This design comes from an exercise in tuning for a short achievable clock period and few clock cycles on the open sky130 flow, not from production work.
Only simulation tests tie the RTL to the original design; equivalence was not proved.
Some runs may be left out. An edit can pass the tests and still lose a function that they never use.
Power figures rest on the tool's default switching activity, not on a simulated workload.

**Run 1: metal 1**

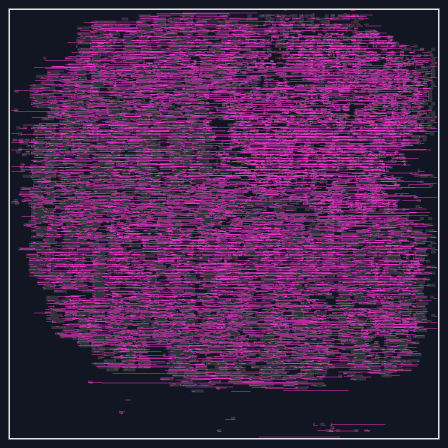
**Run 1: M2 wires**

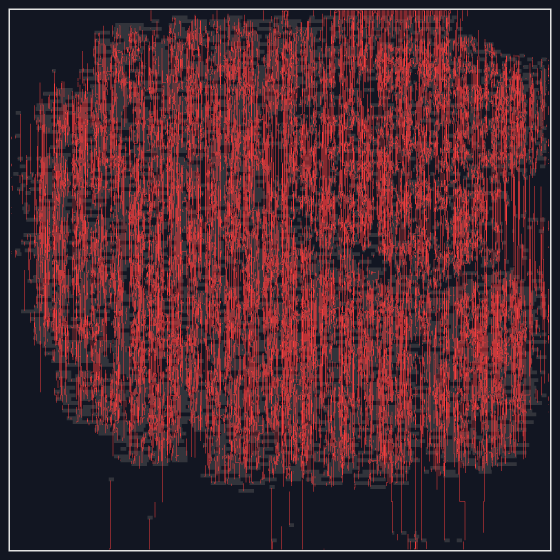
**Run 1: signal wires on met3**

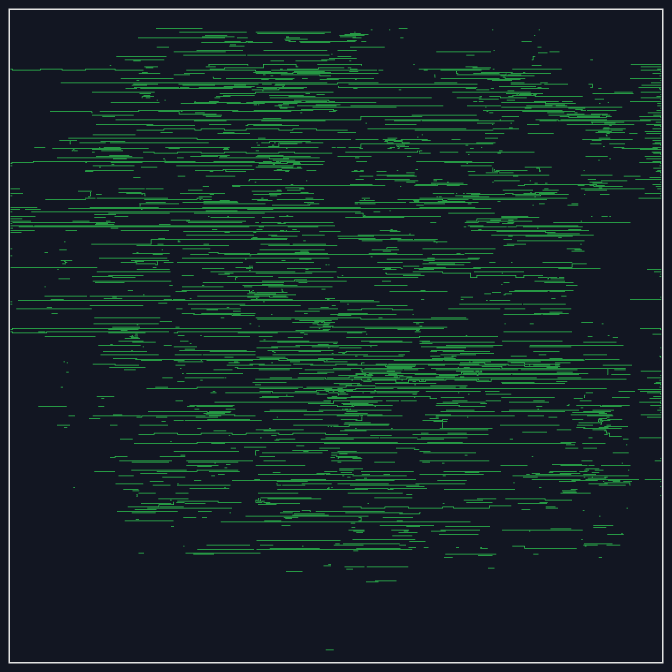
--- design/flow/run.sh ---
#!/bin/bash
# synth_recipe.tcl (not shown) runs the flow's synth.tcl, then flattens the netlist and writes it again
# the make line also repeats each setting of config.mk as NAME=value (left out here)
make -C /OpenROAD-flow-scripts/flow DESIGN_CONFIG=/design/flow/config.mk WORK_HOME=/design/flow/orfs CLKGATE_MAP_FILE= SYNTH_SCRIPT=/design/flow/synth_recipe.tcl finish
--- design/flow/design.v ---
module adder(a,b,out);
input [31:0]  a,b;
output [31:0] out;
assign out=a+b;
endmodule
module shift(shout,shin);
output [31:0] shout;
input [31:0] shin;
assign shout=shin<<2;
endmodule
module signext(in1,out1);
input [15:0] in1;
output [31:0] out1;
assign 	 out1 = {{ 16 {in1[15]}}, in1};
endmodule
module zeroext(in1,out1);
input [15:0] in1;
output [31:0] out1;
assign 	 out1 = {{ 16'b0}, in1};
endmodule
module mult2_to_1_32(out, i0,i1,s0);
output [31:0] out;
input [31:0]i0,i1;
input s0;
assign out = s0 ? i1:i0;
endmodule
module mult2_to_1_5(out, i0,i1,s0);
output [4:0] out;
input [4:0]i0,i1;
input s0;
assign out = s0 ? i1:i0;
endmodule
module mult4_to_1_32(out, i0, i1, i2, i3, s0, s1);
    output [31:0] out;
    input [31:0] i0, i1, i2, i3;
    input s0, s1;
    assign out = (s1 == 0 && s0 == 0) ? i0 :
                 (s1 == 0 && s0 == 1) ? i1 :
                 (s1 == 1 && s0 == 0) ? i2 :
                                        i3;
endmodule
module mult4_to_1_5(out, i0, i1, i2, i3, s0, s1);
    output [4:0] out;
    input [4:0] i0, i1, i2, i3;
    input s0, s1;
    assign out = (s1 == 0 && s0 == 0) ? i0 :
                 (s1 == 0 && s0 == 1) ? i1 :
                 (s1 == 1 && s0 == 0) ? i2 :
                                        i3;
endmodule
module control(in,func,regdest,alusrc,memtoreg,regwrite,memread,memwrite,branch,aluop1,aluop2,aluop3,brvControl,jmxorControl,jalpcControl,balnControl,blezalControl,noriControl);  
input [5:0] in; 
input [5:0] func; 
output regdest,alusrc,memtoreg,regwrite,memread,memwrite,branch,aluop1,aluop2,aluop3;
output brvControl,jmxorControl,jalpcControl,balnControl,blezalControl,noriControl;  
wire rformat,lw,sw,beq;
wire nori,blezal,jalpc,baln;
wire jmxor,brv;
assign rformat=~|in;
assign jmxor=(~|in) & (func[5] & (~func[4]) & (~func[3]) & (~func[2]) & (~func[1]) & (func[0]));  
assign brv=(~|in) & ((~func[5]) & (func[4]) & (~func[3]) & func[2] & (~func[1]) & (~func[0]));  
assign lw=in[5]& (~in[4])&(~in[3])&(~in[2])&in[1]&in[0];
assign sw=in[5]& (~in[4])&in[3]&(~in[2])&in[1]&in[0];
assign beq=~in[5]& (~in[4])&(~in[3])&in[2]&(~in[1])&(~in[0]);
assign nori=(~in[5]) & (~in[4]) & in[3] & in[2] & in[1] & in[0];  
assign blezal=in[5] & (~in[4]) & (~in[3]) & in[2] & (~in[1]) & (~in[0]);  
assign jalpc=(~in[5]) & in[4] & in[3] & in[2] & in[1] & in[0];  
assign baln=(~in[5]) & in[4] & in[3] & (~in[2]) & in[1] & in[0];  
assign regdest=rformat;
assign alusrc=lw|sw|nori;  
assign memtoreg=lw;
assign regwrite=rformat|lw|nori|blezal|jalpc|baln|jmxor;  
assign memread=lw;
assign memwrite=sw;
assign branch=beq;
assign aluop1=beq|nori;
assign aluop2=rformat|nori|brv|jmxor;  
assign aluop3=blezal;
assign noriControl=nori;
assign blezalControl=blezal; 
assign jalpcControl=jalpc;
assign balnControl=baln;
assign jmxorControl=jmxor;
assign brvControl=brv;
endmodule
module alucont(aluop2,aluop1,aluop0,f5,f4,f3,f2,f1,f0,gout); 
input aluop2,aluop1,aluop0,f5,f4,f3,f2,f1,f0;
output [3:0] gout;
reg [3:0] gout;
always @(aluop2 or aluop1 or aluop0 or f5 or f4 or f3 or f2 or f1 or f0)
begin
gout = 4'b0010;  
if(aluop2) gout = 4'b1111;
if(~aluop2 & ~aluop1 & ~aluop0)  gout=4'b0010;
if(~aluop2 & ~aluop1 & aluop0)gout=4'b0110;  
if(~aluop2 & aluop1 & aluop0)gout=4'b1010;  
if(~aluop2 & aluop1 & ~aluop0) 
begin
	if (f5&(~(f4|f3|f2|f1|f0)))gout=4'b0010; 	 
	if ((f5)&(~f4)&(~f3)&(~f2)&(f1)&(~f0))gout=4'b0110;		 
	if ((f5)&(~f4)&(~f3)&(f2)&(~f1)&(~f0))gout=4'b0000;		 
	if ((f5)&(~f4)&(~f3)&(f2)&(~f1)&(f0))gout=4'b0001;			 
	if ((f5)&(~f4)&(f3)&(~f2)&(f1)&(~f0))gout=4'b0111;			 
	if ((~f5)&(f4)&(~f3)&(f2)&(~f1)&(~f0))gout=4'b1000;   
	if ((f5)&(~f4)&(~f3)&(~f2)&(~f1)&(f0))gout=4'b1001;	 
end
end
endmodule
module alu32(sum,a,b,zout,gin, statusN,statusV,statusZ,nORv); 
output [31:0] sum;
output nORv;
input [31:0] a,b; 
input [3:0] gin; 
reg [31:0] sum;
reg [31:0] less;
output zout;
reg zout, nORv;
reg nORv_1;
output reg statusZ, statusN, statusV;
reg tempZ, tempN, tempV;
always @(a or b or gin)
begin
    tempZ = 0;
    tempN = 0;
    tempV = 0;
    nORv_1 = 0;
    less = 0;
    case(gin)
    4'b0010: begin
        sum=a+b;          
		if ((a[31]&b[31]&(~sum[31]) )| ((~a[31])&(~b[31])&(sum[31]))) tempV=1;
        end
    4'b0110: begin
        sum=a+1+(~b);     
		if ((a[31]&(~b[31])&(~sum[31])) | ((~a[31])&(b[31])&(sum[31]))) tempV=1;
        end
    4'b0111: begin 
        less=a+1+(~b);     
        if (less[31]) sum=1;
        else sum=0;
        end
    4'b1111: begin
        if (a[31] || a == 0) 
        begin
            sum = a;  
            nORv_1 = 1;
        end
        else sum = 1;
        end 
    4'b0000: sum=a & b;     
    4'b0001: sum=a|b;         
    4'b1010: sum=~(a | b);  
    4'b1001: sum=a^b;         
	4'b1000: sum=a;           
    default: sum=32'b0;
    endcase
    tempZ = (sum == 0) ? 1 : 0;
    tempN = sum[31];
zout=~(|sum);
nORv = nORv_1;
statusZ = tempZ;
statusN = tempN;
statusV = tempV;
end
endmodule
module processor(
input clk,                
input rst,                
output [31:0] imem_addr,  
input  [31:0] imem_data,  
output [31:0] dmem_addr,  
output [31:0] dmem_wdata, 
output dmem_we,           
output dmem_re,           
input  [31:0] dmem_rdata, 
output ret_valid,         
output [31:0] ret_pc,     
output ret_we,            
output [4:0] ret_waddr,   
output [31:0] ret_wdata   
);
reg [31:0] pc;  
wire [31:0] 
dataa,	 
datab,	 
out2,		 
out3,		 
out4, 		 
out4_1, 		 
sum,		 
extad,		 
zextad,		 
adder1out,	 
adder2out,	 
sextad;	 
wire [5:0] inst31_26, inst5_0;	 
wire [4:0] 
inst25_21,	 
inst20_16,	 
inst15_11,	 
out1_1,      
out1;		 
wire [15:0] inst15_0;	 
wire [25:0] inst25_0;	 
wire [31:0] instruc,	 
dpack;	 
wire [3:0] gout;	 
wire zout,	 
regdest,alusrc,memtoreg,regwrite,memread,memwrite,branch,aluop2,aluop1,aluop0,
noriControl, blezalControl, balnControl, jalpcControl, brvControl, jmxorControl,nORv;  
reg statusN, statusV;	 
wire jmxorcORbalnc;
assign jmxorcORbalnc = jmxorControl || balnControl;
wire blezalANDnorv;
wire jmxorcORblezalORjalpcORbaln;
assign jmxorcORblezalORjalpcORbaln = jmxorControl || blezalANDnorv || jalpcControl || balnControl;
wire statusvANDbrv;
assign statusvANDbrv = statusV && brvControl;
assign blezalANDnorv = blezalControl && nORv;
wire pcsrc1;
assign pcsrc1= jmxorControl || statusvANDbrv ;
wire branchANDzout;
assign branchANDzout=branch && zout; 
wire pcsrc0;
assign pcsrc0 = branchANDzout || jalpcControl || blezalANDnorv;
wire statusnANDbaln;
assign statusnANDbaln = statusN && balnControl; 
reg [31:0] registerfile[0:31];
wire rfwrite;
assign rfwrite = regwrite && !(blezalControl && !nORv) && !rst;
assign dmem_addr = sum;
assign dmem_wdata = datab;
assign dmem_we = memwrite && !rst;
assign dmem_re = memread && !rst;
 assign imem_addr = pc;
 assign instruc = imem_data;
 assign inst31_26=instruc[31:26]; 
 assign inst25_21=instruc[25:21];
 assign inst20_16=instruc[20:16];
 assign inst15_11=instruc[15:11];
 assign inst15_0=instruc[15:0];
 assign inst5_0=instruc[5:0];
 assign inst25_0=instruc[25:0];
wire [3:0] first4BitsOfPC;
wire [31:0] pseudoAddress;
wire [27:0] extendedLabelAddress;
assign first4BitsOfPC = adder1out[31:28];
assign extendedLabelAddress = {inst25_0, 2'b00};  
assign pseudoAddress = {first4BitsOfPC,extendedLabelAddress};
assign dataa=registerfile[inst25_21]; 
assign datab=registerfile[inst20_16]; 
always @(posedge clk)
 if (rfwrite) registerfile[out1] <= out3; 
assign dpack = dmem_rdata;
assign ret_valid = !rst;
assign ret_pc = pc;
assign ret_we = rfwrite;
assign ret_waddr = out1;
assign ret_wdata = out3;
wire [4:0] thirtyone;
assign thirtyone=5'b11111;
mult4_to_1_5  mult1(out1_1, inst20_16,inst15_11,thirtyone,thirtyone,regdest,jmxorcORbalnc);
wire [4:0] twentyfive;
assign twentyfive=5'b11001;
mult2_to_1_5 mult5(out1, out1_1, twentyfive, blezalANDnorv);
mult4_to_1_32 mult2(out2, datab,extad,zextad, zextad, alusrc, noriControl);
mult4_to_1_32 mult3(out3, sum,dpack,adder1out,adder1out,memtoreg,jmxorcORblezalORjalpcORbaln);
mult4_to_1_32 mult4(out4_1, adder1out,adder2out,sum, sum ,pcsrc0, pcsrc1);
mult2_to_1_32 mult6(out4, out4_1, pseudoAddress ,statusnANDbaln);
always @(posedge clk)
 if (rst) pc <= 32'b0;
 else pc <= out4;
wire statusN_t, statusV_t, statusZ_t;
alu32 alu1(sum,dataa,out2,zout,gout, statusN_t,statusV_t,statusZ_t,nORv);
always @(posedge clk)
 if (!rst)
 begin
  statusN <= statusN_t;
  statusV <= statusV_t;
 end
adder add1(pc,32'h4,adder1out);
adder add2(adder1out,sextad,adder2out);
control cont(inst31_26,inst5_0,regdest,alusrc,memtoreg,regwrite,memread,memwrite,branch,aluop0,
aluop1,aluop2,brvControl,jmxorControl,jalpcControl,balnControl,blezalControl,noriControl);
signext sext(inst15_0,extad);
zeroext zext(inst15_0,zextad);
alucont acont(aluop2,aluop1,aluop0,instruc[5],instruc[4],instruc[3],instruc[2], instruc[1], instruc[0] ,gout);
shift shift2(sextad,extad);
endmodule
--- design/flow/constraint.sdc ---
create_clock -name core_clock -period 11.0 [get_ports {clk}]
set_input_delay 2.2000 -clock core_clock [delete_from_list [all_inputs] [get_ports {clk}]]
set_output_delay 2.2000 -clock core_clock [all_outputs]
set_load 0.01 [all_outputs]
--- design/flow/config.mk ---
export PLATFORM = sky130hd
export DESIGN_NAME = processor
export DESIGN_NICKNAME = processor
export VERILOG_FILES = /design/flow/design.v
export SDC_FILE = /design/flow/constraint.sdc
export NUM_CORES = 4
export LEC_CHECK = 0
export CAP_MARGIN = 20
export CORE_MARGIN = 2
export CORE_UTILIZATION = 40
export SETUP_SLACK_MARGIN = 0.5
export SLEW_MARGIN = 20
==> results.tsv, run 1 <==
stage	metric	value	unit
yosys	Synth Register Bits	1058	
pwr	total power	12.0	mW
cts	clock latency on the worst-skew pair	0.78	ns
min_path	Hold/Removal Path Class	reg2reg	
final_layout	commonest cells after routing, fill and taps aside	edfxtp_1 (1026), mux4_2 (563), buf_4 (368)	
cts	# clock sinks	1058	
route	DRC	0	
placed_design	PortBufs	234	
die	# rows	139	
yosys	cell area after synthesis	58000	um2
job	max-cap viol count	0	
final_layout	Final #Nets	4466	
cts	CTS Hold Bufs	0	
placed_design	HPWL after DPL	158000	um
route	1st-pass router iterations	7	
global_route	first-pass GRT wire length	315000	um
yosys	Yosys top cell by area	edfxtp_1	
outcome	status	timing/DRC/antenna clean	
worst_setup_path	Critical Path Sink Type	primary output	
cts	Post-CTS Setup Bufs	0	
final_layout	commonest non-fill, non-tap cell in the layout	edfxtp_1	
worst_setup_path	CP max stage cell	mux4_2	
route	via density per instance	6.67	
yosys	post-synth top area share	0.531	
pwr	Flop+latch power	5.02	mW
worst_setup_path	Startpoint Class	primary input	
route	WL/cell	36.6	um
timing	Final min period	10.45	ns
worst_setup_path	CP max stage delay	0.60	ns
timing	final period utilization	0.950	
die	Core Footprint	144000	um2
worst_setup_path	CP arrival	8.25	ns
worst_setup_path	critical path required time	8.80	ns
yosys	post-synth cell types	89	
route	initial DRC count	6800	
final_layout	Final Non-Filler Cells	6267	
yosys	Top FF cell, synth	edfxtp_1	
cts	CTS tree	done	
pwr	Top pwr grp	sequential cells	
timing	f_max	95.7	MHz
pwr	PD cells	174	nW/um2
yosys	EDFF count, synth	1026	
worst_setup_path	WS Path Type	in2out	
cts	root buffer cell	clkbuf_16	
worst_setup_path	Crit path max-delay family	buffers and inverters	
timing	RSZ-0062 raised after global routing	yes	
worst_setup_path	CP max FO	33	
final_layout	share of cells above drive strength 1	0.296	
placed_design	GP Congestion	0.984	
yosys	Post-synth ARST share	0	
global_route	initial antenna violation count	12	
cts	CTS Buffer Depth	3	
yosys	Yosys Warn Count	3	
final_layout	number of fill cells in the layout	12300	
cts	H-Tree Level Count	3	
timing	final hold vios	0	
pwr	sequential share of power	0.417	
cts	Num CTS Buffers	110	
yosys	Avg Synthesized Cell Area	15.3	um2
Testbench counts for the RTL of run 1, summed over its fixed seeds: cycles 128,000.
About 'metal 1':
longest straight run: 199 um
main direction: horizontal

About 'M2 wires':
share of all routed wire: 45%
wire length on this layer: 104 mm
nets with wire on the layer: 3963
longest straight run: 144 um
main direction: vertical
Vias: 41800
final WL: 230000 um
M2 GR Usage: 0.469

About 'signal wires on met3':
main direction: horizontal
share of all routed wire: 12%
nets with wire on the layer: 900
wire length on this layer: 28.4 mm

## run 1: cell usage after synthesis (all sizes together) (97+ instances only)
| master | count |
|---|---|
| inv | 152 |
| ha | 130 |
| mux2i | 104 |
| o21ai | 120 |
| a21oi | 137 |
| nand2 | 171 |
| clkbuf | 140 |
| edfxtp | 1026 |
| a22oi | 97 |
| buf | 144 |
| nor2 | 250 |
| mux4 | 563 |
## run 1: metrics by stage
step | util | cell area, um2 | hold slack [ns] | worst slack [ns]
after CTS | 0.478 | 68600 | 0.560 | 0.406
after global routing | 0.480 | 69000 | 0.594 | 0.302
after detailed placement | 0.453 | 65000 | 0.552 | 0.0644
final | 0.480 | 69000 | 0.557 | 0.547
after floorplan | - | 58000 | 0.541 | 0.345
after global placement | 0.452 | 65000 | 0.542 | 0.0419
## run 1: routing by layer
| metal | part of all wire | up-vias | GRT usage |
|---|---|---|---|
| li1 | - | 16500 | - |
| met1 | 0.37 | 21500 | 0.404 |
| met2 | 0.45 | 3156 | 0.469 |
| met3 | 0.12 | 573 | 0.0856 |
| met4 | 0.055 | 18 | 0.143 |
| met5 | 0.00050 | - | 0 |
## run 1: worst paths after layout
check	from	endpoint	slack, ns	depth (start not counted)
worst max register to register	registerfile[31][6]	pc[28]	3.57	24
worst max-delay path	imem_data[23]	ret_wdata[20]	0.55	25
worst min-delay path	register	register	0.56	2
worst min register to register	register	register	0.56	2
## run 1: final cells by class
type,count,area (um2),area share
inverters,153,574,0.00832
clock buffers,132,2840,0.0411
repair buffers,641,5960,0.0863
flip-flops and latches,1058,31500,0.456
clock inverters,70,752,0.0109
multi-input cells,2303,25000,0.363
diodes,7,17.5,0.000254
well taps,1903,2380,0.0345
## run 1: state kept, by name, indices dropped and copies added, names as in the netlist, named ones only
signal,flops
pc,30
registerfile,1024
statusN,1
statusV,1
## run 1: tightest hold or removal path: stages (launching register included)
cell	delay (ns)
dfxtp_1	0.35
nor2_1	0.11
nor4_1	0.05
## run 1: kinds of logic after synthesis
family | after synthesis | synth area share
xor+xnor | 78 | 0.0118
mux | 701 | 0.243
simple gates | 731 | 0.0606
fa+ha+maj | 133 | 0.0291
buf+inv | 437 | 0.0340
flops | 1058 | 0.542
compound gates | 660 | 0.0788
**Run 1: signal wires on met4**

Bar = 100 um.
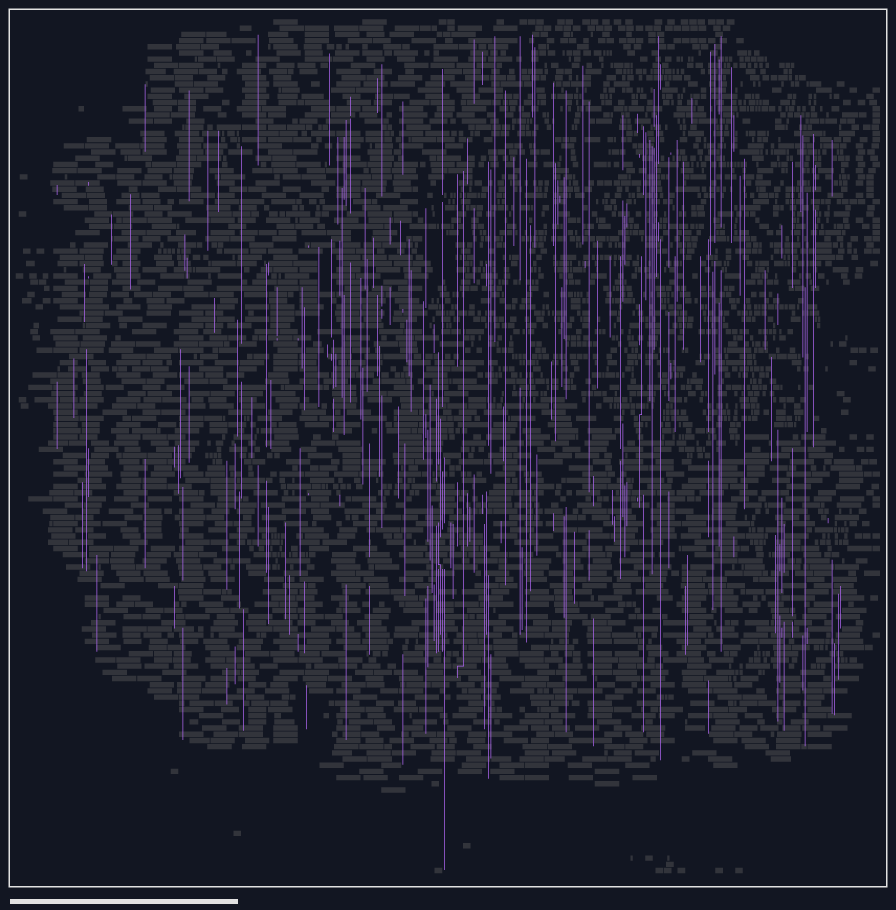

## Run 2: files that changed since run 1, shown whole
==> design/flow/design.v <==
module adder(a,b,out);
input [31:0]  a,b;
output [31:0] out;
assign out=a+b;
endmodule
module shift(shout,shin);
output [31:0] shout;
input [31:0] shin;
assign shout=shin<<2;
endmodule
module signext(in1,out1);
input [15:0] in1;
output [31:0] out1;
assign 	 out1 = {{ 16 {in1[15]}}, in1};
endmodule
module zeroext(in1,out1);
input [15:0] in1;
output [31:0] out1;
assign 	 out1 = {{ 16'b0}, in1};
endmodule
module mult2_to_1_32(out, i0,i1,s0);
output [31:0] out;
input [31:0]i0,i1;
input s0;
assign out = s0 ? i1:i0;
endmodule
module mult2_to_1_5(out, i0,i1,s0);
output [4:0] out;
input [4:0]i0,i1;
input s0;
assign out = s0 ? i1:i0;
endmodule
module mult4_to_1_32(out, i0, i1, i2, i3, s0, s1);
    output [31:0] out;
    input [31:0] i0, i1, i2, i3;
    input s0, s1;
    assign out = (s1 == 0 && s0 == 0) ? i0 :
                 (s1 == 0 && s0 == 1) ? i1 :
                 (s1 == 1 && s0 == 0) ? i2 :
                                        i3;
endmodule
module mult4_to_1_5(out, i0, i1, i2, i3, s0, s1);
    output [4:0] out;
    input [4:0] i0, i1, i2, i3;
    input s0, s1;
    assign out = (s1 == 0 && s0 == 0) ? i0 :
                 (s1 == 0 && s0 == 1) ? i1 :
                 (s1 == 1 && s0 == 0) ? i2 :
                                        i3;
endmodule
module control(in,func,regdest,alusrc,memtoreg,regwrite,memread,memwrite,branch,aluop1,aluop2,aluop3,brvControl,jmxorControl,jalpcControl,balnControl,blezalControl,noriControl);  
input [5:0] in; 
input [5:0] func; 
output regdest,alusrc,memtoreg,regwrite,memread,memwrite,branch,aluop1,aluop2,aluop3;
output brvControl,jmxorControl,jalpcControl,balnControl,blezalControl,noriControl;  
wire rformat,lw,sw,beq;
wire nori,blezal,jalpc,baln;
wire jmxor,brv;
assign rformat=~|in;
assign jmxor=(~|in) & (func[5] & (~func[4]) & (~func[3]) & (~func[2]) & (~func[1]) & (func[0]));  
assign brv=(~|in) & ((~func[5]) & (func[4]) & (~func[3]) & func[2] & (~func[1]) & (~func[0]));  
assign lw=in[5]& (~in[4])&(~in[3])&(~in[2])&in[1]&in[0];
assign sw=in[5]& (~in[4])&in[3]&(~in[2])&in[1]&in[0];
assign beq=~in[5]& (~in[4])&(~in[3])&in[2]&(~in[1])&(~in[0]);
assign nori=(~in[5]) & (~in[4]) & in[3] & in[2] & in[1] & in[0];  
assign blezal=in[5] & (~in[4]) & (~in[3]) & in[2] & (~in[1]) & (~in[0]);  
assign jalpc=(~in[5]) & in[4] & in[3] & in[2] & in[1] & in[0];  
assign baln=(~in[5]) & in[4] & in[3] & (~in[2]) & in[1] & in[0];  
assign regdest=rformat;
assign alusrc=lw|sw|nori;  
assign memtoreg=lw;
assign regwrite=rformat|lw|nori|blezal|jalpc|baln|jmxor;  
assign memread=lw;
assign memwrite=sw;
assign branch=beq;
assign aluop1=beq|nori;
assign aluop2=rformat|nori|brv|jmxor;  
assign aluop3=blezal;
assign noriControl=nori;
assign blezalControl=blezal; 
assign jalpcControl=jalpc;
assign balnControl=baln;
assign jmxorControl=jmxor;
assign brvControl=brv;
endmodule
module alucont(aluop2,aluop1,aluop0,f5,f4,f3,f2,f1,f0,gout); 
input aluop2,aluop1,aluop0,f5,f4,f3,f2,f1,f0;
output [3:0] gout;
reg [3:0] gout;
always @(aluop2 or aluop1 or aluop0 or f5 or f4 or f3 or f2 or f1 or f0)
begin
gout = 4'b0010;  
if(aluop2) gout = 4'b1111;
if(~aluop2 & ~aluop1 & ~aluop0)  gout=4'b0010;
if(~aluop2 & ~aluop1 & aluop0)gout=4'b0110;  
if(~aluop2 & aluop1 & aluop0)gout=4'b1010;  
if(~aluop2 & aluop1 & ~aluop0) 
begin
	if (f5&(~(f4|f3|f2|f1|f0)))gout=4'b0010; 	 
	if ((f5)&(~f4)&(~f3)&(~f2)&(f1)&(~f0))gout=4'b0110;		 
	if ((f5)&(~f4)&(~f3)&(f2)&(~f1)&(~f0))gout=4'b0000;		 
	if ((f5)&(~f4)&(~f3)&(f2)&(~f1)&(f0))gout=4'b0001;			 
	if ((f5)&(~f4)&(f3)&(~f2)&(f1)&(~f0))gout=4'b0111;			 
	if ((~f5)&(f4)&(~f3)&(f2)&(~f1)&(~f0))gout=4'b1000;   
	if ((f5)&(~f4)&(~f3)&(~f2)&(~f1)&(f0))gout=4'b1001;	 
end
end
endmodule
module alu32(sum,a,b,zout,gin, statusN,statusV,statusZ,nORv); 
output [31:0] sum;
output nORv;
input [31:0] a,b; 
input [3:0] gin; 
reg [31:0] sum;
reg [31:0] less;
output zout;
reg zout, nORv;
reg nORv_1;
output reg statusZ, statusN, statusV;
reg tempZ, tempN, tempV;
always @(a or b or gin)
begin
    tempZ = 0;
    tempN = 0;
    tempV = 0;
    nORv_1 = 0;
    less = 0;
    case(gin)
    4'b0010: begin
        sum=a+b;          
		if ((a[31]&b[31]&(~sum[31]) )| ((~a[31])&(~b[31])&(sum[31]))) tempV=1;
        end
    4'b0110: begin
        sum=a+1+(~b);     
		if ((a[31]&(~b[31])&(~sum[31])) | ((~a[31])&(b[31])&(sum[31]))) tempV=1;
        end
    4'b0111: begin 
        less=a+1+(~b);     
        if (less[31]) sum=1;
        else sum=0;
        end
    4'b1111: begin
        if (a[31] || a == 0) 
        begin
            sum = a;  
            nORv_1 = 1;
        end
        else sum = 1;
        end 
    4'b0000: sum=a & b;     
    4'b0001: sum=a|b;         
    4'b1010: sum=~(a | b);  
    4'b1001: sum=a^b;         
	4'b1000: sum=a;           
    default: sum=32'b0;
    endcase
    tempZ = (sum == 0) ? 1 : 0;
    tempN = sum[31];
zout=~(|sum);
nORv = nORv_1;
statusZ = tempZ;
statusN = tempN;
statusV = tempV;
end
endmodule
module processor(
input clk,
input rst,
output [31:0] imem_addr,
input  [31:0] imem_data,
output [31:0] dmem_addr,
output [31:0] dmem_wdata,
output dmem_we,
output dmem_re,
input  [31:0] dmem_rdata,
output ret_valid,
output [31:0] ret_pc,
output ret_we,
output [4:0] ret_waddr,
output [31:0] ret_wdata
);
reg [31:0] pc_f;
reg        v_d;
reg [31:0] ir_d, pc_d, pc4_d;
reg        v_e;
reg [31:0] a_e, b_e, sd_e, pc_e, pc4_e;
reg        we_e, lw_e, sw_e, link_e;
reg [4:0]  wa_e;
reg        sub_e, s_ar_e, s_and_e, s_or_e, s_xor_e, s_nor_e, s_slt_e, s_pass_e, s_one_e;
reg        v_m;
reg [31:0] res_m, sd_m, pc_m;
reg        we_m, lw_m, dwe_m, dre_m;
reg [4:0]  wa_m;
reg        v_w;
reg [31:0] res_w, pc_w;
reg        we_w;
reg [4:0]  wa_w;
reg        flag_n, flag_v;
reg [31:0] rf [0:31];
assign imem_addr = pc_f;
wire [31:0] pc4_f = pc_f + 32'd4;
wire [5:0] op_d = ir_d[31:26];
wire [5:0] fn_d = ir_d[5:0];
wire [4:0] rs_d = ir_d[25:21];
wire [4:0] rt_d = ir_d[20:16];
wire [4:0] rd_d = ir_d[15:11];
wire rtype_d  = (op_d == 6'h00);
wire i_brv    = rtype_d & (fn_d == 6'h14);
wire i_jmxor  = rtype_d & (fn_d == 6'h21);
wire i_sub    = rtype_d & (fn_d == 6'h22);
wire i_and    = rtype_d & (fn_d == 6'h24);
wire i_or     = rtype_d & (fn_d == 6'h25);
wire i_slt    = rtype_d & (fn_d == 6'h2a);
wire i_lw     = (op_d == 6'h23);
wire i_sw     = (op_d == 6'h2b);
wire i_beq    = (op_d == 6'h04);
wire i_nori   = (op_d == 6'h0f);
wire i_blezal = (op_d == 6'h24);
wire i_jalpc  = (op_d == 6'h1f);
wire i_baln   = (op_d == 6'h1b);
wire need_b  = ~(i_lw | i_nori | i_blezal | i_brv);
wire br_a    = i_beq | i_blezal | i_brv | i_jmxor;   
wire br_b    = i_beq | i_jmxor;                      
wire [31:0] bx_e  = sub_e ? ~b_e : b_e;
wire [31:0] sum_e = a_e + bx_e + {31'd0, sub_e};
wire [31:0] r_e =
      ({32{s_ar_e}}   & sum_e)
    | ({32{s_and_e}}  & (a_e & b_e))
    | ({32{s_or_e}}   & (a_e | b_e))
    | ({32{s_xor_e}}  & (a_e ^ b_e))
    | ({32{s_nor_e}}  & ~(a_e | b_e))
    | ({32{s_pass_e}} & a_e)
    | {31'd0, (s_slt_e & sum_e[31]) | s_one_e};
wire n_e = r_e[31];
wire v_e_flag = s_ar_e & (a_e[31] == bx_e[31]) & (sum_e[31] != a_e[31]);
wire [31:0] res_e = link_e ? pc4_e : r_e;
wire hit_e_a = v_e & we_e & (wa_e == rs_d);
wire hit_m_a = v_m & we_m & (wa_m == rs_d);
wire hit_w_a = v_w & we_w & (wa_w == rs_d);
wire hit_e_b = v_e & we_e & (wa_e == rt_d);
wire hit_m_b = v_m & we_m & (wa_m == rt_d);
wire hit_w_b = v_w & we_w & (wa_w == rt_d);
wire [31:0] m_val = lw_m ? dmem_rdata : res_m;
wire [31:0] a_old = hit_m_a ? res_m : hit_w_a ? res_w : rf[rs_d];
wire [31:0] b_old = hit_m_b ? res_m : hit_w_b ? res_w : rf[rt_d];
wire [31:0] a_fwd = hit_e_a ? res_e : hit_m_a ? m_val : hit_w_a ? res_w : rf[rs_d];
wire [31:0] b_fwd = hit_e_b ? res_e : hit_m_b ? m_val : hit_w_b ? res_w : rf[rt_d];
wire load_use = v_e & lw_e & (hit_e_a | (need_b & hit_e_b));
wire br_haz   = (br_a & (hit_e_a | (hit_m_a & lw_m))) | (br_b & (hit_e_b | (hit_m_b & lw_m)));
wire stall    = v_d & (load_use | br_haz);
wire prev_n = v_e ? n_e : flag_n;
wire prev_v = v_e ? v_e_flag : flag_v;
wire blez_c = a_old[31] | (a_old == 32'd0);
wire eq_c   = (a_old == b_old);
wire [31:0] sext_d = {{16{ir_d[15]}}, ir_d[15:0]};
wire [31:0] zext_d = {16'd0, ir_d[15:0]};
wire [31:0] bta_d  = pc4_d + {sext_d[29:0], 2'b00};
wire [31:0] jta_d  = {pc4_d[31:28], ir_d[25:0], 2'b00};
wire take_d = v_d & ~stall & (i_jalpc | (i_baln & prev_n) | (i_blezal & blez_c) |
                               (i_beq & eq_c) | (i_brv & prev_v) | i_jmxor);
wire [31:0] tgt_d = i_jmxor ? (a_old ^ b_old) : i_brv ? a_old : i_baln ? jta_d : bta_d;
wire go_d = v_d & ~stall;
always @(posedge clk) begin
  if (rst) begin
    pc_f <= 32'd0;
    v_d  <= 1'b0;
  end else if (!stall) begin
    if (take_d) begin
      pc_f <= tgt_d;
      v_d  <= 1'b0;
    end else begin
      pc_f  <= pc4_f;
      v_d   <= 1'b1;
      ir_d  <= imem_data;
      pc_d  <= pc_f;
      pc4_d <= pc4_f;
    end
  end
  v_e <= go_d & ~rst;
  if (go_d) begin
    a_e    <= a_fwd;
    b_e    <= (i_lw | i_sw) ? sext_d : i_nori ? zext_d : b_fwd;
    sd_e   <= b_fwd;
    pc_e   <= pc_d;
    pc4_e  <= pc4_d;
    we_e   <= rtype_d | i_lw | i_nori | (i_blezal & blez_c) | i_jalpc | i_baln;
    wa_e   <= i_blezal ? 5'd25 : (i_jmxor | i_baln) ? 5'd31 : rtype_d ? rd_d : rt_d;
    lw_e   <= i_lw;
    sw_e   <= i_sw;
    link_e <= i_jmxor | i_blezal | i_jalpc | i_baln;
    sub_e  <= i_sub | i_slt | i_beq;
    s_ar_e <= ~(i_and | i_or | i_slt | i_brv | i_jmxor | i_nori | i_blezal);
    s_and_e  <= i_and;
    s_or_e   <= i_or;
    s_xor_e  <= i_jmxor;
    s_nor_e  <= i_nori;
    s_slt_e  <= i_slt;
    s_pass_e <= i_brv | (i_blezal & blez_c);
    s_one_e  <= i_blezal & ~blez_c;
  end
  v_m   <= v_e & ~rst;
  dwe_m <= v_e & sw_e & ~rst;
  dre_m <= v_e & lw_e & ~rst;
  if (v_e) begin
    res_m <= res_e;
    sd_m  <= sd_e;
    pc_m  <= pc_e;
    we_m  <= we_e;
    wa_m  <= wa_e;
    lw_m  <= lw_e;
  end
  if (v_e & ~rst) begin
    flag_n <= n_e;
    flag_v <= v_e_flag;
  end
  v_w <= v_m & ~rst;
  if (v_m) begin
    res_w <= m_val;
    pc_w  <= pc_m;
    we_w  <= we_m;
    wa_w  <= wa_m;
  end
  if (v_w & we_w & ~rst) rf[wa_w] <= res_w;
end
assign dmem_addr  = res_m;
assign dmem_wdata = sd_m;
assign dmem_we    = dwe_m;
assign dmem_re    = dre_m;
assign ret_valid = v_w;
assign ret_pc    = pc_w;
assign ret_we    = we_w;
assign ret_waddr = wa_w;
assign ret_wdata = res_w;
endmodule
**Run 2: signal wires on met4**

Bar = 100 um.
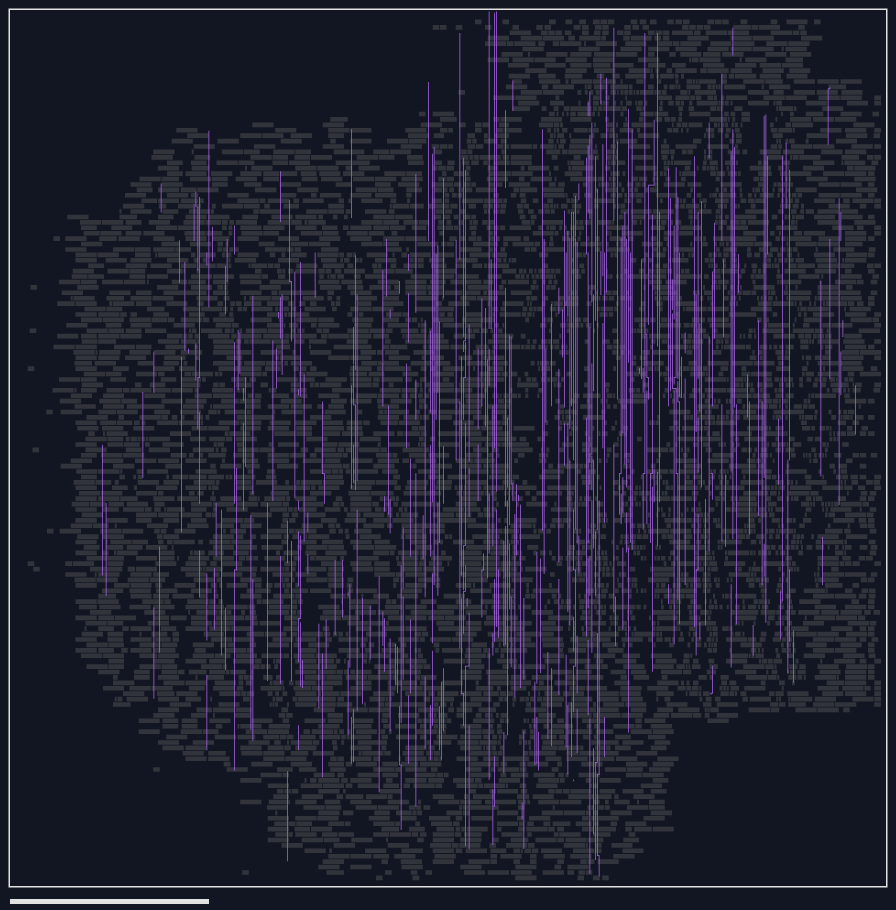
longest straight run: 255 um
wire length on this layer: 21.4 mm
Vias: 52900
final WL: 295000 um

**Run 2: metal 1**

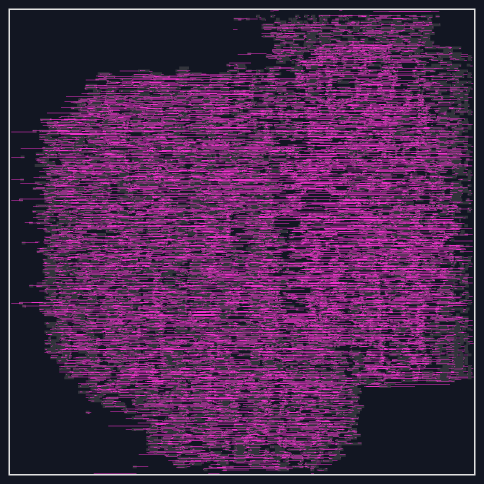
share of all routed wire: 37%
main direction: horizontal

==> run 2 against run 1 <==
Net effect:
- design area up 25%
- via count up 27%
- synthesized cell count up 36%
- setup slack better by 3.1 ns
- clock skew down 0.016 ns
- sequential power up 33%
- largest cell class unchanged
- largest power group unchanged
==> results.tsv, run 2 <==
stage	metric	value	unit
min_path	Hold/Removal Path Class	reg2reg	
placed_design	GP Congestion	0.994	
timing	Slew headroom	0.189	
cts	CTS tree	done	
worst_setup_path	Critical Path Sink Type	register	
yosys	post-synth cell types	104	
die	Die X	440	um
final_layout	Final #Nets	5573	
worst_setup_path	critical path required time	11.70	ns
cts	Num CTS Buffers	163	
route	1st-pass router iterations	6	
worst_setup_path	CP max stage cell	and3_1	
yosys	largest cells by area after synthesis	edfxtp_1 (58%), mux4_2 (12%), mux2i_1 (4.2%)	
yosys	EDFF count, synth	1469	
cts	Post-CTS Setup Bufs	0	
final_layout	area grow syn2layout	13.6	%
cts	CTS Buffer Depth	3	
final_layout	max reg flops	1024	
yosys	post-synthesis sequential area ratio	0.593	
worst_setup_path	CP cell instances	buf_12, and3_1, a22oi_1, a41oi_1, o221ai_1, a221oi_1, a2111oi_0, nand4_1, nor4_1, a211o_2, o31a_1, buf_4, nor2_4, buf_4, mux2_2	
final_layout	share of cells above drive strength 1	0.174	
timing	Final Slew Violations	0	
cts	root buffer cell	clkbuf_16	
timing	Final min period	7.35	ns
pwr	Pleak	29.4	nW
global_route	initial antenna violation count	9	
cts	H-Tree Level Count	4	
yosys	Yosys top cell by area	edfxtp_1	
final_layout	commonest non-fill, non-tap cell in the layout	edfxtp_1	
die	Core Footprint	188000	um2
yosys	Avg Synthesized Cell Area	14.7	um2
worst_setup_path	CP max stage delay	1.06	ns
placed_design	HPWL after DPL	191000	um
yosys	Post-synth ARST share	0	
cts	# clock sinks	1517	
route	via density per instance	6.61	
timing	Hold WS	0.415	ns
timing	setup TNS	0	ns
cts	clock latency on the worst-skew pair	0.85	ns
die	IO Pins	235	
yosys	Syn Nets	5346	
timing	f_max	136	MHz
die	die height	440	um
worst_setup_path	CP arrival	8.05	ns
timing	final period utilization	0.668	
route	WL/cell	36.9	um
cts	CTS Hold Bufs	0	
yosys	post-synth top area share	0.581	
timing	final hold vios	0	
pwr	PD cells	166	nW/um2
yosys	Yosys Warn Count	1	
job	max-cap viol count	0	
cts	Clock transition at path regs	0.06	ns
die	Starting Density	0.404	
global_route	first-pass GRT wire length	405000	um
route	initial DRC count	8737	
yosys	cell with the most instances after synthesis	edfxtp_1	
yosys	most frequent cells after synthesis	edfxtp_1 (1469), mux4_2 (400), mux2i_1 (320)	
die	# rows	159	
yosys	Mapped Cells	5153	
worst_setup_path	CP max FO	99	
global_route	all-layer global routing usage	0.300	
timing	RSZ-0062 raised after global routing	no	
placed_design	PortBufs	234	
pwr	worst vdd ir	172	uV
cts	Resized cells post-CTS	0	
outcome	status	timing/DRC/antenna clean	
timing	worst-margin pin slew	1.22	ns
yosys	Synth Register Bits	1517	
global_route	pin count of the biggest net entering global routing	129	
yosys	Top FF cell, synth	edfxtp_1	
die	area of the die	193000	um2
final_layout	commonest cells after routing, fill and taps aside	edfxtp_1 (1469), mux4_2 (400), mux2i_1 (320)	
worst_setup_path	WS Path Type	reg2reg	
final_layout	Biggest register	rf	
worst_setup_path	Startpoint Class	register	
final_layout	number of fill cells in the layout	16400	
route	DRC	0	
route	Antenna Nets Post-Route	0	
yosys	cell area after synthesis	76000	um2
timing	Setup Viol. Count Final	0	
Testbench counts for the RTL of run 2, summed over its fixed seeds: cycles 147,831.
==> run 2: worst paths after layout <==
path	slack, ns	from	cells after the start	to
worst max-delay path	3.65	register	15	register
worst min-delay path	0.41	pc_m[4]	0	pc_w[4]
worst max register to register	3.65	register	15	register
worst min register to register	0.41	pc_m[4]	0	pc_w[4]
==> run 2: layer usage <==
layer	share of wire	track usage
met3	0.11	0.0696
met2	0.45	0.460
met4	0.073	0.183
met5	0.000085	0
met1	0.37	0.387
==> run 2: area by class of cell <==
type | instances | area [um2] | share of cell area
Tap cell | 2495 | 3120 | 0.0362
Antenna cell | 1 | 2.50 | 0.0000290
Clock buffer | 201 | 4260 | 0.0494
Inverter | 139 | 529 | 0.00613
Clock inverter | 93 | 756 | 0.00876
Sequential cell | 1517 | 45100 | 0.523
Timing Repair Buffer | 412 | 3800 | 0.0440
Multi-Input combinational cell | 3147 | 28700 | 0.333
==> run 2: worst max-delay path: cells and delay by family, from the launching register on <==
| family | cells | cell delay, ns |
|---|---|---|
| flops | 1 | 0.60 |
| buf+inv | 3 | 1.32 |
| simple gates | 4 | 1.81 |
| compound gates | 7 | 2.72 |
| mux | 1 | 0.41 |
==> run 2: report_power, final <==
group          switching (mW)  internal (mW)
clock                    2.36           2.96
sequential              0.177           6.48
combinational            1.48          0.878
total                    4.01           10.3
==> run 2: cell families (layout without fill, tap and decap cells) <==
family,after synthesis,after routing,synth area share
flip-flops,1517,1517,0.593
adder cells (fa/ha/maj),127,127,0.0211
multiplexers,759,759,0.167
XOR/XNOR,169,169,0.0195
buffers and inverters,489,845,0.0334
AO/OA/AOI/OAI,1092,1092,0.103
other,0,1,0
AND/OR/NAND/NOR,1000,1000,0.0632
==> run 2: through the flow <==
stage	std cells	util	worst slack (ns)	area (um2)	total power [mW]
after CTS	8003	0.458	3.89	86300	14.3
after floorplan	5153	-	2.81	76000	8.17
after global placement	7708	0.432	3.80	81200	9.05
after detailed placement	7709	0.432	3.90	81200	9.06
final	8005	0.459	3.65	86300	14.3
after global routing	8004	0.459	3.50	86300	14.7
**Run 2: signal wires on met3**

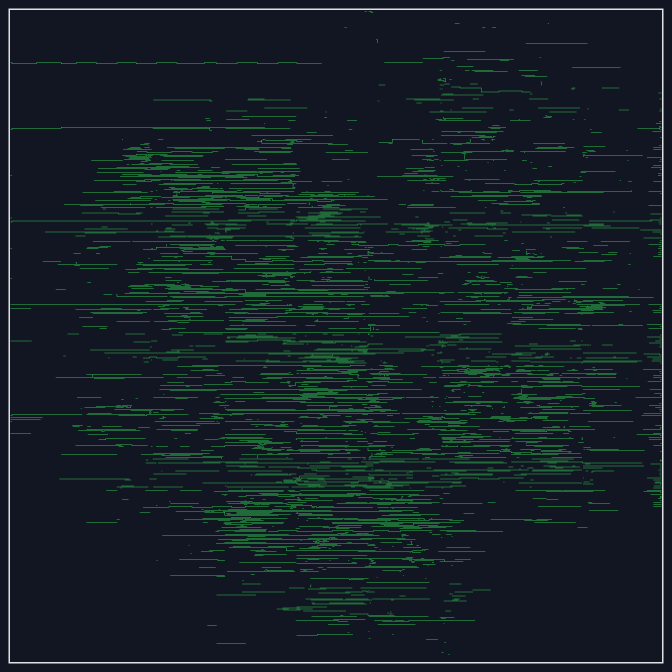

==> run 3, diff against run 2 <==
--- a/design/flow/design.v
+++ b/design/flow/design.v
@@ -182,4 +182,11 @@
 reg [31:0] pc_f;
-reg        v_d;
+reg        v_d, hit_d;
 reg [31:0] ir_d, pc_d, pc4_d;
+reg        btb_v   [0:31];
+reg [6:0]  btb_tag [0:31];
+reg [31:0] btb_tgt [0:31];
+reg        bu_set, bu_clr;
+reg [4:0]  bu_idx;
+reg [6:0]  bu_tag;
+reg [31:0] bu_tgt;
 reg        v_e;
@@ -201,2 +208,5 @@
 wire [31:0] pc4_f = pc_f + 32'd4;
+wire [4:0]  idx_f = pc_f[6:2];
+wire        hit_f = btb_v[idx_f] & (btb_tag[idx_f] == {pc_f[11:7], pc_f[1:0]});
+wire [31:0] pred_f = hit_f ? btb_tgt[idx_f] : pc4_f;
 wire [5:0] op_d = ir_d[31:26];
@@ -261,2 +271,4 @@
 wire [31:0] tgt_d = i_jmxor ? (a_old ^ b_old) : i_brv ? a_old : i_baln ? jta_d : bta_d;
+wire [31:0] next_d = take_d ? tgt_d : pc4_d;
+wire mis_d = v_d & ~stall & (next_d != pc_f);
 wire go_d = v_d & ~stall;
@@ -267,8 +279,9 @@
   end else if (!stall) begin
-    if (take_d) begin
-      pc_f <= tgt_d;
+    if (mis_d) begin
+      pc_f <= next_d;
       v_d  <= 1'b0;
     end else begin
-      pc_f  <= pc4_f;
+      pc_f  <= pred_f;
       v_d   <= 1'b1;
+      hit_d <= hit_f;
       ir_d  <= imem_data;
@@ -278,2 +291,11 @@
   end
+  bu_set <= go_d & take_d & ~rst;
+  bu_clr <= go_d & ~take_d & hit_d & ~rst;
+  bu_idx <= pc_d[6:2];
+  bu_tag <= {pc_d[11:7], pc_d[1:0]};
+  bu_tgt <= tgt_d;
+  if (bu_set) begin
+    btb_tag[bu_idx] <= bu_tag;
+    btb_tgt[bu_idx] <= bu_tgt;
+  end
   v_e <= go_d & ~rst;
@@ -324,2 +346,11 @@
 end
+integer i;
+always @(posedge clk)
+  if (rst) begin
+    for (i = 0; i < 32; i = i + 1) btb_v[i] <= 1'b0;
+  end else if (bu_set) begin
+    btb_v[bu_idx] <= 1'b1;
+  end else if (bu_clr) begin
+    btb_v[bu_idx] <= 1'b0;
+  end
 assign dmem_addr  = res_m;
==> design/flow/flow/run.sh (new file) <==
#!/bin/bash
# Standard ORFS layout (standard.sh, unchanged synthesis), with timing repair
# asked for a larger setup margin so that it keeps shortening the worst paths.
set -euo pipefail
cd "$(dirname "$0")/.."
bash standard.sh SETUP_SLACK_MARGIN=7 TNS_END_PERCENT=20 finish > standard_flow.log 2>&1
==> design/flow/standard.sh (new file) <==
#!/bin/bash
# synth_recipe.tcl (not shown) runs the flow's synth.tcl, then flattens the netlist and writes it again
# the make line also repeats each setting of config.mk as NAME=value (left out here)
make -C /OpenROAD-flow-scripts/flow DESIGN_CONFIG=/design/flow/config.mk WORK_HOME=/design/flow/orfs CLKGATE_MAP_FILE= SYNTH_SCRIPT=/design/flow/synth_recipe.tcl "${@:-finish}"
removed: design/flow/run.sh
**Run 3: signal wires on met3**

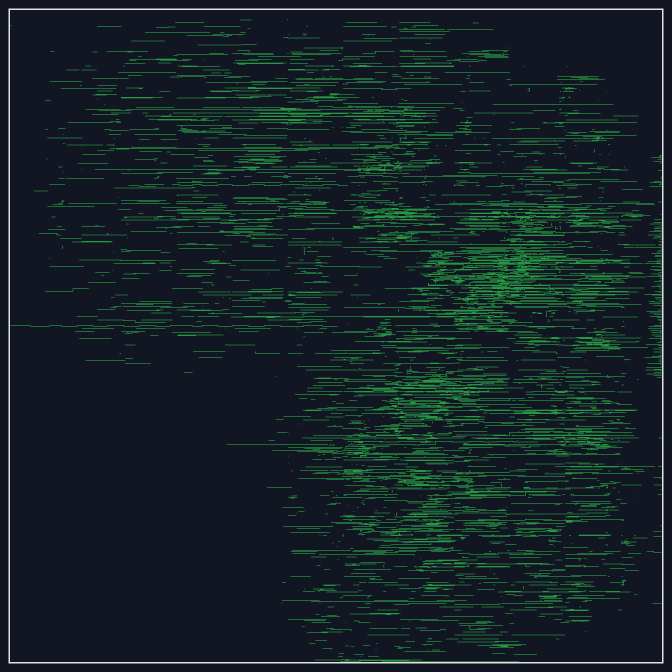
longest straight run: 259 um
main direction: horizontal

**Run 3: signal wires on met4**

Bar = 200 um.
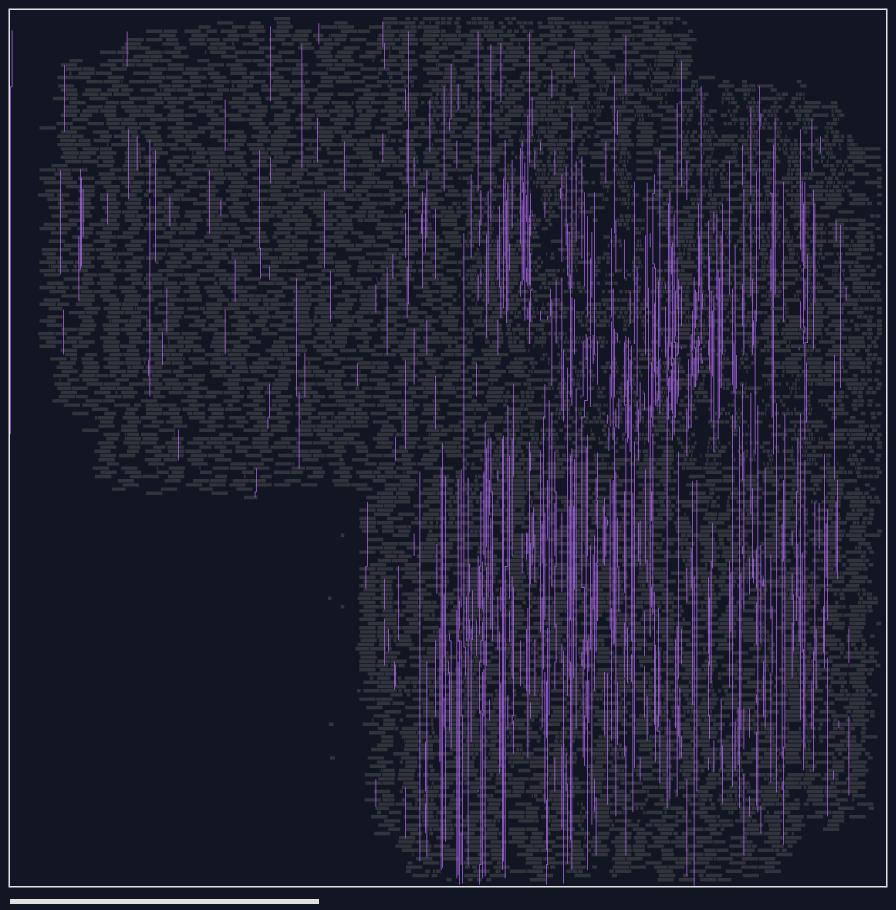
nets with wire on the layer: 398
longest straight run: 279 um
wire length on this layer: 33.0 mm
main direction: vertical
share of all routed wire: 7.1%

==> run 3 against run 2 <==
Net effect:
- sequential power is 89% higher
- setup slack better by 0.51 ns
- non-clock buffer count grew 403
- first-iteration DRC count up 41%
- combinational power grew 57%
- area after synthesis increased by 67%
- largest cell class unchanged
- largest power group unchanged
==> results.tsv, run 3 <==
stage	metric	value	unit
placed_design	Placed Instances	11500	
pwr	total power	27.0	mW
final_layout	commonest non-fill, non-tap cell in the layout	edfxtp_1	
pwr	Pleak	50.1	nW
cts	Num CTS Buffers	311	
pwr	worst vdd ir	121	uV
worst_setup_path	FF-to-FF setup slack	4.16	ns
route	final WL	463000	um
die	area of the die	322000	um2
cts	CTS tree	done	
yosys	Compound-Gate Fraction of Synth Area	0.0612	
yosys	Yosys top cell by area	edfxtp_1	
timing	final hold vios	0	
yosys	largest cells by area after synthesis	edfxtp_1 (65%), mux4_2 (15%), mux2i_1 (2.5%)	
die	IO Pins	235	
die	Starting Density	0.403	
global_route	met3 Track Usage GR	0.0613	
yosys	Synth Register Bits	2849	
cts	CTS Hold Bufs	0	
cts	CTS Buffer Depth	4	
timing	RSZ-0062 raised after global routing	yes	
timing	Slew headroom	0.243	
route	1st-pass router iterations	8	
worst_setup_path	Crit path max-delay family	simple AND/OR/NAND/NOR gates	
global_route	all-layer global routing usage	0.278	
worst_setup_path	CP arrival	7.46	ns
outcome	status	timing/DRC/antenna clean	
global_route	pin count of the biggest net entering global routing	118	
global_route	first-pass GRT wire length	626000	um
worst_setup_path	CP max stage delay	0.62	ns
placed_design	Placement Cell Area	135000	um2
job	max-cap viol count	0	
cts	Clock transition at path regs	0.06	ns
die	# rows	206	
yosys	post-synthesis simple-gate area fraction	0.0418	
worst_setup_path	Startpoint Class	register	
route	initial DRC count	12300	
die	Core Footprint	315000	um2
yosys	largest family of logic cells by synthesized area	multiplexers	
global_route	grt met1 use	0.373	
worst_setup_path	WS Path Type	reg2reg	
worst_setup_path	critical path required time	11.62	ns
placed_design	PortBufs	234	
route	WL/cell	37.5	um
final_layout	Final Non-Filler Cells	12400	
worst_setup_path	CP max FO	14	
yosys	Post-synth ARST share	0	
yosys	cell with the most instances after synthesis	edfxtp_1	
global_route	busiest metal layer after global routing	met2	
global_route	initial antenna violation count	29	
timing	f_max	146	MHz
timing	Final min period	6.84	ns
route	via density per instance	6.51	
timing	final period utilization	0.622	
final_layout	Final #Nets	8132	
yosys	adder-cell share of the synthesized area	0.0126	
route	WL met3	53200	um
yosys	cell area after synthesis	127000	um2
route	Antenna Nets Post-Route	0	
route	Vias	80400	
route	Top Metal Used	met5	
yosys	post-synth cell types	101	
final_layout	finished layout cell area	152000	um2
timing	Setup Viol. Count Final	0	
yosys	mux contribution to synthesized area	0.181	
route	metal2 WL	205000	um
worst_setup_path	worst reg-to-reg path cell count	26	
timing	setup TNS	0	ns
yosys	Mapped Cells	7275	
yosys	Avg Synthesized Cell Area	17.4	um2
worst_setup_path	Critical Path Stages	26	
min_path	Hold/Removal Path Class	reg2reg	
worst_setup_path	Critical Path Sink Type	register	
yosys	area share of xor/xnor cells in the synthesized design	0.0132	
min_path	WHS Path Cells	0	
route	DRC	0	
die	Die X	567	um
timing	Final Slew Violations	0	
cts	root buffer cell	clkbuf_16	
die	die height	567	um
worst_setup_path	CP max stage cell	mux4_2	
final_layout	commonest cells after routing, fill and taps aside	edfxtp_1 (2750), mux4_2 (826), buf_4 (386)	
yosys	post-synthesis sequential area ratio	0.666	
Testbench counts for the RTL of run 3, summed over its fixed seeds: cycles 133,758.
## run 3: changes by cell type after synthesis, sizes merged, moves of 14 or more
cell,previous run,this run
inv,138,177
clkbuf,163,271
a21o,42,57
mux2,39,108
nand3,123,138
dfxtp,48,99
nor3,68,54
edfxtp,1469,2750
nor2,260,315
mux4,400,826
xnor2,71,90
o21ai,149,175
a22o,63,27
a22oi,155,215
## run 3: cell type report
cell class              count  area (um2)
inverters                 180         707
clock buffers             409        8470
flip-flops and latches   2849       84600
clock inverters           157        1880
fillers                 25900      163000
multi-input cells        3780       41900
repair buffers            815        9240
diodes                      9        22.5
well taps                4160        5200
repair inverters            2        17.5
## run 3: worst paths after layout
check | start | endpoint
setup reg to reg | register | pc_d[26]
hold reg to reg | pc_d[4] | bu_idx[2]
setup / recovery | register | pc_d[26]
hold / removal | pc_d[4] | bu_idx[2]
## run 3: logic make-up after synthesis
logic type      after synthesis
compound gates             1117
xor+xnor                    192
fa+ha+maj                   127
buf+inv                     649
flops                      2849
mux                        1249
simple gates               1092
## run 3: worst reg2reg max path: stages (launching register included)
cell and delay, ns:
dfxtp_4 0.43, buf_12 0.20, buf_12 0.19, buf_16 0.18, mux4_2 0.52, mux4_2 0.62, nor4_4 0.47, nor3_2 0.13
buf_4 0.17, o21a_4 0.12, xnor2_2 0.16, or4b_4 0.52, or4_4 0.48, a31oi_4 0.26, buf_12 0.15, buf_16 0.14
mux2i_4 0.24, o2111ai_2 0.13, and4bb_1 0.34, and4_4 0.24, buf_12 0.12, o211ai_4 0.07, buf_6 0.13, clkinvlp_4 0.10
buf_6 0.16, buf_12 0.16, buf_16 0.16
## run 3: power breakdown
| part | switching [mW] | internal, mW |
|---|---|---|
| clock | 4.41 | 6.23 |
| combinational | 2.16 | 1.54 |
| sequential | 0.384 | 12.2 |
## run 3: stage by stage
| stage | hold slack [ns] | util | setup WS (ns) |
|---|---|---|---|
| after floorplan | 0.343 | - | 4.10 |
| after global placement | 0.358 | 0.429 | 1.16 |
| after detailed placement | 0.361 | 0.429 | 2.07 |
| after CTS | 0.374 | 0.474 | 4.44 |
| after global routing | 0.381 | 0.482 | 4.19 |
| final | 0.375 | 0.482 | 4.16 |
## run 3: what timing repair did
| item | CTS | global route |
|---|---|---|
| gates resized for setup | 319 | 328 |
| setup buffers | 140 | 107 |
| gates cloned | 40 | 20 |
| pin swaps | 76 | 72 |
| setup endpoints to repair | 1118 | 1197 |
**Run 3: metal 1**

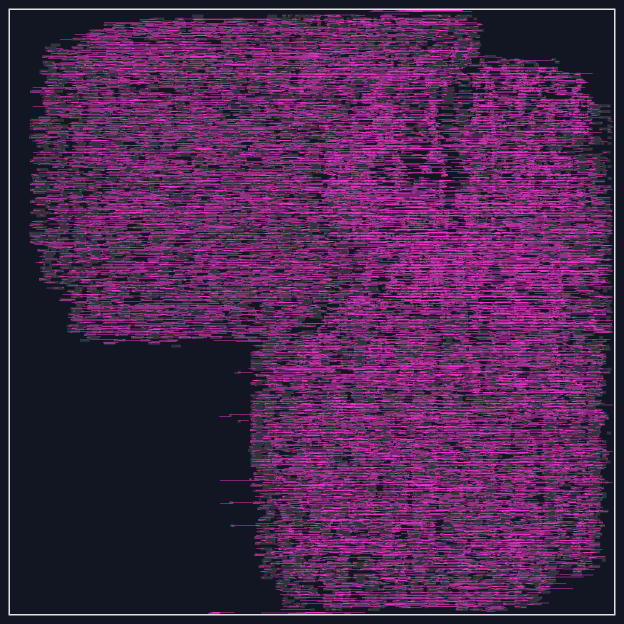

==> run 4, diff against run 3 <==
--- a/design/flow/design.v
+++ b/design/flow/design.v
@@ -184,14 +184,8 @@
 reg [31:0] ir_d, pc_d, pc4_d;
-reg        btb_v   [0:31];
-reg [6:0]  btb_tag [0:31];
-reg [31:0] btb_tgt [0:31];
-reg        bu_set, bu_clr;
-reg [4:0]  bu_idx;
-reg [6:0]  bu_tag;
-reg [31:0] bu_tgt;
-reg        v_e;
-reg [31:0] a_e, b_e, sd_e, pc_e, pc4_e;
+reg        v_e, hit_e;
+reg [31:0] a_e, b_e, sd_e, pc_e, pc4_e, st_e, pnx_e;
 reg        we_e, lw_e, sw_e, link_e;
 reg [4:0]  wa_e;
-reg        sub_e, s_ar_e, s_and_e, s_or_e, s_xor_e, s_nor_e, s_slt_e, s_pass_e, s_one_e;
+reg        sub_e, s_ar_e, s_and_e, s_or_e, s_xor_e, s_nor_e, s_slt_e, s_pass_e;
+reg        j_e, jx_e, brv_e, baln_e, blez_e, beq_e, pnx4_e, pnxst_e;
 reg        v_m;
@@ -206,6 +200,13 @@
 reg [31:0] rf [0:31];
+reg        btb_v   [0:31];
+reg [6:0]  btb_tag [0:31];
+reg [31:0] btb_tgt [0:31];
+reg        bu_set, bu_clr;
+reg [4:0]  bu_idx;
+reg [6:0]  bu_tag;
+reg [31:0] bu_tgt;
 assign imem_addr = pc_f;
-wire [31:0] pc4_f = pc_f + 32'd4;
-wire [4:0]  idx_f = pc_f[6:2];
-wire        hit_f = btb_v[idx_f] & (btb_tag[idx_f] == {pc_f[11:7], pc_f[1:0]});
+wire [31:0] pc4_f  = pc_f + 32'd4;
+wire [4:0]  idx_f  = pc_f[6:2];
+wire        hit_f  = btb_v[idx_f] & (btb_tag[idx_f] == {pc_f[11:7], pc_f[1:0]});
 wire [31:0] pred_f = hit_f ? btb_tgt[idx_f] : pc4_f;
@@ -230,5 +231,3 @@
 wire i_baln   = (op_d == 6'h1b);
-wire need_b  = ~(i_lw | i_nori | i_blezal | i_brv);
-wire br_a    = i_beq | i_blezal | i_brv | i_jmxor;   
-wire br_b    = i_beq | i_jmxor;                      
+wire need_b = ~(i_lw | i_nori | i_blezal | i_brv);
 wire [31:0] bx_e  = sub_e ? ~b_e : b_e;
@@ -242,3 +241,3 @@
     | ({32{s_pass_e}} & a_e)
-    | {31'd0, (s_slt_e & sum_e[31]) | s_one_e};
+    | {31'd0, s_slt_e & sum_e[31]};
 wire n_e = r_e[31];
@@ -246,2 +245,9 @@
 wire [31:0] res_e = link_e ? pc4_e : r_e;
+wire blez_c = a_e[31] | (a_e == 32'd0);
+wire take_e = j_e | (baln_e & flag_n) | (brv_e & flag_v) | (blez_e & blez_c) | (beq_e & (a_e == b_e));
+wire [31:0] dyn_e = brv_e ? a_e : (a_e ^ b_e);      
+wire [31:0] tgt_e = jx_e ? dyn_e : st_e;
+wire tgt_ok = jx_e ? (dyn_e == pnx_e) : pnxst_e;
+wire mis_e  = v_e & (take_e ? ~tgt_ok : ~pnx4_e);
+wire [31:0] next_e = take_e ? tgt_e : pc4_e;
 wire hit_e_a = v_e & we_e & (wa_e == rs_d);
@@ -253,4 +259,2 @@
 wire [31:0] m_val = lw_m ? dmem_rdata : res_m;
-wire [31:0] a_old = hit_m_a ? res_m : hit_w_a ? res_w : rf[rs_d];
-wire [31:0] b_old = hit_m_b ? res_m : hit_w_b ? res_w : rf[rt_d];
 wire [31:0] a_fwd = hit_e_a ? res_e : hit_m_a ? m_val : hit_w_a ? res_w : rf[rs_d];
@@ -258,8 +262,5 @@
 wire load_use = v_e & lw_e & (hit_e_a | (need_b & hit_e_b));
-wire br_haz   = (br_a & (hit_e_a | (hit_m_a & lw_m))) | (br_b & (hit_e_b | (hit_m_b & lw_m)));
-wire stall    = v_d & (load_use | br_haz);
-wire prev_n = v_e ? n_e : flag_n;
-wire prev_v = v_e ? v_e_flag : flag_v;
-wire blez_c = a_old[31] | (a_old == 32'd0);
-wire eq_c   = (a_old == b_old);
+wire blez_use = v_e & blez_e & ((rs_d == 5'd25) | (need_b & (rt_d == 5'd25)));
+wire stall    = v_d & (load_use | blez_use);
+wire go_d     = v_d & ~stall & ~mis_e;
 wire [31:0] sext_d = {{16{ir_d[15]}}, ir_d[15:0]};
@@ -268,8 +269,3 @@
 wire [31:0] jta_d  = {pc4_d[31:28], ir_d[25:0], 2'b00};
-wire take_d = v_d & ~stall & (i_jalpc | (i_baln & prev_n) | (i_blezal & blez_c) |
-                               (i_beq & eq_c) | (i_brv & prev_v) | i_jmxor);
-wire [31:0] tgt_d = i_jmxor ? (a_old ^ b_old) : i_brv ? a_old : i_baln ? jta_d : bta_d;
-wire [31:0] next_d = take_d ? tgt_d : pc4_d;
-wire mis_d = v_d & ~stall & (next_d != pc_f);
-wire go_d = v_d & ~stall;
+wire [31:0] st_d   = i_baln ? jta_d : bta_d;
 always @(posedge clk) begin
@@ -278,38 +274,34 @@
     v_d  <= 1'b0;
+  end else if (mis_e) begin
+    pc_f <= next_e;
+    v_d  <= 1'b0;
   end else if (!stall) begin
-    if (mis_d) begin
-      pc_f <= next_d;
-      v_d  <= 1'b0;
-    end else begin
-      pc_f  <= pred_f;
-      v_d   <= 1'b1;
-      hit_d <= hit_f;
-      ir_d  <= imem_data;
-      pc_d  <= pc_f;
-      pc4_d <= pc4_f;
-    end
-  end
-  bu_set <= go_d & take_d & ~rst;
-  bu_clr <= go_d & ~take_d & hit_d & ~rst;
-  bu_idx <= pc_d[6:2];
-  bu_tag <= {pc_d[11:7], pc_d[1:0]};
-  bu_tgt <= tgt_d;
-  if (bu_set) begin
-    btb_tag[bu_idx] <= bu_tag;
-    btb_tgt[bu_idx] <= bu_tgt;
+    pc_f <= pred_f;
+    v_d  <= 1'b1;
+  end
+  if (!stall) begin
+    hit_d <= hit_f;
+    ir_d  <= imem_data;
+    pc_d  <= pc_f;
+    pc4_d <= pc4_f;
   end
   v_e <= go_d & ~rst;
-  if (go_d) begin
-    a_e    <= a_fwd;
-    b_e    <= (i_lw | i_sw) ? sext_d : i_nori ? zext_d : b_fwd;
-    sd_e   <= b_fwd;
-    pc_e   <= pc_d;
-    pc4_e  <= pc4_d;
-    we_e   <= rtype_d | i_lw | i_nori | (i_blezal & blez_c) | i_jalpc | i_baln;
-    wa_e   <= i_blezal ? 5'd25 : (i_jmxor | i_baln) ? 5'd31 : rtype_d ? rd_d : rt_d;
-    lw_e   <= i_lw;
-    sw_e   <= i_sw;
-    link_e <= i_jmxor | i_blezal | i_jalpc | i_baln;
-    sub_e  <= i_sub | i_slt | i_beq;
-    s_ar_e <= ~(i_and | i_or | i_slt | i_brv | i_jmxor | i_nori | i_blezal);
+  begin
+    a_e     <= a_fwd;
+    b_e     <= (i_lw | i_sw) ? sext_d : i_nori ? zext_d : b_fwd;
+    sd_e    <= b_fwd;
+    pc_e    <= pc_d;
+    pc4_e   <= pc4_d;
+    st_e    <= st_d;
+    pnx_e   <= pc_f;
+    pnx4_e  <= (pc_f == pc4_d);
+    pnxst_e <= (pc_f == st_d);
+    hit_e   <= hit_d;
+    we_e    <= rtype_d | i_lw | i_nori | i_jalpc | i_baln;
+    wa_e    <= i_blezal ? 5'd25 : (i_jmxor | i_baln) ? 5'd31 : rtype_d ? rd_d : rt_d;
+    lw_e    <= i_lw;
+    sw_e    <= i_sw;
+    link_e  <= i_jmxor | i_blezal | i_jalpc | i_baln;
+    sub_e   <= i_sub | i_slt | i_beq;
+    s_ar_e  <= ~(i_and | i_or | i_slt | i_brv | i_jmxor | i_nori | i_blezal);
     s_and_e  <= i_and;
@@ -319,4 +311,18 @@
     s_slt_e  <= i_slt;
-    s_pass_e <= i_brv | (i_blezal & blez_c);
-    s_one_e  <= i_blezal & ~blez_c;
+    s_pass_e <= i_brv | i_blezal;
+    j_e     <= i_jalpc | i_jmxor;
+    jx_e    <= i_jmxor | i_brv;
+    brv_e   <= i_brv;
+    baln_e  <= i_baln;
+    blez_e  <= i_blezal;
+    beq_e   <= i_beq;
+  end
+  bu_set <= v_e & take_e & ~rst;
+  bu_clr <= v_e & ~take_e & hit_e & ~rst;
+  bu_idx <= pc_e[6:2];
+  bu_tag <= {pc_e[11:7], pc_e[1:0]};
+  bu_tgt <= tgt_e;
+  if (bu_set) begin
+    btb_tag[bu_idx] <= bu_tag;
+    btb_tgt[bu_idx] <= bu_tgt;
   end
@@ -325,3 +331,3 @@
   dre_m <= v_e & lw_e & ~rst;
-  if (v_e) begin
+  begin
     res_m <= res_e;
@@ -329,3 +335,3 @@
     pc_m  <= pc_e;
-    we_m  <= we_e;
+    we_m  <= we_e | (blez_e & blez_c);
     wa_m  <= wa_e;
@@ -333,3 +339,3 @@
   end
-  if (v_e & ~rst) begin
+  if (v_e) begin
     flag_n <= n_e;
@@ -338,3 +344,3 @@
   v_w <= v_m & ~rst;
-  if (v_m) begin
+  begin
     res_w <= m_val;
@@ -344,3 +350,3 @@
   end
-  if (v_w & we_w & ~rst) rf[wa_w] <= res_w;
+  if (v_w & we_w) rf[wa_w] <= res_w;
 end
--- a/design/flow/flow/run.sh
+++ b/design/flow/flow/run.sh
@@ -5,2 +5,2 @@
 cd "$(dirname "$0")/.."
-bash standard.sh SETUP_SLACK_MARGIN=7 TNS_END_PERCENT=20 finish > standard_flow.log 2>&1
+bash standard.sh SETUP_SLACK_MARGIN=7.5 TNS_END_PERCENT=20 finish > standard_flow.log 2>&1
**Run 4: metal 1**

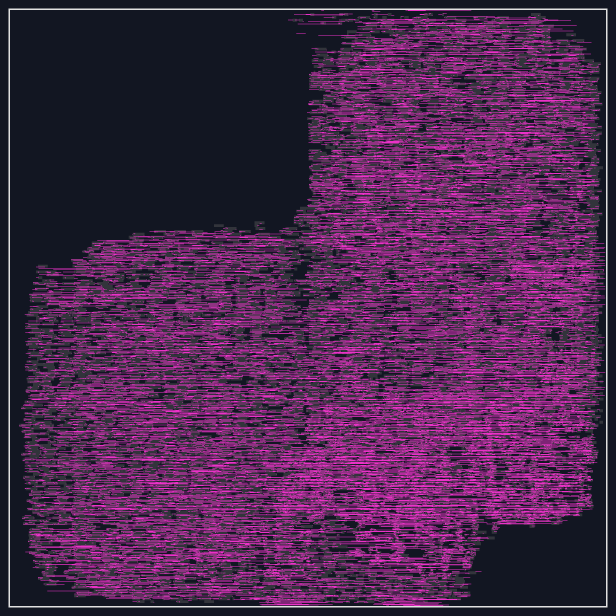
longest straight run: 162 um
main direction: horizontal
nets with wire on the layer: 7434
wire length on this layer: 163 mm
grt met1 use: 0.355
final WL: 430000 um
Vias: 73800

==> run 4 against run 3 <==
Net effect:
- core utilization is essentially flat
- area after synthesis fell by 2.4%
- clock-buffer cell count rose by 18
- first-iteration DRC count fell by 15%
- sequential share of layout area fell by 0.12 points
- worst hold slack worse by 0.071 ns
- global-route usage decreased by 1.3 points
- die area down 2.4%
- register-to-register slack improved by 3.2 ns
==> results.tsv, run 4 <==
stage	metric	value	unit
cts	H-Tree Level Count	5	
global_route	all-layer global routing usage	0.266	
placed_design	Placed Instances	11000	
outcome	status	timing/DRC/antenna clean	
cts	CTS Buffer Depth	4	
pwr	P_sw	8.34	mW
yosys	post-synth top area share	0.582	
final_layout	commonest non-fill, non-tap cell in the layout	edfxtp_1	
cts	CTS Hold Bufs	0	
worst_setup_path	Crit path max-delay family	flip-flops	
pwr	internal power	21.7	mW
timing	f_max	267	MHz
route	initial DRC count	10500	
yosys	Mapped Cells	6873	
yosys	Yosys top cell by area	edfxtp_1	
die	# rows	204	
pwr	P_clk	10.5	mW
yosys	EDFF count, synth	2401	
min_path	min-delay src	pc_m[18]	
worst_setup_path	critical path required time	8.80	ns
cts	clock latency on the worst-skew pair	0.95	ns
yosys	Post-synth ARST share	0	
pwr	Pleak	50.3	nW
yosys	Avg Synthesized Cell Area	18.0	um2
yosys	most frequent cells after synthesis	edfxtp_1 (2401), mux4_2 (1021), dfxtp_1 (508)	
pwr	Switching Fraction	0.277	
worst_setup_path	CP arrival	1.54	ns
die	IO Pins	235	
final_layout	share of cells above drive strength 1	0.341	
placed_design	PortBufs	234	
timing	RSZ-0062 raised after global routing	yes	
timing	Final Slew Violations	0	
timing	Slew headroom	0.117	
pwr	sequential share of power	0.457	
worst_setup_path	RR Endpoint	rf[7][8]	
placed_design	GP Congestion	0.978	
worst_setup_path	CP max stage cell	dfxtp_2	
worst_setup_path	CP bufs+invs	1	
placed_design	HPWL after DPL	243000	um
worst_setup_path	Startpoint Class	register	
final_layout	number of fill cells in the layout	25600	
final_layout	area grow syn2layout	20.2	%
route	WL/cell	36.0	um
cts	root buffer cell	clkbuf_16	
worst_setup_path	CP max stage delay	0.38	ns
Testbench counts for the RTL of run 4, summed over its fixed seeds: cycles 136,589.
**Run 4: signal wires on met4**

Bar = 200 um.
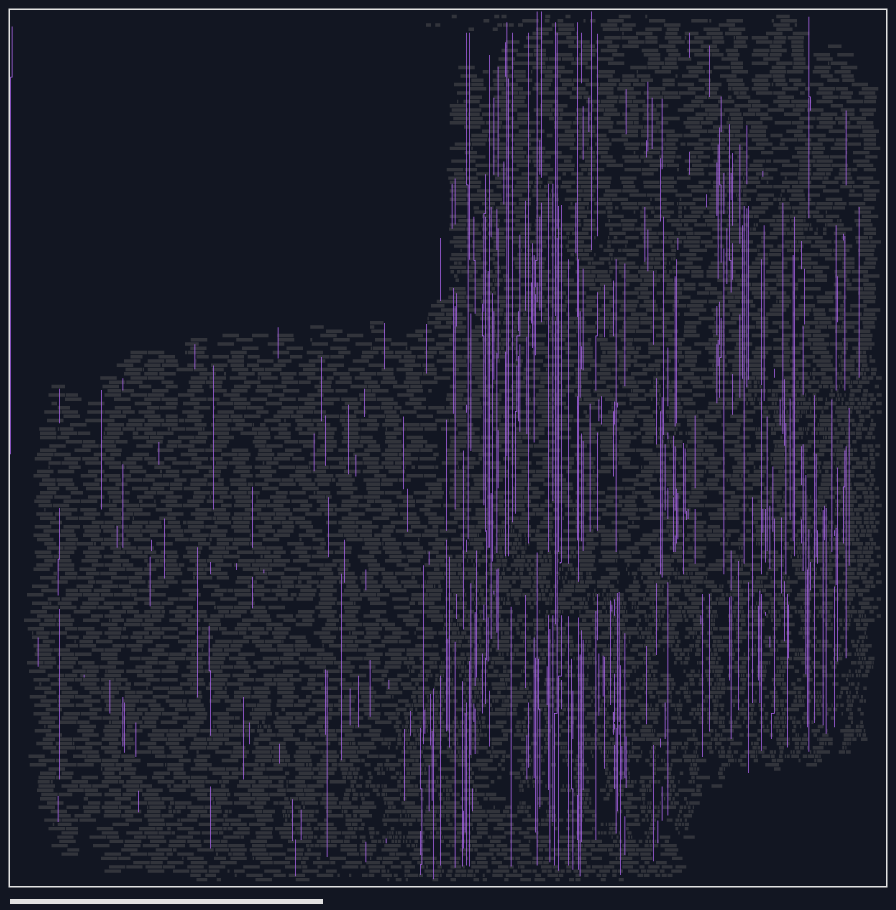
nets with wire on the layer: 249
share of all routed wire: 5.9%

## run 4: changes by cell type in the layout (fill, tap and decap cells not counted), moves of 34 or more
| cell | previous run | this run |
|---|---|---|
| mux4_2 | 826 | 1021 |
| dfxtp_1 | 77 | 340 |
| edfxtp_1 | 2750 | 2401 |
| mux2_2 | 87 | 53 |
| a22oi_1 | 202 | 34 |
| mux2i_1 | 300 | 216 |
| clkdlybuf4s50_1 | 217 | 64 |
| dfxtp_2 | 4 | 85 |
| dlygate4sd2_1 | 0 | 58 |
| nand3_1 | 125 | 66 |
| dfxtp_4 | 18 | 83 |
| o21bai_1 | 6 | 40 |
## run 4: per-layer routing
metal	track usage	wire length (um)	vias up	share of wire
li1	-	-	29300	-
met1	0.355	163000	39300	0.38
met2	0.418	201000	4296	0.47
met3	0.0500	40400	832	0.094
met4	0.134	25300	12	0.059
met5	0	88	-	0.00020
## run 4: logic make-up (layout without fill, tap and decap cells)
logic type                 count (synthesis)  after routing  synth area share
other                                      0             11                 0
AOI/OAI and AO/OA                        782            782            0.0406
muxes                                   1325           1325             0.211
and+or+nand+nor                          901            901            0.0348
DFF                                     2909           2909             0.664
xor gates and xnor gates                 213            213            0.0153
adders and majority gates                133            133            0.0136
buffers and inverters                    610           1526            0.0204
## run 4: timing repair
| item | CTS | global route |
|---|---|---|
| buffers inserted | 163 | 105 |
| resized for setup | 997 | 357 |
| endpoints found under the hold margin | 0 | 0 |
| cloned | 48 | 15 |
| pin swaps | 44 | 62 |
| setup endpoints to repair | 773 | 369 |
## run 4: final cells by class
| type | count | area (um2) | area share |
|---|---|---|---|
| Multi-Input combinational cell | 3354 | 41000 | 0.275 |
| Antenna cell | 11 | 27.5 | 0.000185 |
| Inverter | 168 | 652 | 0.00438 |
| Clock inverter | 143 | 1490 | 0.00997 |
| Timing Repair Buffer | 787 | 9230 | 0.0620 |
| Clock buffer | 427 | 8700 | 0.0584 |
| Timing Repair inverter | 1 | 8.76 | 0.0000588 |
| Sequential cell | 2909 | 82700 | 0.555 |
| Tap cell | 4120 | 5150 | 0.0346 |
## run 4: through the flow
stage	setup slack (ns)	cell area, um2	total power [mW]	util	hold slack, ns
finish	7.26	149000	30.0	0.483	0.305
global route	7.24	149000	30.8	0.483	0.322
CTS	7.22	147000	29.7	0.476	0.305
detailed placement	5.90	132000	18.1	0.427	0.312
global placement	5.82	132000	18.0	0.427	0.310
floorplan	7.35	124000	15.9	-	0.310
**Run 4: signal wires on met3**

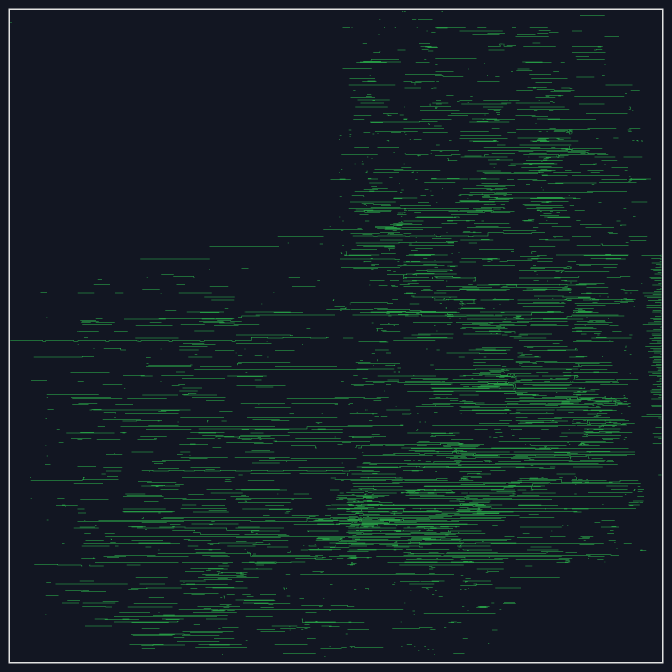

==> run 5, diff against run 4 <==
--- a/design/flow/config.mk
+++ b/design/flow/config.mk
@@ -9,3 +9,3 @@
 export CORE_MARGIN = 2
-export CORE_UTILIZATION = 40
+export CORE_UTILIZATION = 55
 export SETUP_SLACK_MARGIN = 0.5
**Run 5: signal wires on met3**

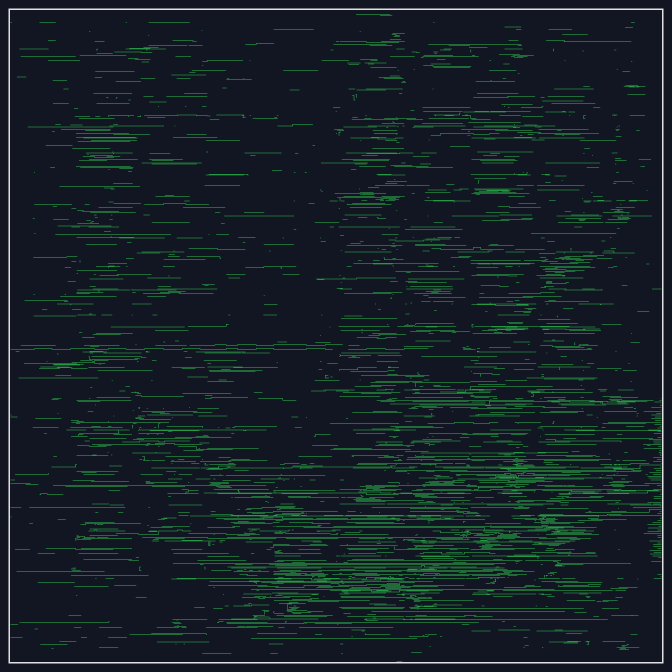
main direction: horizontal
longest straight run: 244 um
share of all routed wire: 8.8%
nets with wire on the layer: 1095
wire length on this layer: 36.9 mm
Vias: 73200
met3 Track Usage GR: 0.0624
final WL: 417000 um

==> run 5 against run 4 <==
Net effect:
- setup slack got worse by 0.11 ns
- cell count down 9.8%
- clock skew down 0.052 ns
- largest cell class unchanged
- largest power group unchanged
==> results.tsv, run 5 <==
stage	metric	value	unit
outcome	status	timing/DRC/antenna clean	
worst_setup_path	CP cell instances	buf_4, mux4_2, mux2i_1, nand2_1, o211ai_1, o211ai_1, o21a_1, mux2_2	
yosys	Yosys top cell by area	edfxtp_1	
worst_setup_path	CP max stage delay	0.87	ns
yosys	Avg Synthesized Cell Area	18.0	um2
final_layout	share of cells above drive strength 1	0.330	
global_route	first-pass GRT wire length	571000	um
pwr	PD cells	201	nW/um2
final_layout	commonest cells after routing, fill and taps aside	edfxtp_1 (2401), mux4_2 (1021), dfxtp_1 (361)	
yosys	Syn Nets	7072	
pwr	worst vdd ir	156	uV
yosys	Post-synth ARST share	0	
final_layout	largest registers	btb_tgt: 1024 flops, rf: 1024 flops, btb_tag: 224 flops	
worst_setup_path	CP arrival	4.66	ns
worst_setup_path	Crit path max-delay family	compound AO/OA/AOI/OAI gates	
yosys	most frequent cells after synthesis	edfxtp_1 (2401), mux4_2 (1021), dfxtp_1 (508)	
worst_setup_path	CP max stage cell	dfxtp_4	
worst_setup_path	CP bufs+invs	1	
global_route	initial antenna violation count	27	
placed_design	Placed Instances	9852	
die	Starting Density	0.552	
placed_design	GP Congestion	0.976	
die	# rows	174	
pwr	total power	29.5	mW
yosys	Synth Register Bits	2909	
timing	final hold vios	0	
job	max-cap viol count	0	
cts	CTS Buffer Depth	4	
timing	final period utilization	0.350	
placed_design	worst slack at placement	5.76	ns
yosys	largest cells by area after synthesis	edfxtp_1 (58%), mux4_2 (19%), dfxtp_1 (8.2%)	
route	WL/cell	38.8	um
placed_design	HPWL after DPL	230000	um
pwr	Pleak	49.9	nW
worst_setup_path	critical path required time	11.81	ns
route	Antenna Nets Post-Route	0	
route	1st-pass router iterations	8	
timing	Final Slew Violations	0	
die	die height	479	um
yosys	Yosys Warn Count	1	
yosys	post-synth top area share	0.582	
cts	clock latency on the worst-skew pair	0.96	ns
yosys	EDFF count, synth	2401	
timing	RSZ-0062 raised after global routing	yes	
**Run 5: signal wires on met4**

Bar = 100 um.
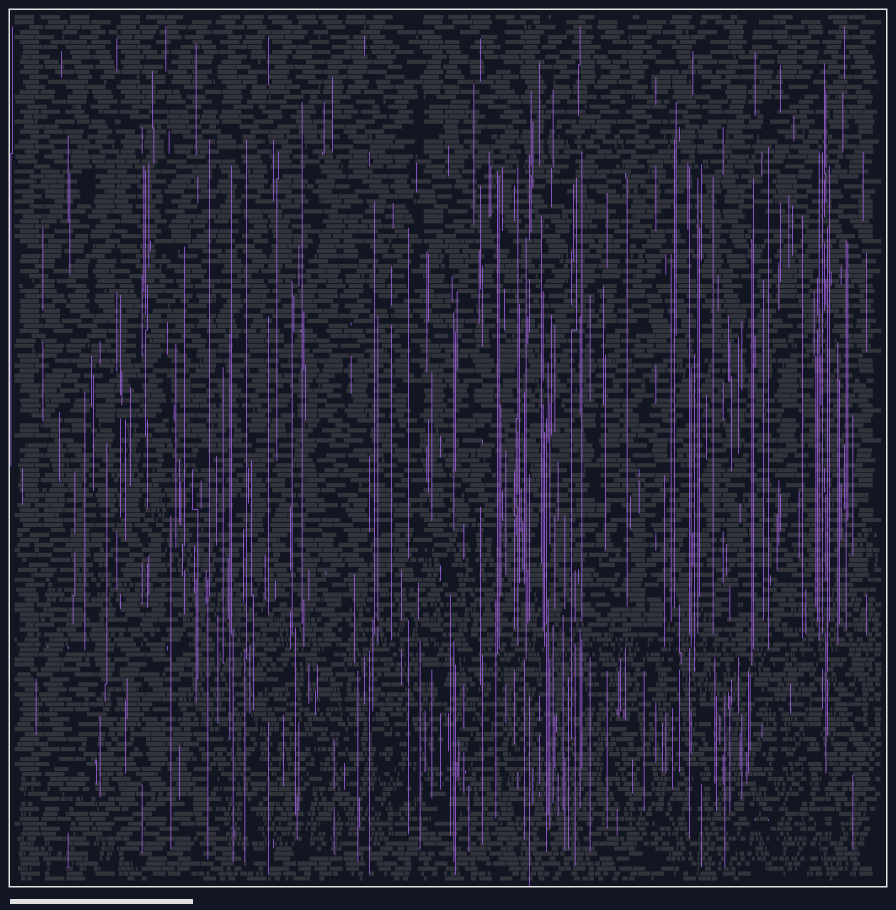
longest straight run: 284 um
wire length on this layer: 24.0 mm
main direction: vertical
nets with wire on the layer: 263

## run 5: per-stage QoR
step                hold WS [ns]  cell area, um2   util
finish                     0.297          147000  0.654
CTS                        0.305          145000  0.647
global route               0.310          147000  0.653
floorplan                  0.310          124000      -
detailed placement         0.312          130000  0.580
global placement           0.310          130000  0.580
## run 5: cell type report
class / instances / area [um2]
flip-flops and latches: 2909 / 82700
fillers: 15400 / 77700
multi-input cells: 3355 / 40800
clock buffers: 432 / 8920
repair buffers: 740 / 8510
well taps: 2992 / 3740
clock inverters: 136 / 1180
inverters: 168 / 651
diodes: 21 / 52.6
## run 5: worst paths after layout
path | start | endpoint | slack, ns | cells past startpoint
worst min register to register | pc_d[27] | pc_e[27] | 0.30 | 0
worst max-delay path | register | b_e[15] | 7.15 | 8
worst min-delay path | pc_d[27] | pc_e[27] | 0.30 | 0
worst max register to register | register | b_e[15] | 7.15 | 8
## run 5: report_power, final
part           switching (mW)  internal, mW
Combinational            3.05          2.27
Clock                    4.31          6.12
Sequential              0.628          13.1
Total                    7.99          21.5
## run 5: cell families (layout without fill, tap and decap cells)
group	Yosys count	in the layout	synth area share
flops	2909	2909	0.664
compound gates	782	782	0.0406
fa+ha+maj	133	133	0.0136
simple gates	901	902	0.0348
buf+inv	610	1476	0.0204
other cells	0	21	0
xor+xnor	213	213	0.0153
mux	1325	1325	0.211
## run 5: what timing repair did
item / CTS / global route
setup endpoints to repair: 410 / 280
gates resized for setup: 918 / 266
gates cloned: 48 / 4
pin swaps: 30 / 48
buffers inserted: 193 / 67
## run 5: metal layers
layer | global-route usage | share of wire
met1 | 0.476 | 0.37
met2 | 0.590 | 0.49
met3 | 0.0624 | 0.088
met4 | 0.185 | 0.058
met5 | 0 | 0.00017
**Run 5: M2 wires**

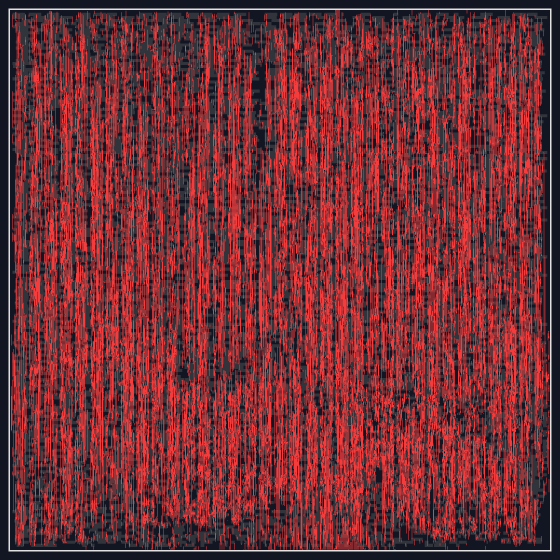

==> run 6, diff against run 5 <==
--- a/design/flow/design.v
+++ b/design/flow/design.v
@@ -288,3 +288,3 @@
   v_e <= go_d & ~rst;
-  begin
+  if (!stall) begin
     a_e     <= a_fwd;
@@ -331,3 +331,3 @@
   dre_m <= v_e & lw_e & ~rst;
-  begin
+  if (v_e) begin
     res_m <= res_e;
@@ -344,3 +344,3 @@
   v_w <= v_m & ~rst;
-  begin
+  if (v_m) begin
     res_w <= m_val;
==> design/flow/run.sh (new file) <==
#!/bin/bash
# synth_recipe.tcl (not shown) runs the flow's synth.tcl, then flattens the netlist and writes it again
# the make line also repeats each setting of config.mk as NAME=value (left out here)
make -C /OpenROAD-flow-scripts/flow DESIGN_CONFIG=/design/flow/config.mk WORK_HOME=/design/flow/orfs CLKGATE_MAP_FILE= SYNTH_SCRIPT=/design/flow/synth_recipe.tcl finish
--- a/design/flow/config.mk
+++ b/design/flow/config.mk
@@ -9,3 +9,3 @@
 export CORE_MARGIN = 2
-export CORE_UTILIZATION = 55
+export CORE_UTILIZATION = 40
 export SETUP_SLACK_MARGIN = 0.5
removed: design/flow/flow/run.sh
removed: design/flow/standard.sh
**Run 6: M2 wires**

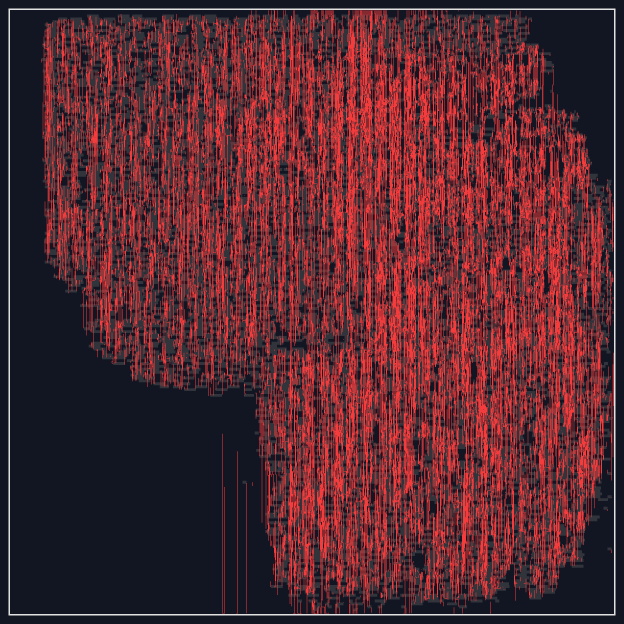
main direction: vertical
wire length on this layer: 191 mm
nets with wire on the layer: 6546
share of all routed wire: 46%

==> run 6 against run 5 <==
Net effect:
- still clean on timing, DRC and antenna
- combinational power shrank 43%
- area after synthesis is 2.5% higher
- worst hold slack gained 0.085 ns
- wire length is 0.51% lower
- die area up 41%
- register-to-register slack got worse by 1.6 ns
- cell count increased by 7.2%
- critical path depth rose by 4
- sequential share of layout area increased by 2.7 points
- clock skew is 0.038 ns higher
- critical path type unchanged
- largest power group unchanged
==> results.tsv, run 6 <==
stage	metric	value	unit
outcome	status	timing/DRC/antenna clean	
timing	final period utilization	0.498	
min_path	min-delay src	pc_e[6]	
yosys	Yosys top cell by area	edfxtp_1	
placed_design	GP Congestion	0.962	
route	final WL	415000	um
timing	RSZ-0062 raised after global routing	no	
pwr	worst vdd ir	141	uV
placed_design	PortBufs	234	
worst_setup_path	CP max FO	121	
placed_design	HPWL after DPL	255000	um
worst_setup_path	CP max stage delay	0.96	ns
yosys	Top FF cell, synth	edfxtp_1	
timing	PnR worst setup slack	5.52	ns
worst_setup_path	critical path required time	11.78	ns
yosys	Mapped Cells	6782	
yosys	Syn Nets	6981	
yosys	cell with the most instances after synthesis	edfxtp_1	
die	Core Footprint	315000	um2
cts	CTS tree	done	
die	Die X	567	um
cts	root buffer cell	clkbuf_16	
yosys	cell area after synthesis	127000	um2
worst_setup_path	Startpoint Class	register	
worst_setup_path	CP startpoint	ir_d[29]	
cts	Post-CTS Setup Bufs	0	
cts	clock latency on the worst-skew pair	0.94	ns
worst_setup_path	CP arrival	6.25	ns
yosys	largest cells by area after synthesis	edfxtp_1 (66%), mux4_2 (18%), mux2i_1 (1.7%)	
yosys	Avg Synthesized Cell Area	18.7	um2
die	die height	567	um
yosys	EDFF count, synth	2790	
timing	Final min period	5.48	ns
yosys	post-synthesis sequential area ratio	0.676	
cts	# clock sinks	2889	
timing	Final Slew Violations	0	
timing	final hold vios	0	
timing	f_max	183	MHz
global_route	initial antenna violation count	36	
final_layout	area grow syn2layout	14.5	%
Testbench counts for the RTL of run 6, summed over its fixed seeds: cycles 136,589.
**Run 6: signal wires on met3**

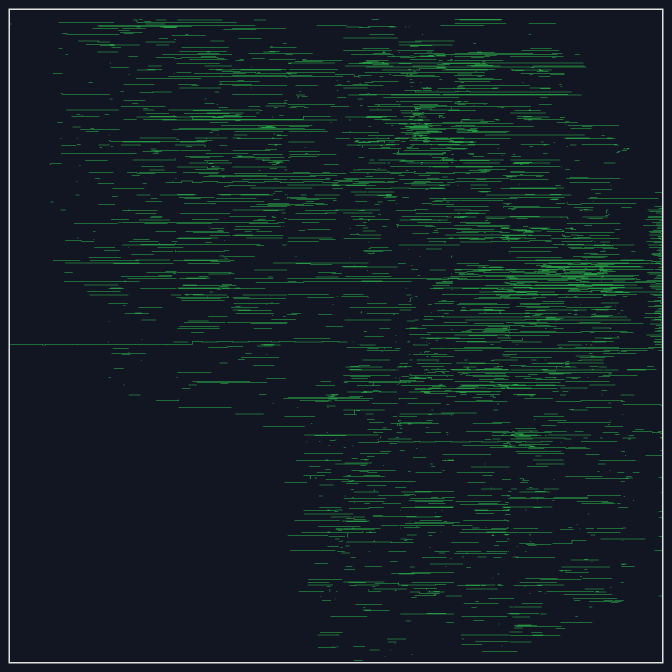
main direction: horizontal
longest straight run: 182 um
wire length on this layer: 40.6 mm
share of all routed wire: 9.8%

run 6: cell count changes after synthesis, sizes merged, moves of 17 or more:
cell / change
a21oi: -32
a211oi: +22
mux2i: -32
mux2: +27
inv: -30
nor3: +17
edfxtp: +389
buf: -18
dfxtp: -409
o21ai: -63
run 6: cells by family (layout without fill, tap and decap cells):
kind of cell             after synthesis  count (layout)  synth area share
flip-flops                          2889            2889             0.676
other                                  0              17                 0
AND/OR/NAND/NOR                      930             930            0.0349
multiplexers                        1318            1318             0.205
adder cells (fa/ha/maj)              133             133            0.0132
AO/OA/AOI/OAI                        718             718            0.0377
buffers and inverters                572            1141            0.0179
XOR/XNOR                             222             222            0.0153
run 6: per-layer routing:
metal / GRT usage / vias to the layer above / routed length [um] / share of wire
li1: - / 28700 / - / -
met1: 0.346 / 38800 / 161000 / 0.39
met2: 0.393 / 4156 / 191000 / 0.46
met3: 0.0532 / 808 / 40600 / 0.098
met4: 0.117 / 8 / 22400 / 0.054
met5: 0 / - / 68 / 0.00016
run 6: layout make-up:
type	count	area, um2
Fill cell	26400	170000
Clock inverter	163	1900
Sequential cell	2889	85800
Timing Repair Buffer	441	4050
Antenna cell	17	42.5
Tap cell	4160	5200
Inverter	136	518
Clock buffer	401	8300
Multi-Input combinational cell	3321	39500
run 6: worst paths after layout:
check,to,slack (ns),depth (start not counted)
worst max-delay path,pc_f[27],5.52,12
worst min-delay path,bu_idx[4],0.38,0
worst max register to register,pc_f[27],5.52,12
worst min register to register,bu_idx[4],0.38,0
run 6: worst max-delay path, delay by kind of cell (launching register included):
kind	cells	cell delay [ns]
buf+inv	3	1.97
simple gates	5	1.65
flops	1	0.55
mux	1	0.30
compound gates	3	0.75
run 6: where the power goes:
group	internal [mW]	switching, mW	total, mW	leakage, nW
clock	6.15	4.44	10.6	4.95
sequential	12.5	0.567	13.1	26.8
combinational	1.23	1.79	3.02	15.9
total	19.9	6.80	26.7	47.6
run 6: per-stage QoR:
step	power [mW]	hold WS (ns)	util	area [um2]	cells
2_1_floorplan	14.9	0.343	-	127000	6782
3_3_place_gp	16.3	0.360	0.428	135000	10900
3_5_place_dp	16.3	0.357	0.428	135000	10900
4_1_cts	26.8	0.380	0.461	145000	11500
5_1_grt	27.4	0.400	0.461	145000	11500
6_report	26.7	0.382	0.461	145000	11500
**Run 6: signal wires on met4**

Bar = 200 um.
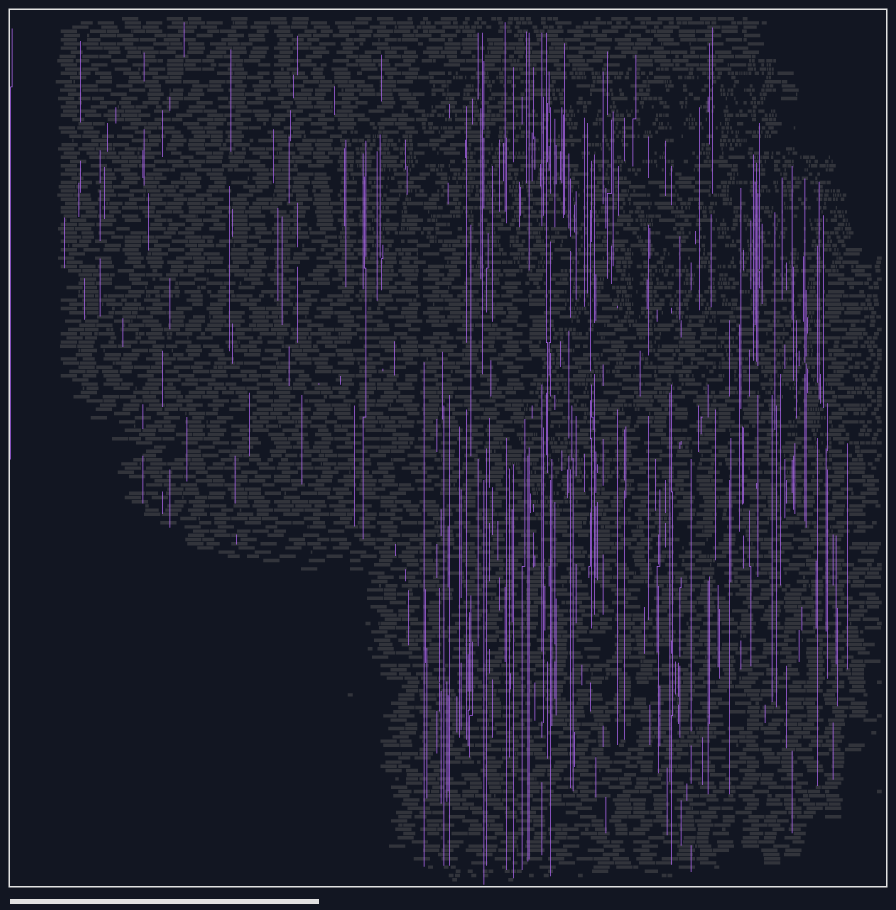

==> run 7, diff against run 6 <==
--- a/design/flow/design.v
+++ b/design/flow/design.v
@@ -288,3 +288,3 @@
   v_e <= go_d & ~rst;
-  if (!stall) begin
+  begin
     a_e     <= a_fwd;
@@ -331,3 +331,3 @@
   dre_m <= v_e & lw_e & ~rst;
-  if (v_e) begin
+  begin
     res_m <= res_e;
@@ -344,3 +344,3 @@
   v_w <= v_m & ~rst;
-  if (v_m) begin
+  begin
     res_w <= m_val;
==> design/flow/flow/run.sh (new file) <==
#!/bin/bash
# Standard ORFS layout (standard.sh, unchanged synthesis), with timing repair
# asked for a larger setup margin so that it keeps shortening the worst paths, and
# the port buffers made plain buffers (buf_4) rather than the smallest buffer-like cell.
set -euo pipefail
cd "$(dirname "$0")/.."
bash standard.sh SETUP_SLACK_MARGIN=7.5 TNS_END_PERCENT=20 \
  "BUFFER_PORTS_ARGS=-buffer_cell sky130_fd_sc_hd__buf_4" finish > standard_flow.log 2>&1
==> design/flow/standard.sh (new file) <==
#!/bin/bash
# synth_recipe.tcl (not shown) runs the flow's synth.tcl, then flattens the netlist and writes it again
# the make line also repeats each setting of config.mk as NAME=value (left out here)
make -C /OpenROAD-flow-scripts/flow DESIGN_CONFIG=/design/flow/config.mk WORK_HOME=/design/flow/orfs CLKGATE_MAP_FILE= SYNTH_SCRIPT=/design/flow/synth_recipe.tcl "${@:-finish}"
removed: design/flow/run.sh
**Run 7: signal wires on met4**

Bar = 200 um.
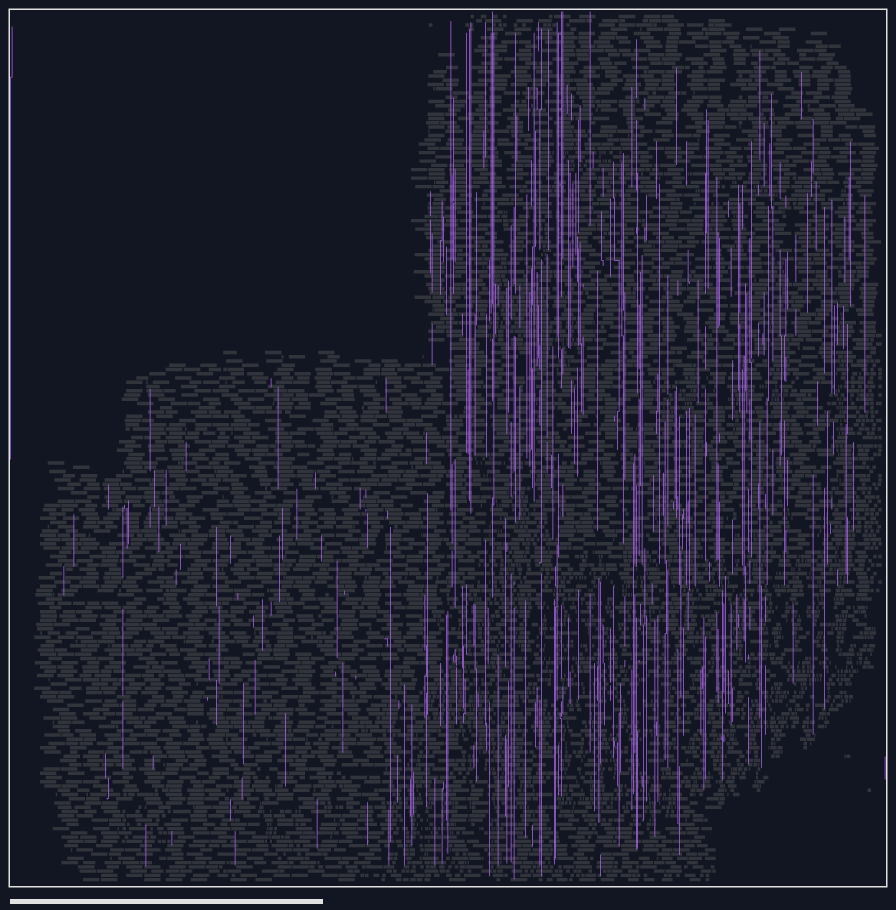
main direction: vertical
longest straight run: 314 um
Vias: 74200
final WL: 427000 um

**Run 7: metal 1**

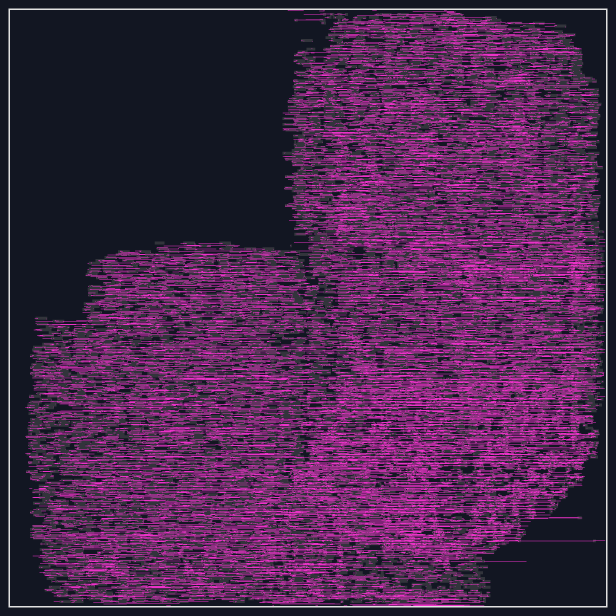
nets with wire on the layer: 7385
longest straight run: 102 um
grt met1 use: 0.353

==> run 7 against run 6 <==
Net effect:
- combinational power grew 81%
- clock power barely moved
- global-route usage grew 0.92 points
- still clean
- via count grew 2.3%
- power is 11% higher
- die area decreased by 2.4%
- clock skew fell by 0.022 ns
- clock-buffer cell count grew 22
- first-iteration DRC count fell by 1.0%
- flip-flop and latch count increased by 20
- wire length rose by 2.7%
- critical endpoint is now ret_waddr[3]
==> results.tsv, run 7 <==
stage	metric	value	unit
outcome	status	timing/DRC/antenna clean	
placed_design	PortBufs	234	
yosys	cell area after synthesis	124000	um2
yosys	post-synthesis sequential area ratio	0.664	
placed_design	Placement Cell Area	131000	um2
route	WL met3	41500	um
cts	clock latency on the worst-skew pair	0.93	ns
pwr	Pleak	49.8	nW
yosys	Mapped Cells	6873	
timing	Setup Viol. Count Final	0	
final_layout	commonest cells after routing, fill and taps aside	edfxtp_1 (2401), mux4_2 (1021), buf_4 (512)	
worst_setup_path	critical path required time	8.80	ns
job	max-cap viol count	0	
timing	Final Slew Violations	0	
cts	CTS Buffer Depth	4	
yosys	Syn Nets	7072	
pwr	total power	29.6	mW
worst_setup_path	CP max stage cell	dfxtp_4	
yosys	post-synth top area share	0.582	
route	1st-pass router iterations	8	
yosys	EDFF count, synth	2401	
placed_design	HPWL after DPL	244000	um
worst_setup_path	worst reg2reg startpoint	ir_d[14]	
yosys	post-synth cell types	100	
cts	# clock sinks	2909	
timing	PnR worst setup slack	7.25	ns
worst_setup_path	CP max stage delay	0.48	ns
route	via density per instance	6.25	
min_path	Hold/Removal Path Class	reg2reg	
final_layout	largest registers	btb_tgt: 1024 flops, rf: 1024 flops, btb_tag: 224 flops	
worst_setup_path	CP arrival	1.55	ns
yosys	most frequent cells after synthesis	edfxtp_1 (2401), mux4_2 (1021), dfxtp_1 (508)	
global_route	pin count of the biggest net entering global routing	73	
timing	final period utilization	0.341	
route	initial DRC count	10600	
final_layout	commonest non-fill, non-tap cell in the layout	edfxtp_1	
timing	Final min period	3.75	ns
yosys	Synth Register Bits	2909	
final_layout	Final #Nets	7694	
final_layout	Final Non-Filler Cells	11900	
yosys	largest cells by area after synthesis	edfxtp_1 (58%), mux4_2 (19%), dfxtp_1 (8.2%)	
placed_design	worst slack at placement	5.78	ns
timing	Slew headroom	0.173	
Testbench counts for the RTL of run 7, summed over its fixed seeds: cycles 136,589.
[run 7: cell types whose count changed after synthesis, sizes merged, moves of 17 or more]
cell    change
dfxtp     +409
edfxtp    -389
o21ai      +63
a21oi      +32
mux2i      +32
inv        +30
mux2       -27
a211oi     -22
buf        +18
nor3       -17
[run 7: worst paths after layout]
check                 end  slack [ns]  cells past startpoint
max          ret_waddr[3]        7.25                      1
min              sd_m[24]        0.31                      0
min reg2reg      sd_m[24]        0.31                      0
max reg2reg       pnxst_e        7.31                     11
[run 7: cells by family after synthesis]
kind of cell / share of synthesized area
AOI/OAI and AO/OA: 0.0406
and+or+nand+nor: 0.0348
buffers and inverters: 0.0204
muxes: 0.211
xor gates and xnor gates: 0.0153
adders and majority gates: 0.0136
DFF: 0.664
[run 7: power by group]
part | internal [mW] | switching (mW)
logic | 2.35 | 3.11
registers | 13.1 | 0.669
clock network | 5.89 | 4.49
[run 7: cell type report]
class	count	area (um2)
multi-input combinational	3356	40500
timing repair inverter	1	8.76
clock buffer	423	8580
antenna	5	12.5
fill	25800	161000
sequential	2909	82700
tap	4120	5150
timing repair buffer	752	8470
inverter	168	649
clock inverter	140	1420
[run 7: worst reg2reg max path: stages (launching register included)]
cell and delay [ns]:
edfxtp_1 0.57, ha_1 0.50, nand4_1 0.14, or4_1 0.58, a221oi_4 0.31, o21ai_1 0.18, and3_1 0.22, o31ai_2 0.31
xor2_1 0.12, nor3b_1 0.27, nand4_1 0.19, nor3b_2 0.19
[run 7: metal layers]
| layer | vias up | track usage |
|---|---|---|
| met5 | - | 0 |
| met3 | 940 | 0.0485 |
| met4 | 20 | 0.137 |
| met2 | 4541 | 0.412 |
| met1 | 39500 | 0.353 |
| li1 | 29200 | - |
[run 7: repair_timing]
item / 4_1_cts / 5_1_grt
hold buffers: 0 / 0
resized for setup: 525 / 187
cloned: 40 / 17
setup buffers: 156 / 87
setup endpoints to repair: 907 / 351
pin swaps: 38 / 39
**Run 7: M2 wires**

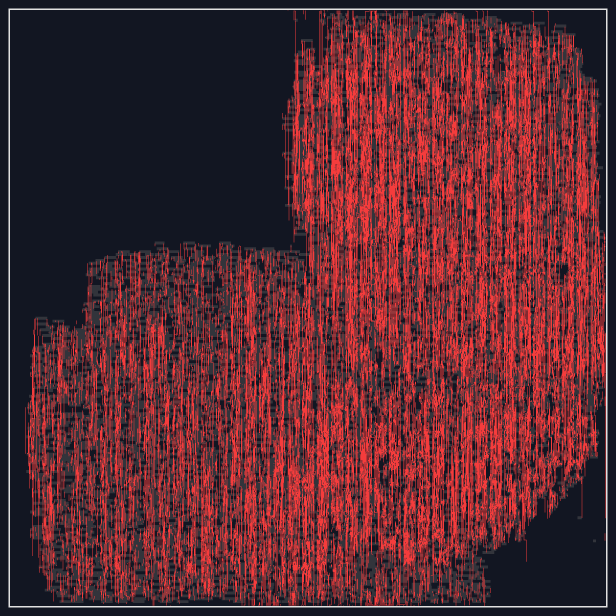

==> run 8, diff against run 7 <==
--- a/design/flow/design.v
+++ b/design/flow/design.v
@@ -200,14 +200,19 @@
 reg [31:0] rf [0:31];
-reg        btb_v   [0:31];
-reg [6:0]  btb_tag [0:31];
-reg [31:0] btb_tgt [0:31];
+localparam BW = 5;
+localparam TW = 12 - BW;
+reg        btb_v   [0:(1<<BW)-1];
+reg [TW-1:0] btb_tag [0:(1<<BW)-1];
+reg [31:0] btb_tgt [0:(1<<BW)-1];
+reg        btb_abs [0:(1<<BW)-1];   
 reg        bu_set, bu_clr;
-reg [4:0]  bu_idx;
-reg [6:0]  bu_tag;
+reg [BW-1:0] bu_idx;
+reg [TW-1:0] bu_tag;
 reg [31:0] bu_tgt;
+reg [19:0] bu_pch;           
 assign imem_addr = pc_f;
 wire [31:0] pc4_f  = pc_f + 32'd4;
-wire [4:0]  idx_f  = pc_f[6:2];
-wire        hit_f  = btb_v[idx_f] & (btb_tag[idx_f] == {pc_f[11:7], pc_f[1:0]});
-wire [31:0] pred_f = hit_f ? btb_tgt[idx_f] : pc4_f;
+wire [BW-1:0] idx_f = pc_f[BW+1:2];
+wire        hit_f  = btb_v[idx_f] & (btb_tag[idx_f] == {pc_f[11:BW+2], pc_f[1:0]});
+wire [31:0] btgt_f = btb_tgt[idx_f];
+wire [31:0] pred_f = hit_f ? {btb_abs[idx_f] ? btgt_f[31:12] : pc_f[31:12], btgt_f[11:0]} : pc4_f;
 wire [5:0] op_d = ir_d[31:26];
@@ -270,2 +275,3 @@
 wire [31:0] st_d   = i_baln ? jta_d : bta_d;
+wire redir_d = go_d & i_jalpc & ~hit_d;
 always @(posedge clk) begin
@@ -277,2 +283,5 @@
     v_d  <= 1'b0;
+  end else if (redir_d) begin
+    pc_f <= bta_d;
+    v_d  <= 1'b0;
   end else if (!stall) begin
@@ -297,3 +306,3 @@
     pnx4_e  <= (pc_f == pc4_d);
-    pnxst_e <= (pc_f == st_d);
+    pnxst_e <= (pc_f == st_d) | redir_d;
     hit_e   <= hit_d;
@@ -321,5 +330,6 @@
   bu_clr <= v_e & ~take_e & hit_e & ~rst;
-  bu_idx <= pc_e[6:2];
-  bu_tag <= {pc_e[11:7], pc_e[1:0]};
+  bu_idx <= pc_e[BW+1:2];
+  bu_tag <= {pc_e[11:BW+2], pc_e[1:0]};
   bu_tgt <= tgt_e;
+  bu_pch <= pc_e[31:12];
   if (bu_set) begin
@@ -327,2 +337,3 @@
     btb_tgt[bu_idx] <= bu_tgt;
+    btb_abs[bu_idx] <= (bu_tgt[31:12] != bu_pch);
   end
@@ -355,3 +366,3 @@
   if (rst) begin
-    for (i = 0; i < 32; i = i + 1) btb_v[i] <= 1'b0;
+    for (i = 0; i < (1<<BW); i = i + 1) btb_v[i] <= 1'b0;
   end else if (bu_set) begin
**Run 8: M2 wires**

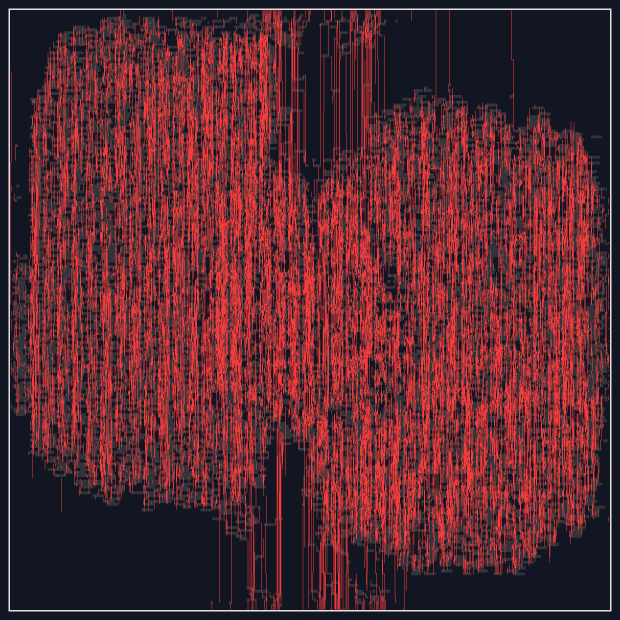
longest straight run: 155 um
wire length on this layer: 201 mm
nets with wire on the layer: 7088
main direction: vertical
Vias: 75000
M2 GR Usage: 0.421
final WL: 419000 um

**Run 8: signal wires on met4**

Bar = 200 um.
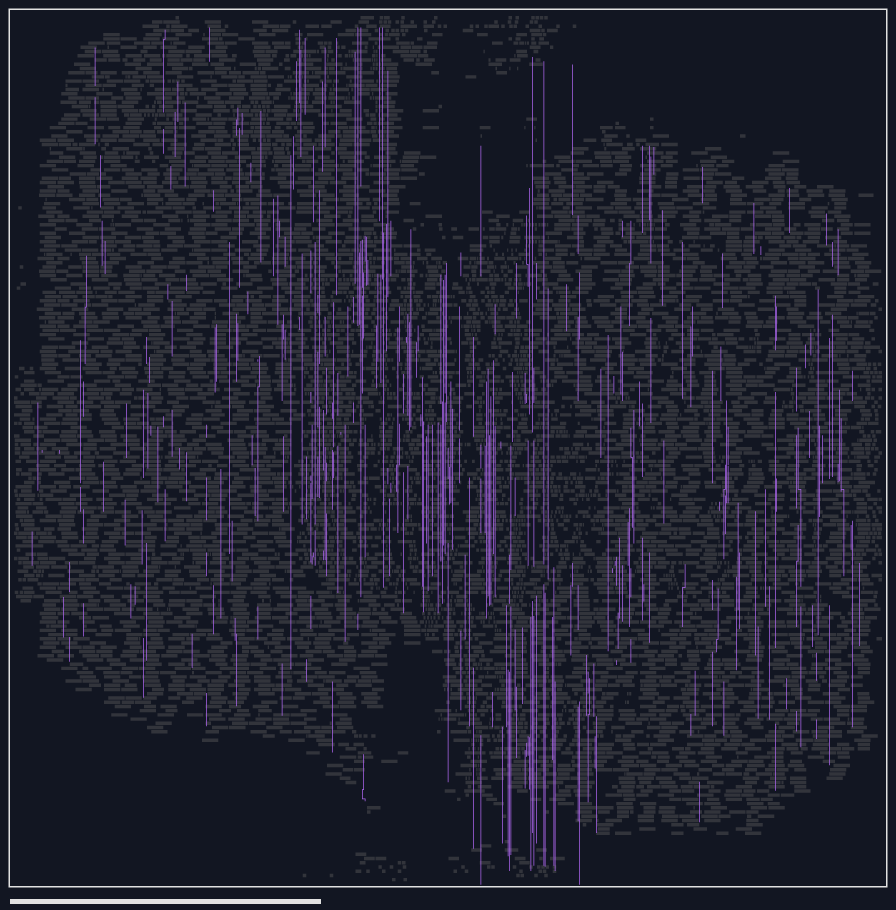
main direction: vertical
nets with wire on the layer: 230
wire length on this layer: 20.5 mm
share of all routed wire: 4.9%

==> run 8 against run 7 <==
Net effect:
- synthesized cell count increased by 2.5%
- design area increased by 1.6%
- global-route usage decreased by 0.36 points
- cell count increased by 1.6%
- area after synthesis increased by 1.3%
- combinational power decreased by 7.9%
- highest routed layer unchanged
- still clean on timing, DRC and antenna
==> results.tsv, run 8 <==
stage	metric	value	unit
outcome	status	timing/DRC/antenna clean	
yosys	Avg Synthesized Cell Area	17.8	um2
route	1st-pass router iterations	6	
timing	PnR worst setup slack	7.20	ns
min_path	WHS Path Cells	0	
timing	final hold vios	0	
route	Antenna Nets Post-Route	0	
pwr	Pleak	50.4	nW
cts	# clock sinks	2941	
global_route	total gr overflow	0	
cts	root buffer cell	clkbuf_16	
timing	setup TNS	0	ns
worst_setup_path	WS Path Type	reg2reg	
yosys	Post-synth ARST share	0	
global_route	pin count of the biggest net entering global routing	114	
cts	CTS Buffer Depth	4	
timing	Final min period	3.80	ns
min_path	Hold/Removal Path Class	reg2reg	
placed_design	Placement Cell Area	133000	um2
placed_design	worst slack at placement	5.58	ns
global_route	met3 Track Usage GR	0.0458	
pwr	total power	29.4	mW
final_layout	number of fill cells in the layout	25900	
route	initial DRC count	10400	
timing	skew final	0.0426	ns
cts	H-Tree Level Count	5	
die	Starting Density	0.402	
yosys	post-synthesis sequential area ratio	0.664	
yosys	cell with the most instances after synthesis	edfxtp_1	
cts	Num CTS Buffers	321	
final_layout	Final Non-Filler Cells	12100	
yosys	Synth Register Bits	2941	
die	IO Pins	235	
global_route	initial antenna violation count	22	
yosys	EDFF count, synth	2433	
final_layout	commonest non-fill, non-tap cell in the layout	edfxtp_1	
pwr	PD cells	196	nW/um2
global_route	first-pass GRT wire length	579000	um
yosys	Yosys Warn Count	1	
worst_setup_path	critical path required time	11.82	ns
final_layout	Final Util	0.480	
route	DRC	0	
final_layout	largest registers	btb_tgt: 1024 flops, rf: 1024 flops, btb_tag: 224 flops	
cts	clock latency on the worst-skew pair	0.94	ns
placed_design	GP Congestion	0.910	
worst_setup_path	worst reg-to-reg path cell count	13	
yosys	post-synth top area share	0.583	
route	via density per instance	6.21	
yosys	Syn Nets	7243	
timing	Final Slew Violations	0	
timing	worst-margin pin slew	1.16	ns
global_route	busiest metal layer after global routing	met2	
final_layout	Final #Nets	7851	
final_layout	commonest cells after routing, fill and taps aside	edfxtp_1 (2433), mux4_2 (1036), buf_4 (515)	
timing	final period utilization	0.346	
job	max-cap viol count	0	
route	WL/cell	34.7	um
final_layout	finished layout cell area	150000	um2
global_route	all-layer global routing usage	0.260	
yosys	Yosys top cell by area	edfxtp_1	
yosys	largest cells by area after synthesis	edfxtp_1 (58%), mux4_2 (19%), dfxtp_1 (8.1%)	
final_layout	area grow syn2layout	19.5	%
timing	Setup Viol. Count Final	0	
worst_setup_path	CP max FO	7	
cts	CTS tree	done	
yosys	Mapped Cells	7044	
global_route	grt met1 use	0.346	
timing	Hold WS	0.320	ns
yosys	cell area after synthesis	125000	um2
placed_design	Placed Instances	11200	
die	area of the die	318000	um2
global_route	vias in the first global route	73400	
die	Die X	564	um
die	Core Footprint	312000	um2
worst_setup_path	Startpoint Class	register	
worst_setup_path	CP arrival	4.63	ns
yosys	post-synth cell types	90	
timing	Slew headroom	0.225	
timing	f_max	263	MHz
timing	RSZ-0062 raised after global routing	yes	
final_layout	share of cells above drive strength 1	0.345	
placed_design	HPWL after DPL	233000	um
worst_setup_path	Critical Path Sink Type	register	
die	# rows	205	
yosys	most frequent cells after synthesis	edfxtp_1 (2433), mux4_2 (1036), dfxtp_1 (508)	
placed_design	PortBufs	234	
pwr	worst vdd ir	136	uV
die	die height	564	um
cts	Clock transition at path regs	0.06	ns
yosys	Top FF cell, synth	edfxtp_1	
Testbench counts for the RTL of run 8, summed over its fixed seeds: cycles 135,275.
run 8: cell count changes after synthesis, sizes merged, moves of 17 or more:
| cell | change |
|---|---|
| nand2 | +36 |
| xnor2 | +36 |
| mux2i | -18 |
| edfxtp | +32 |
| o21ai | +23 |
| clkbuf | +30 |
| nor2 | +40 |
| a21oi | -38 |
| o21bai | -33 |
| mux2 | -22 |
| a211oi | +17 |
| o21a | -18 |
| nor3 | +18 |
| o211ai | +17 |
run 8: path summary, 6_finish.rpt:
path                                   end  startpoint  slack (ns)
worst max register to register    pc_f[20]    register        7.20
worst min-delay path            bu_pch[12]    pc_e[24]        0.32
worst min register to register  bu_pch[12]    pc_e[24]        0.32
worst max-delay path              pc_f[20]    register        7.20
run 8: area by class of cell:
cell class / count / area, um2 / area share
Inverter: 170 / 671 / 0.00448
Clock buffer: 434 / 8970 / 0.0598
Tap cell: 4140 / 5180 / 0.0346
Timing Repair Buffer: 738 / 8220 / 0.0549
Sequential cell: 2941 / 83600 / 0.558
Multi-Input combinational cell: 3479 / 41900 / 0.279
Timing Repair inverter: 1 / 8.76 / 0.0000585
Antenna cell: 18 / 45.0 / 0.000301
Clock inverter: 146 / 1310 / 0.00873
run 8: power breakdown:
group,internal (mW),switching [mW]
registers,13.2,0.554
logic,2.19,2.84
clock network,6.12,4.51
total,21.5,7.90
run 8: logic make-up after synthesis:
logic type               share of synthesized area
adder cells (fa/ha/maj)                     0.0134
buffers and inverters                       0.0198
flip-flops                                   0.664
AND/OR/NAND/NOR                             0.0375
XOR/XNOR                                    0.0163
AO/OA/AOI/OAI                               0.0420
multiplexers                                 0.207
run 8: worst max-delay path: stages (launching register included):
cell      delay (ns)
dfxtp_4         0.46
buf_16          0.15
mux4_2          0.51
o211ai_1        0.26
a21oi_2         0.09
or4_1           0.54
a22o_1          0.23
nor4_4          0.25
buf_4           0.19
buf_12          0.15
nand2b_4        0.20
o211ai_4        0.16
buf_6           0.17
a311o_1         0.30
run 8: repair_timing:
action	4_1_cts	5_1_grt
gates cloned	52	2
pin swaps	92	63
resized for setup	654	117
setup endpoints to repair	463	286
setup buffers	210	31
hold buffers	0	0
run 8: layer usage:
metal,wire length (um),vias to the layer above
met1,158000,39900
met4,20500,2
li1,-,29900
met5,11,-
met3,39700,850
met2,201000,4393

==> gallery <==
M2 wires.
Plate I
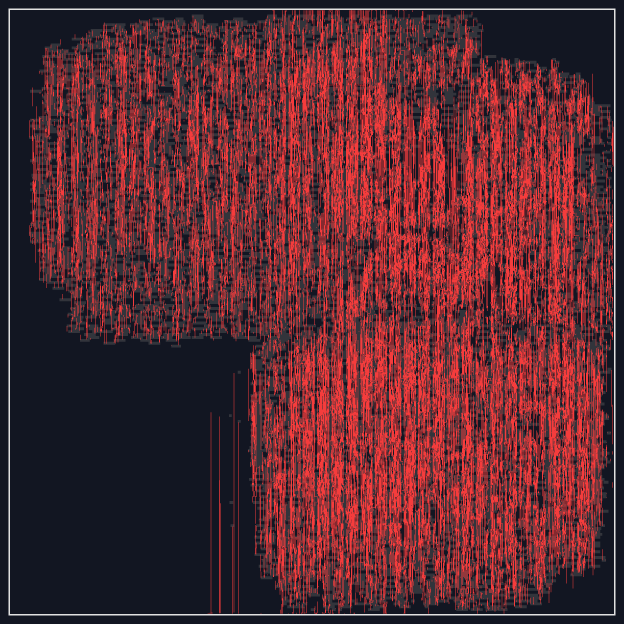
Plate II
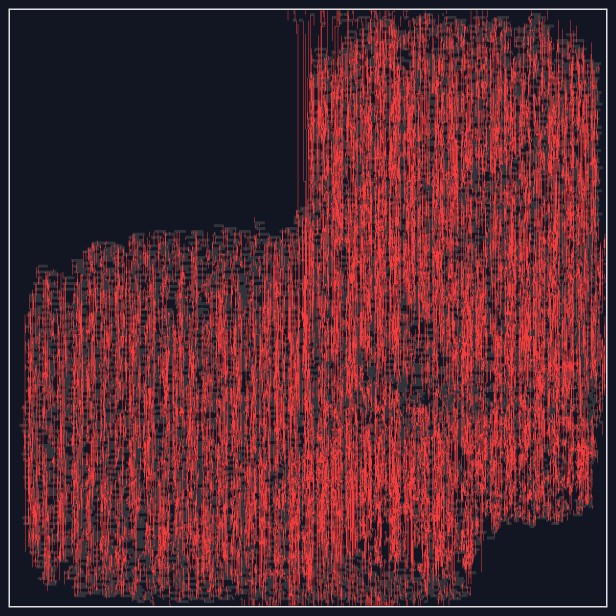
Plate III
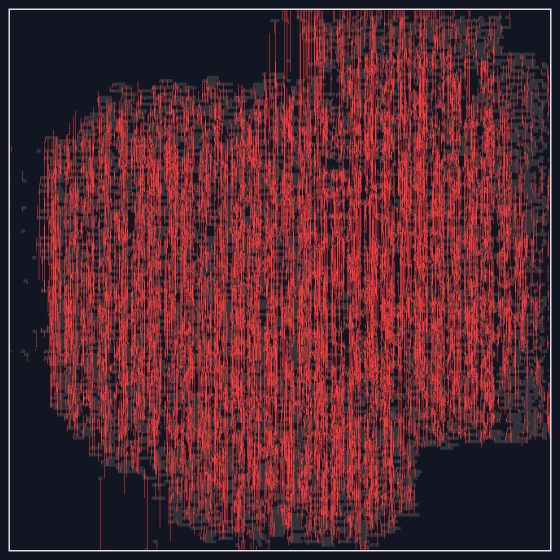
run 4: Plate II
run 3: Plate I
run 2: Plate III

Key to Plate III:
main direction: vertical
nets with wire on the layer: 4866
wire length on this layer: 133 mm
longest straight run: 145 um

separate check: timing with driven ports:
How much do the figures lean on ideal ports? The routed layouts below were timed once more, with nothing changed but the port constraints. Step 1, drivers: a clkbuf_16 drives clk and a buf_2 each remaining input, both assumed. Step 2, shift: input delay + t, output delay - t, t = (earliest + latest rising clock arrival at the registers) / 2. This alone moves slack from input paths to output paths. Slacks: no drivers / after step 1 / after step 2; pairs: no drivers / after step 1.
run	shift t [ns]	slack for setup (ns)	clock arrival spread, ns
run 1	0.822	0.547 / 0.487 / 0.487	0.062 / 0.062
run 2	0.909	3.648 / 3.648 / 3.648	0.048 / 0.048
run 3	0.988	4.157 / 4.157 / 4.157	0.113 / 0.113
run 4	0.982	7.257 / 7.158 / 6.375	0.136 / 0.135
run 5	1.015	7.146 / 7.132 / 6.560	0.066 / 0.067
run 6	0.985	5.525 / 5.525 / 5.525	0.120 / 0.119
run 7	0.993	7.250 / 7.154 / 6.880	0.100 / 0.100
run 8	1.010	7.197 / 7.155 / 6.578	0.047 / 0.047
After both steps setup and hold are still met in every run listed. For run 4, which loses most, drivers alone change the setup slack by -0.099 ns; drivers and shift together by -0.882 ns.
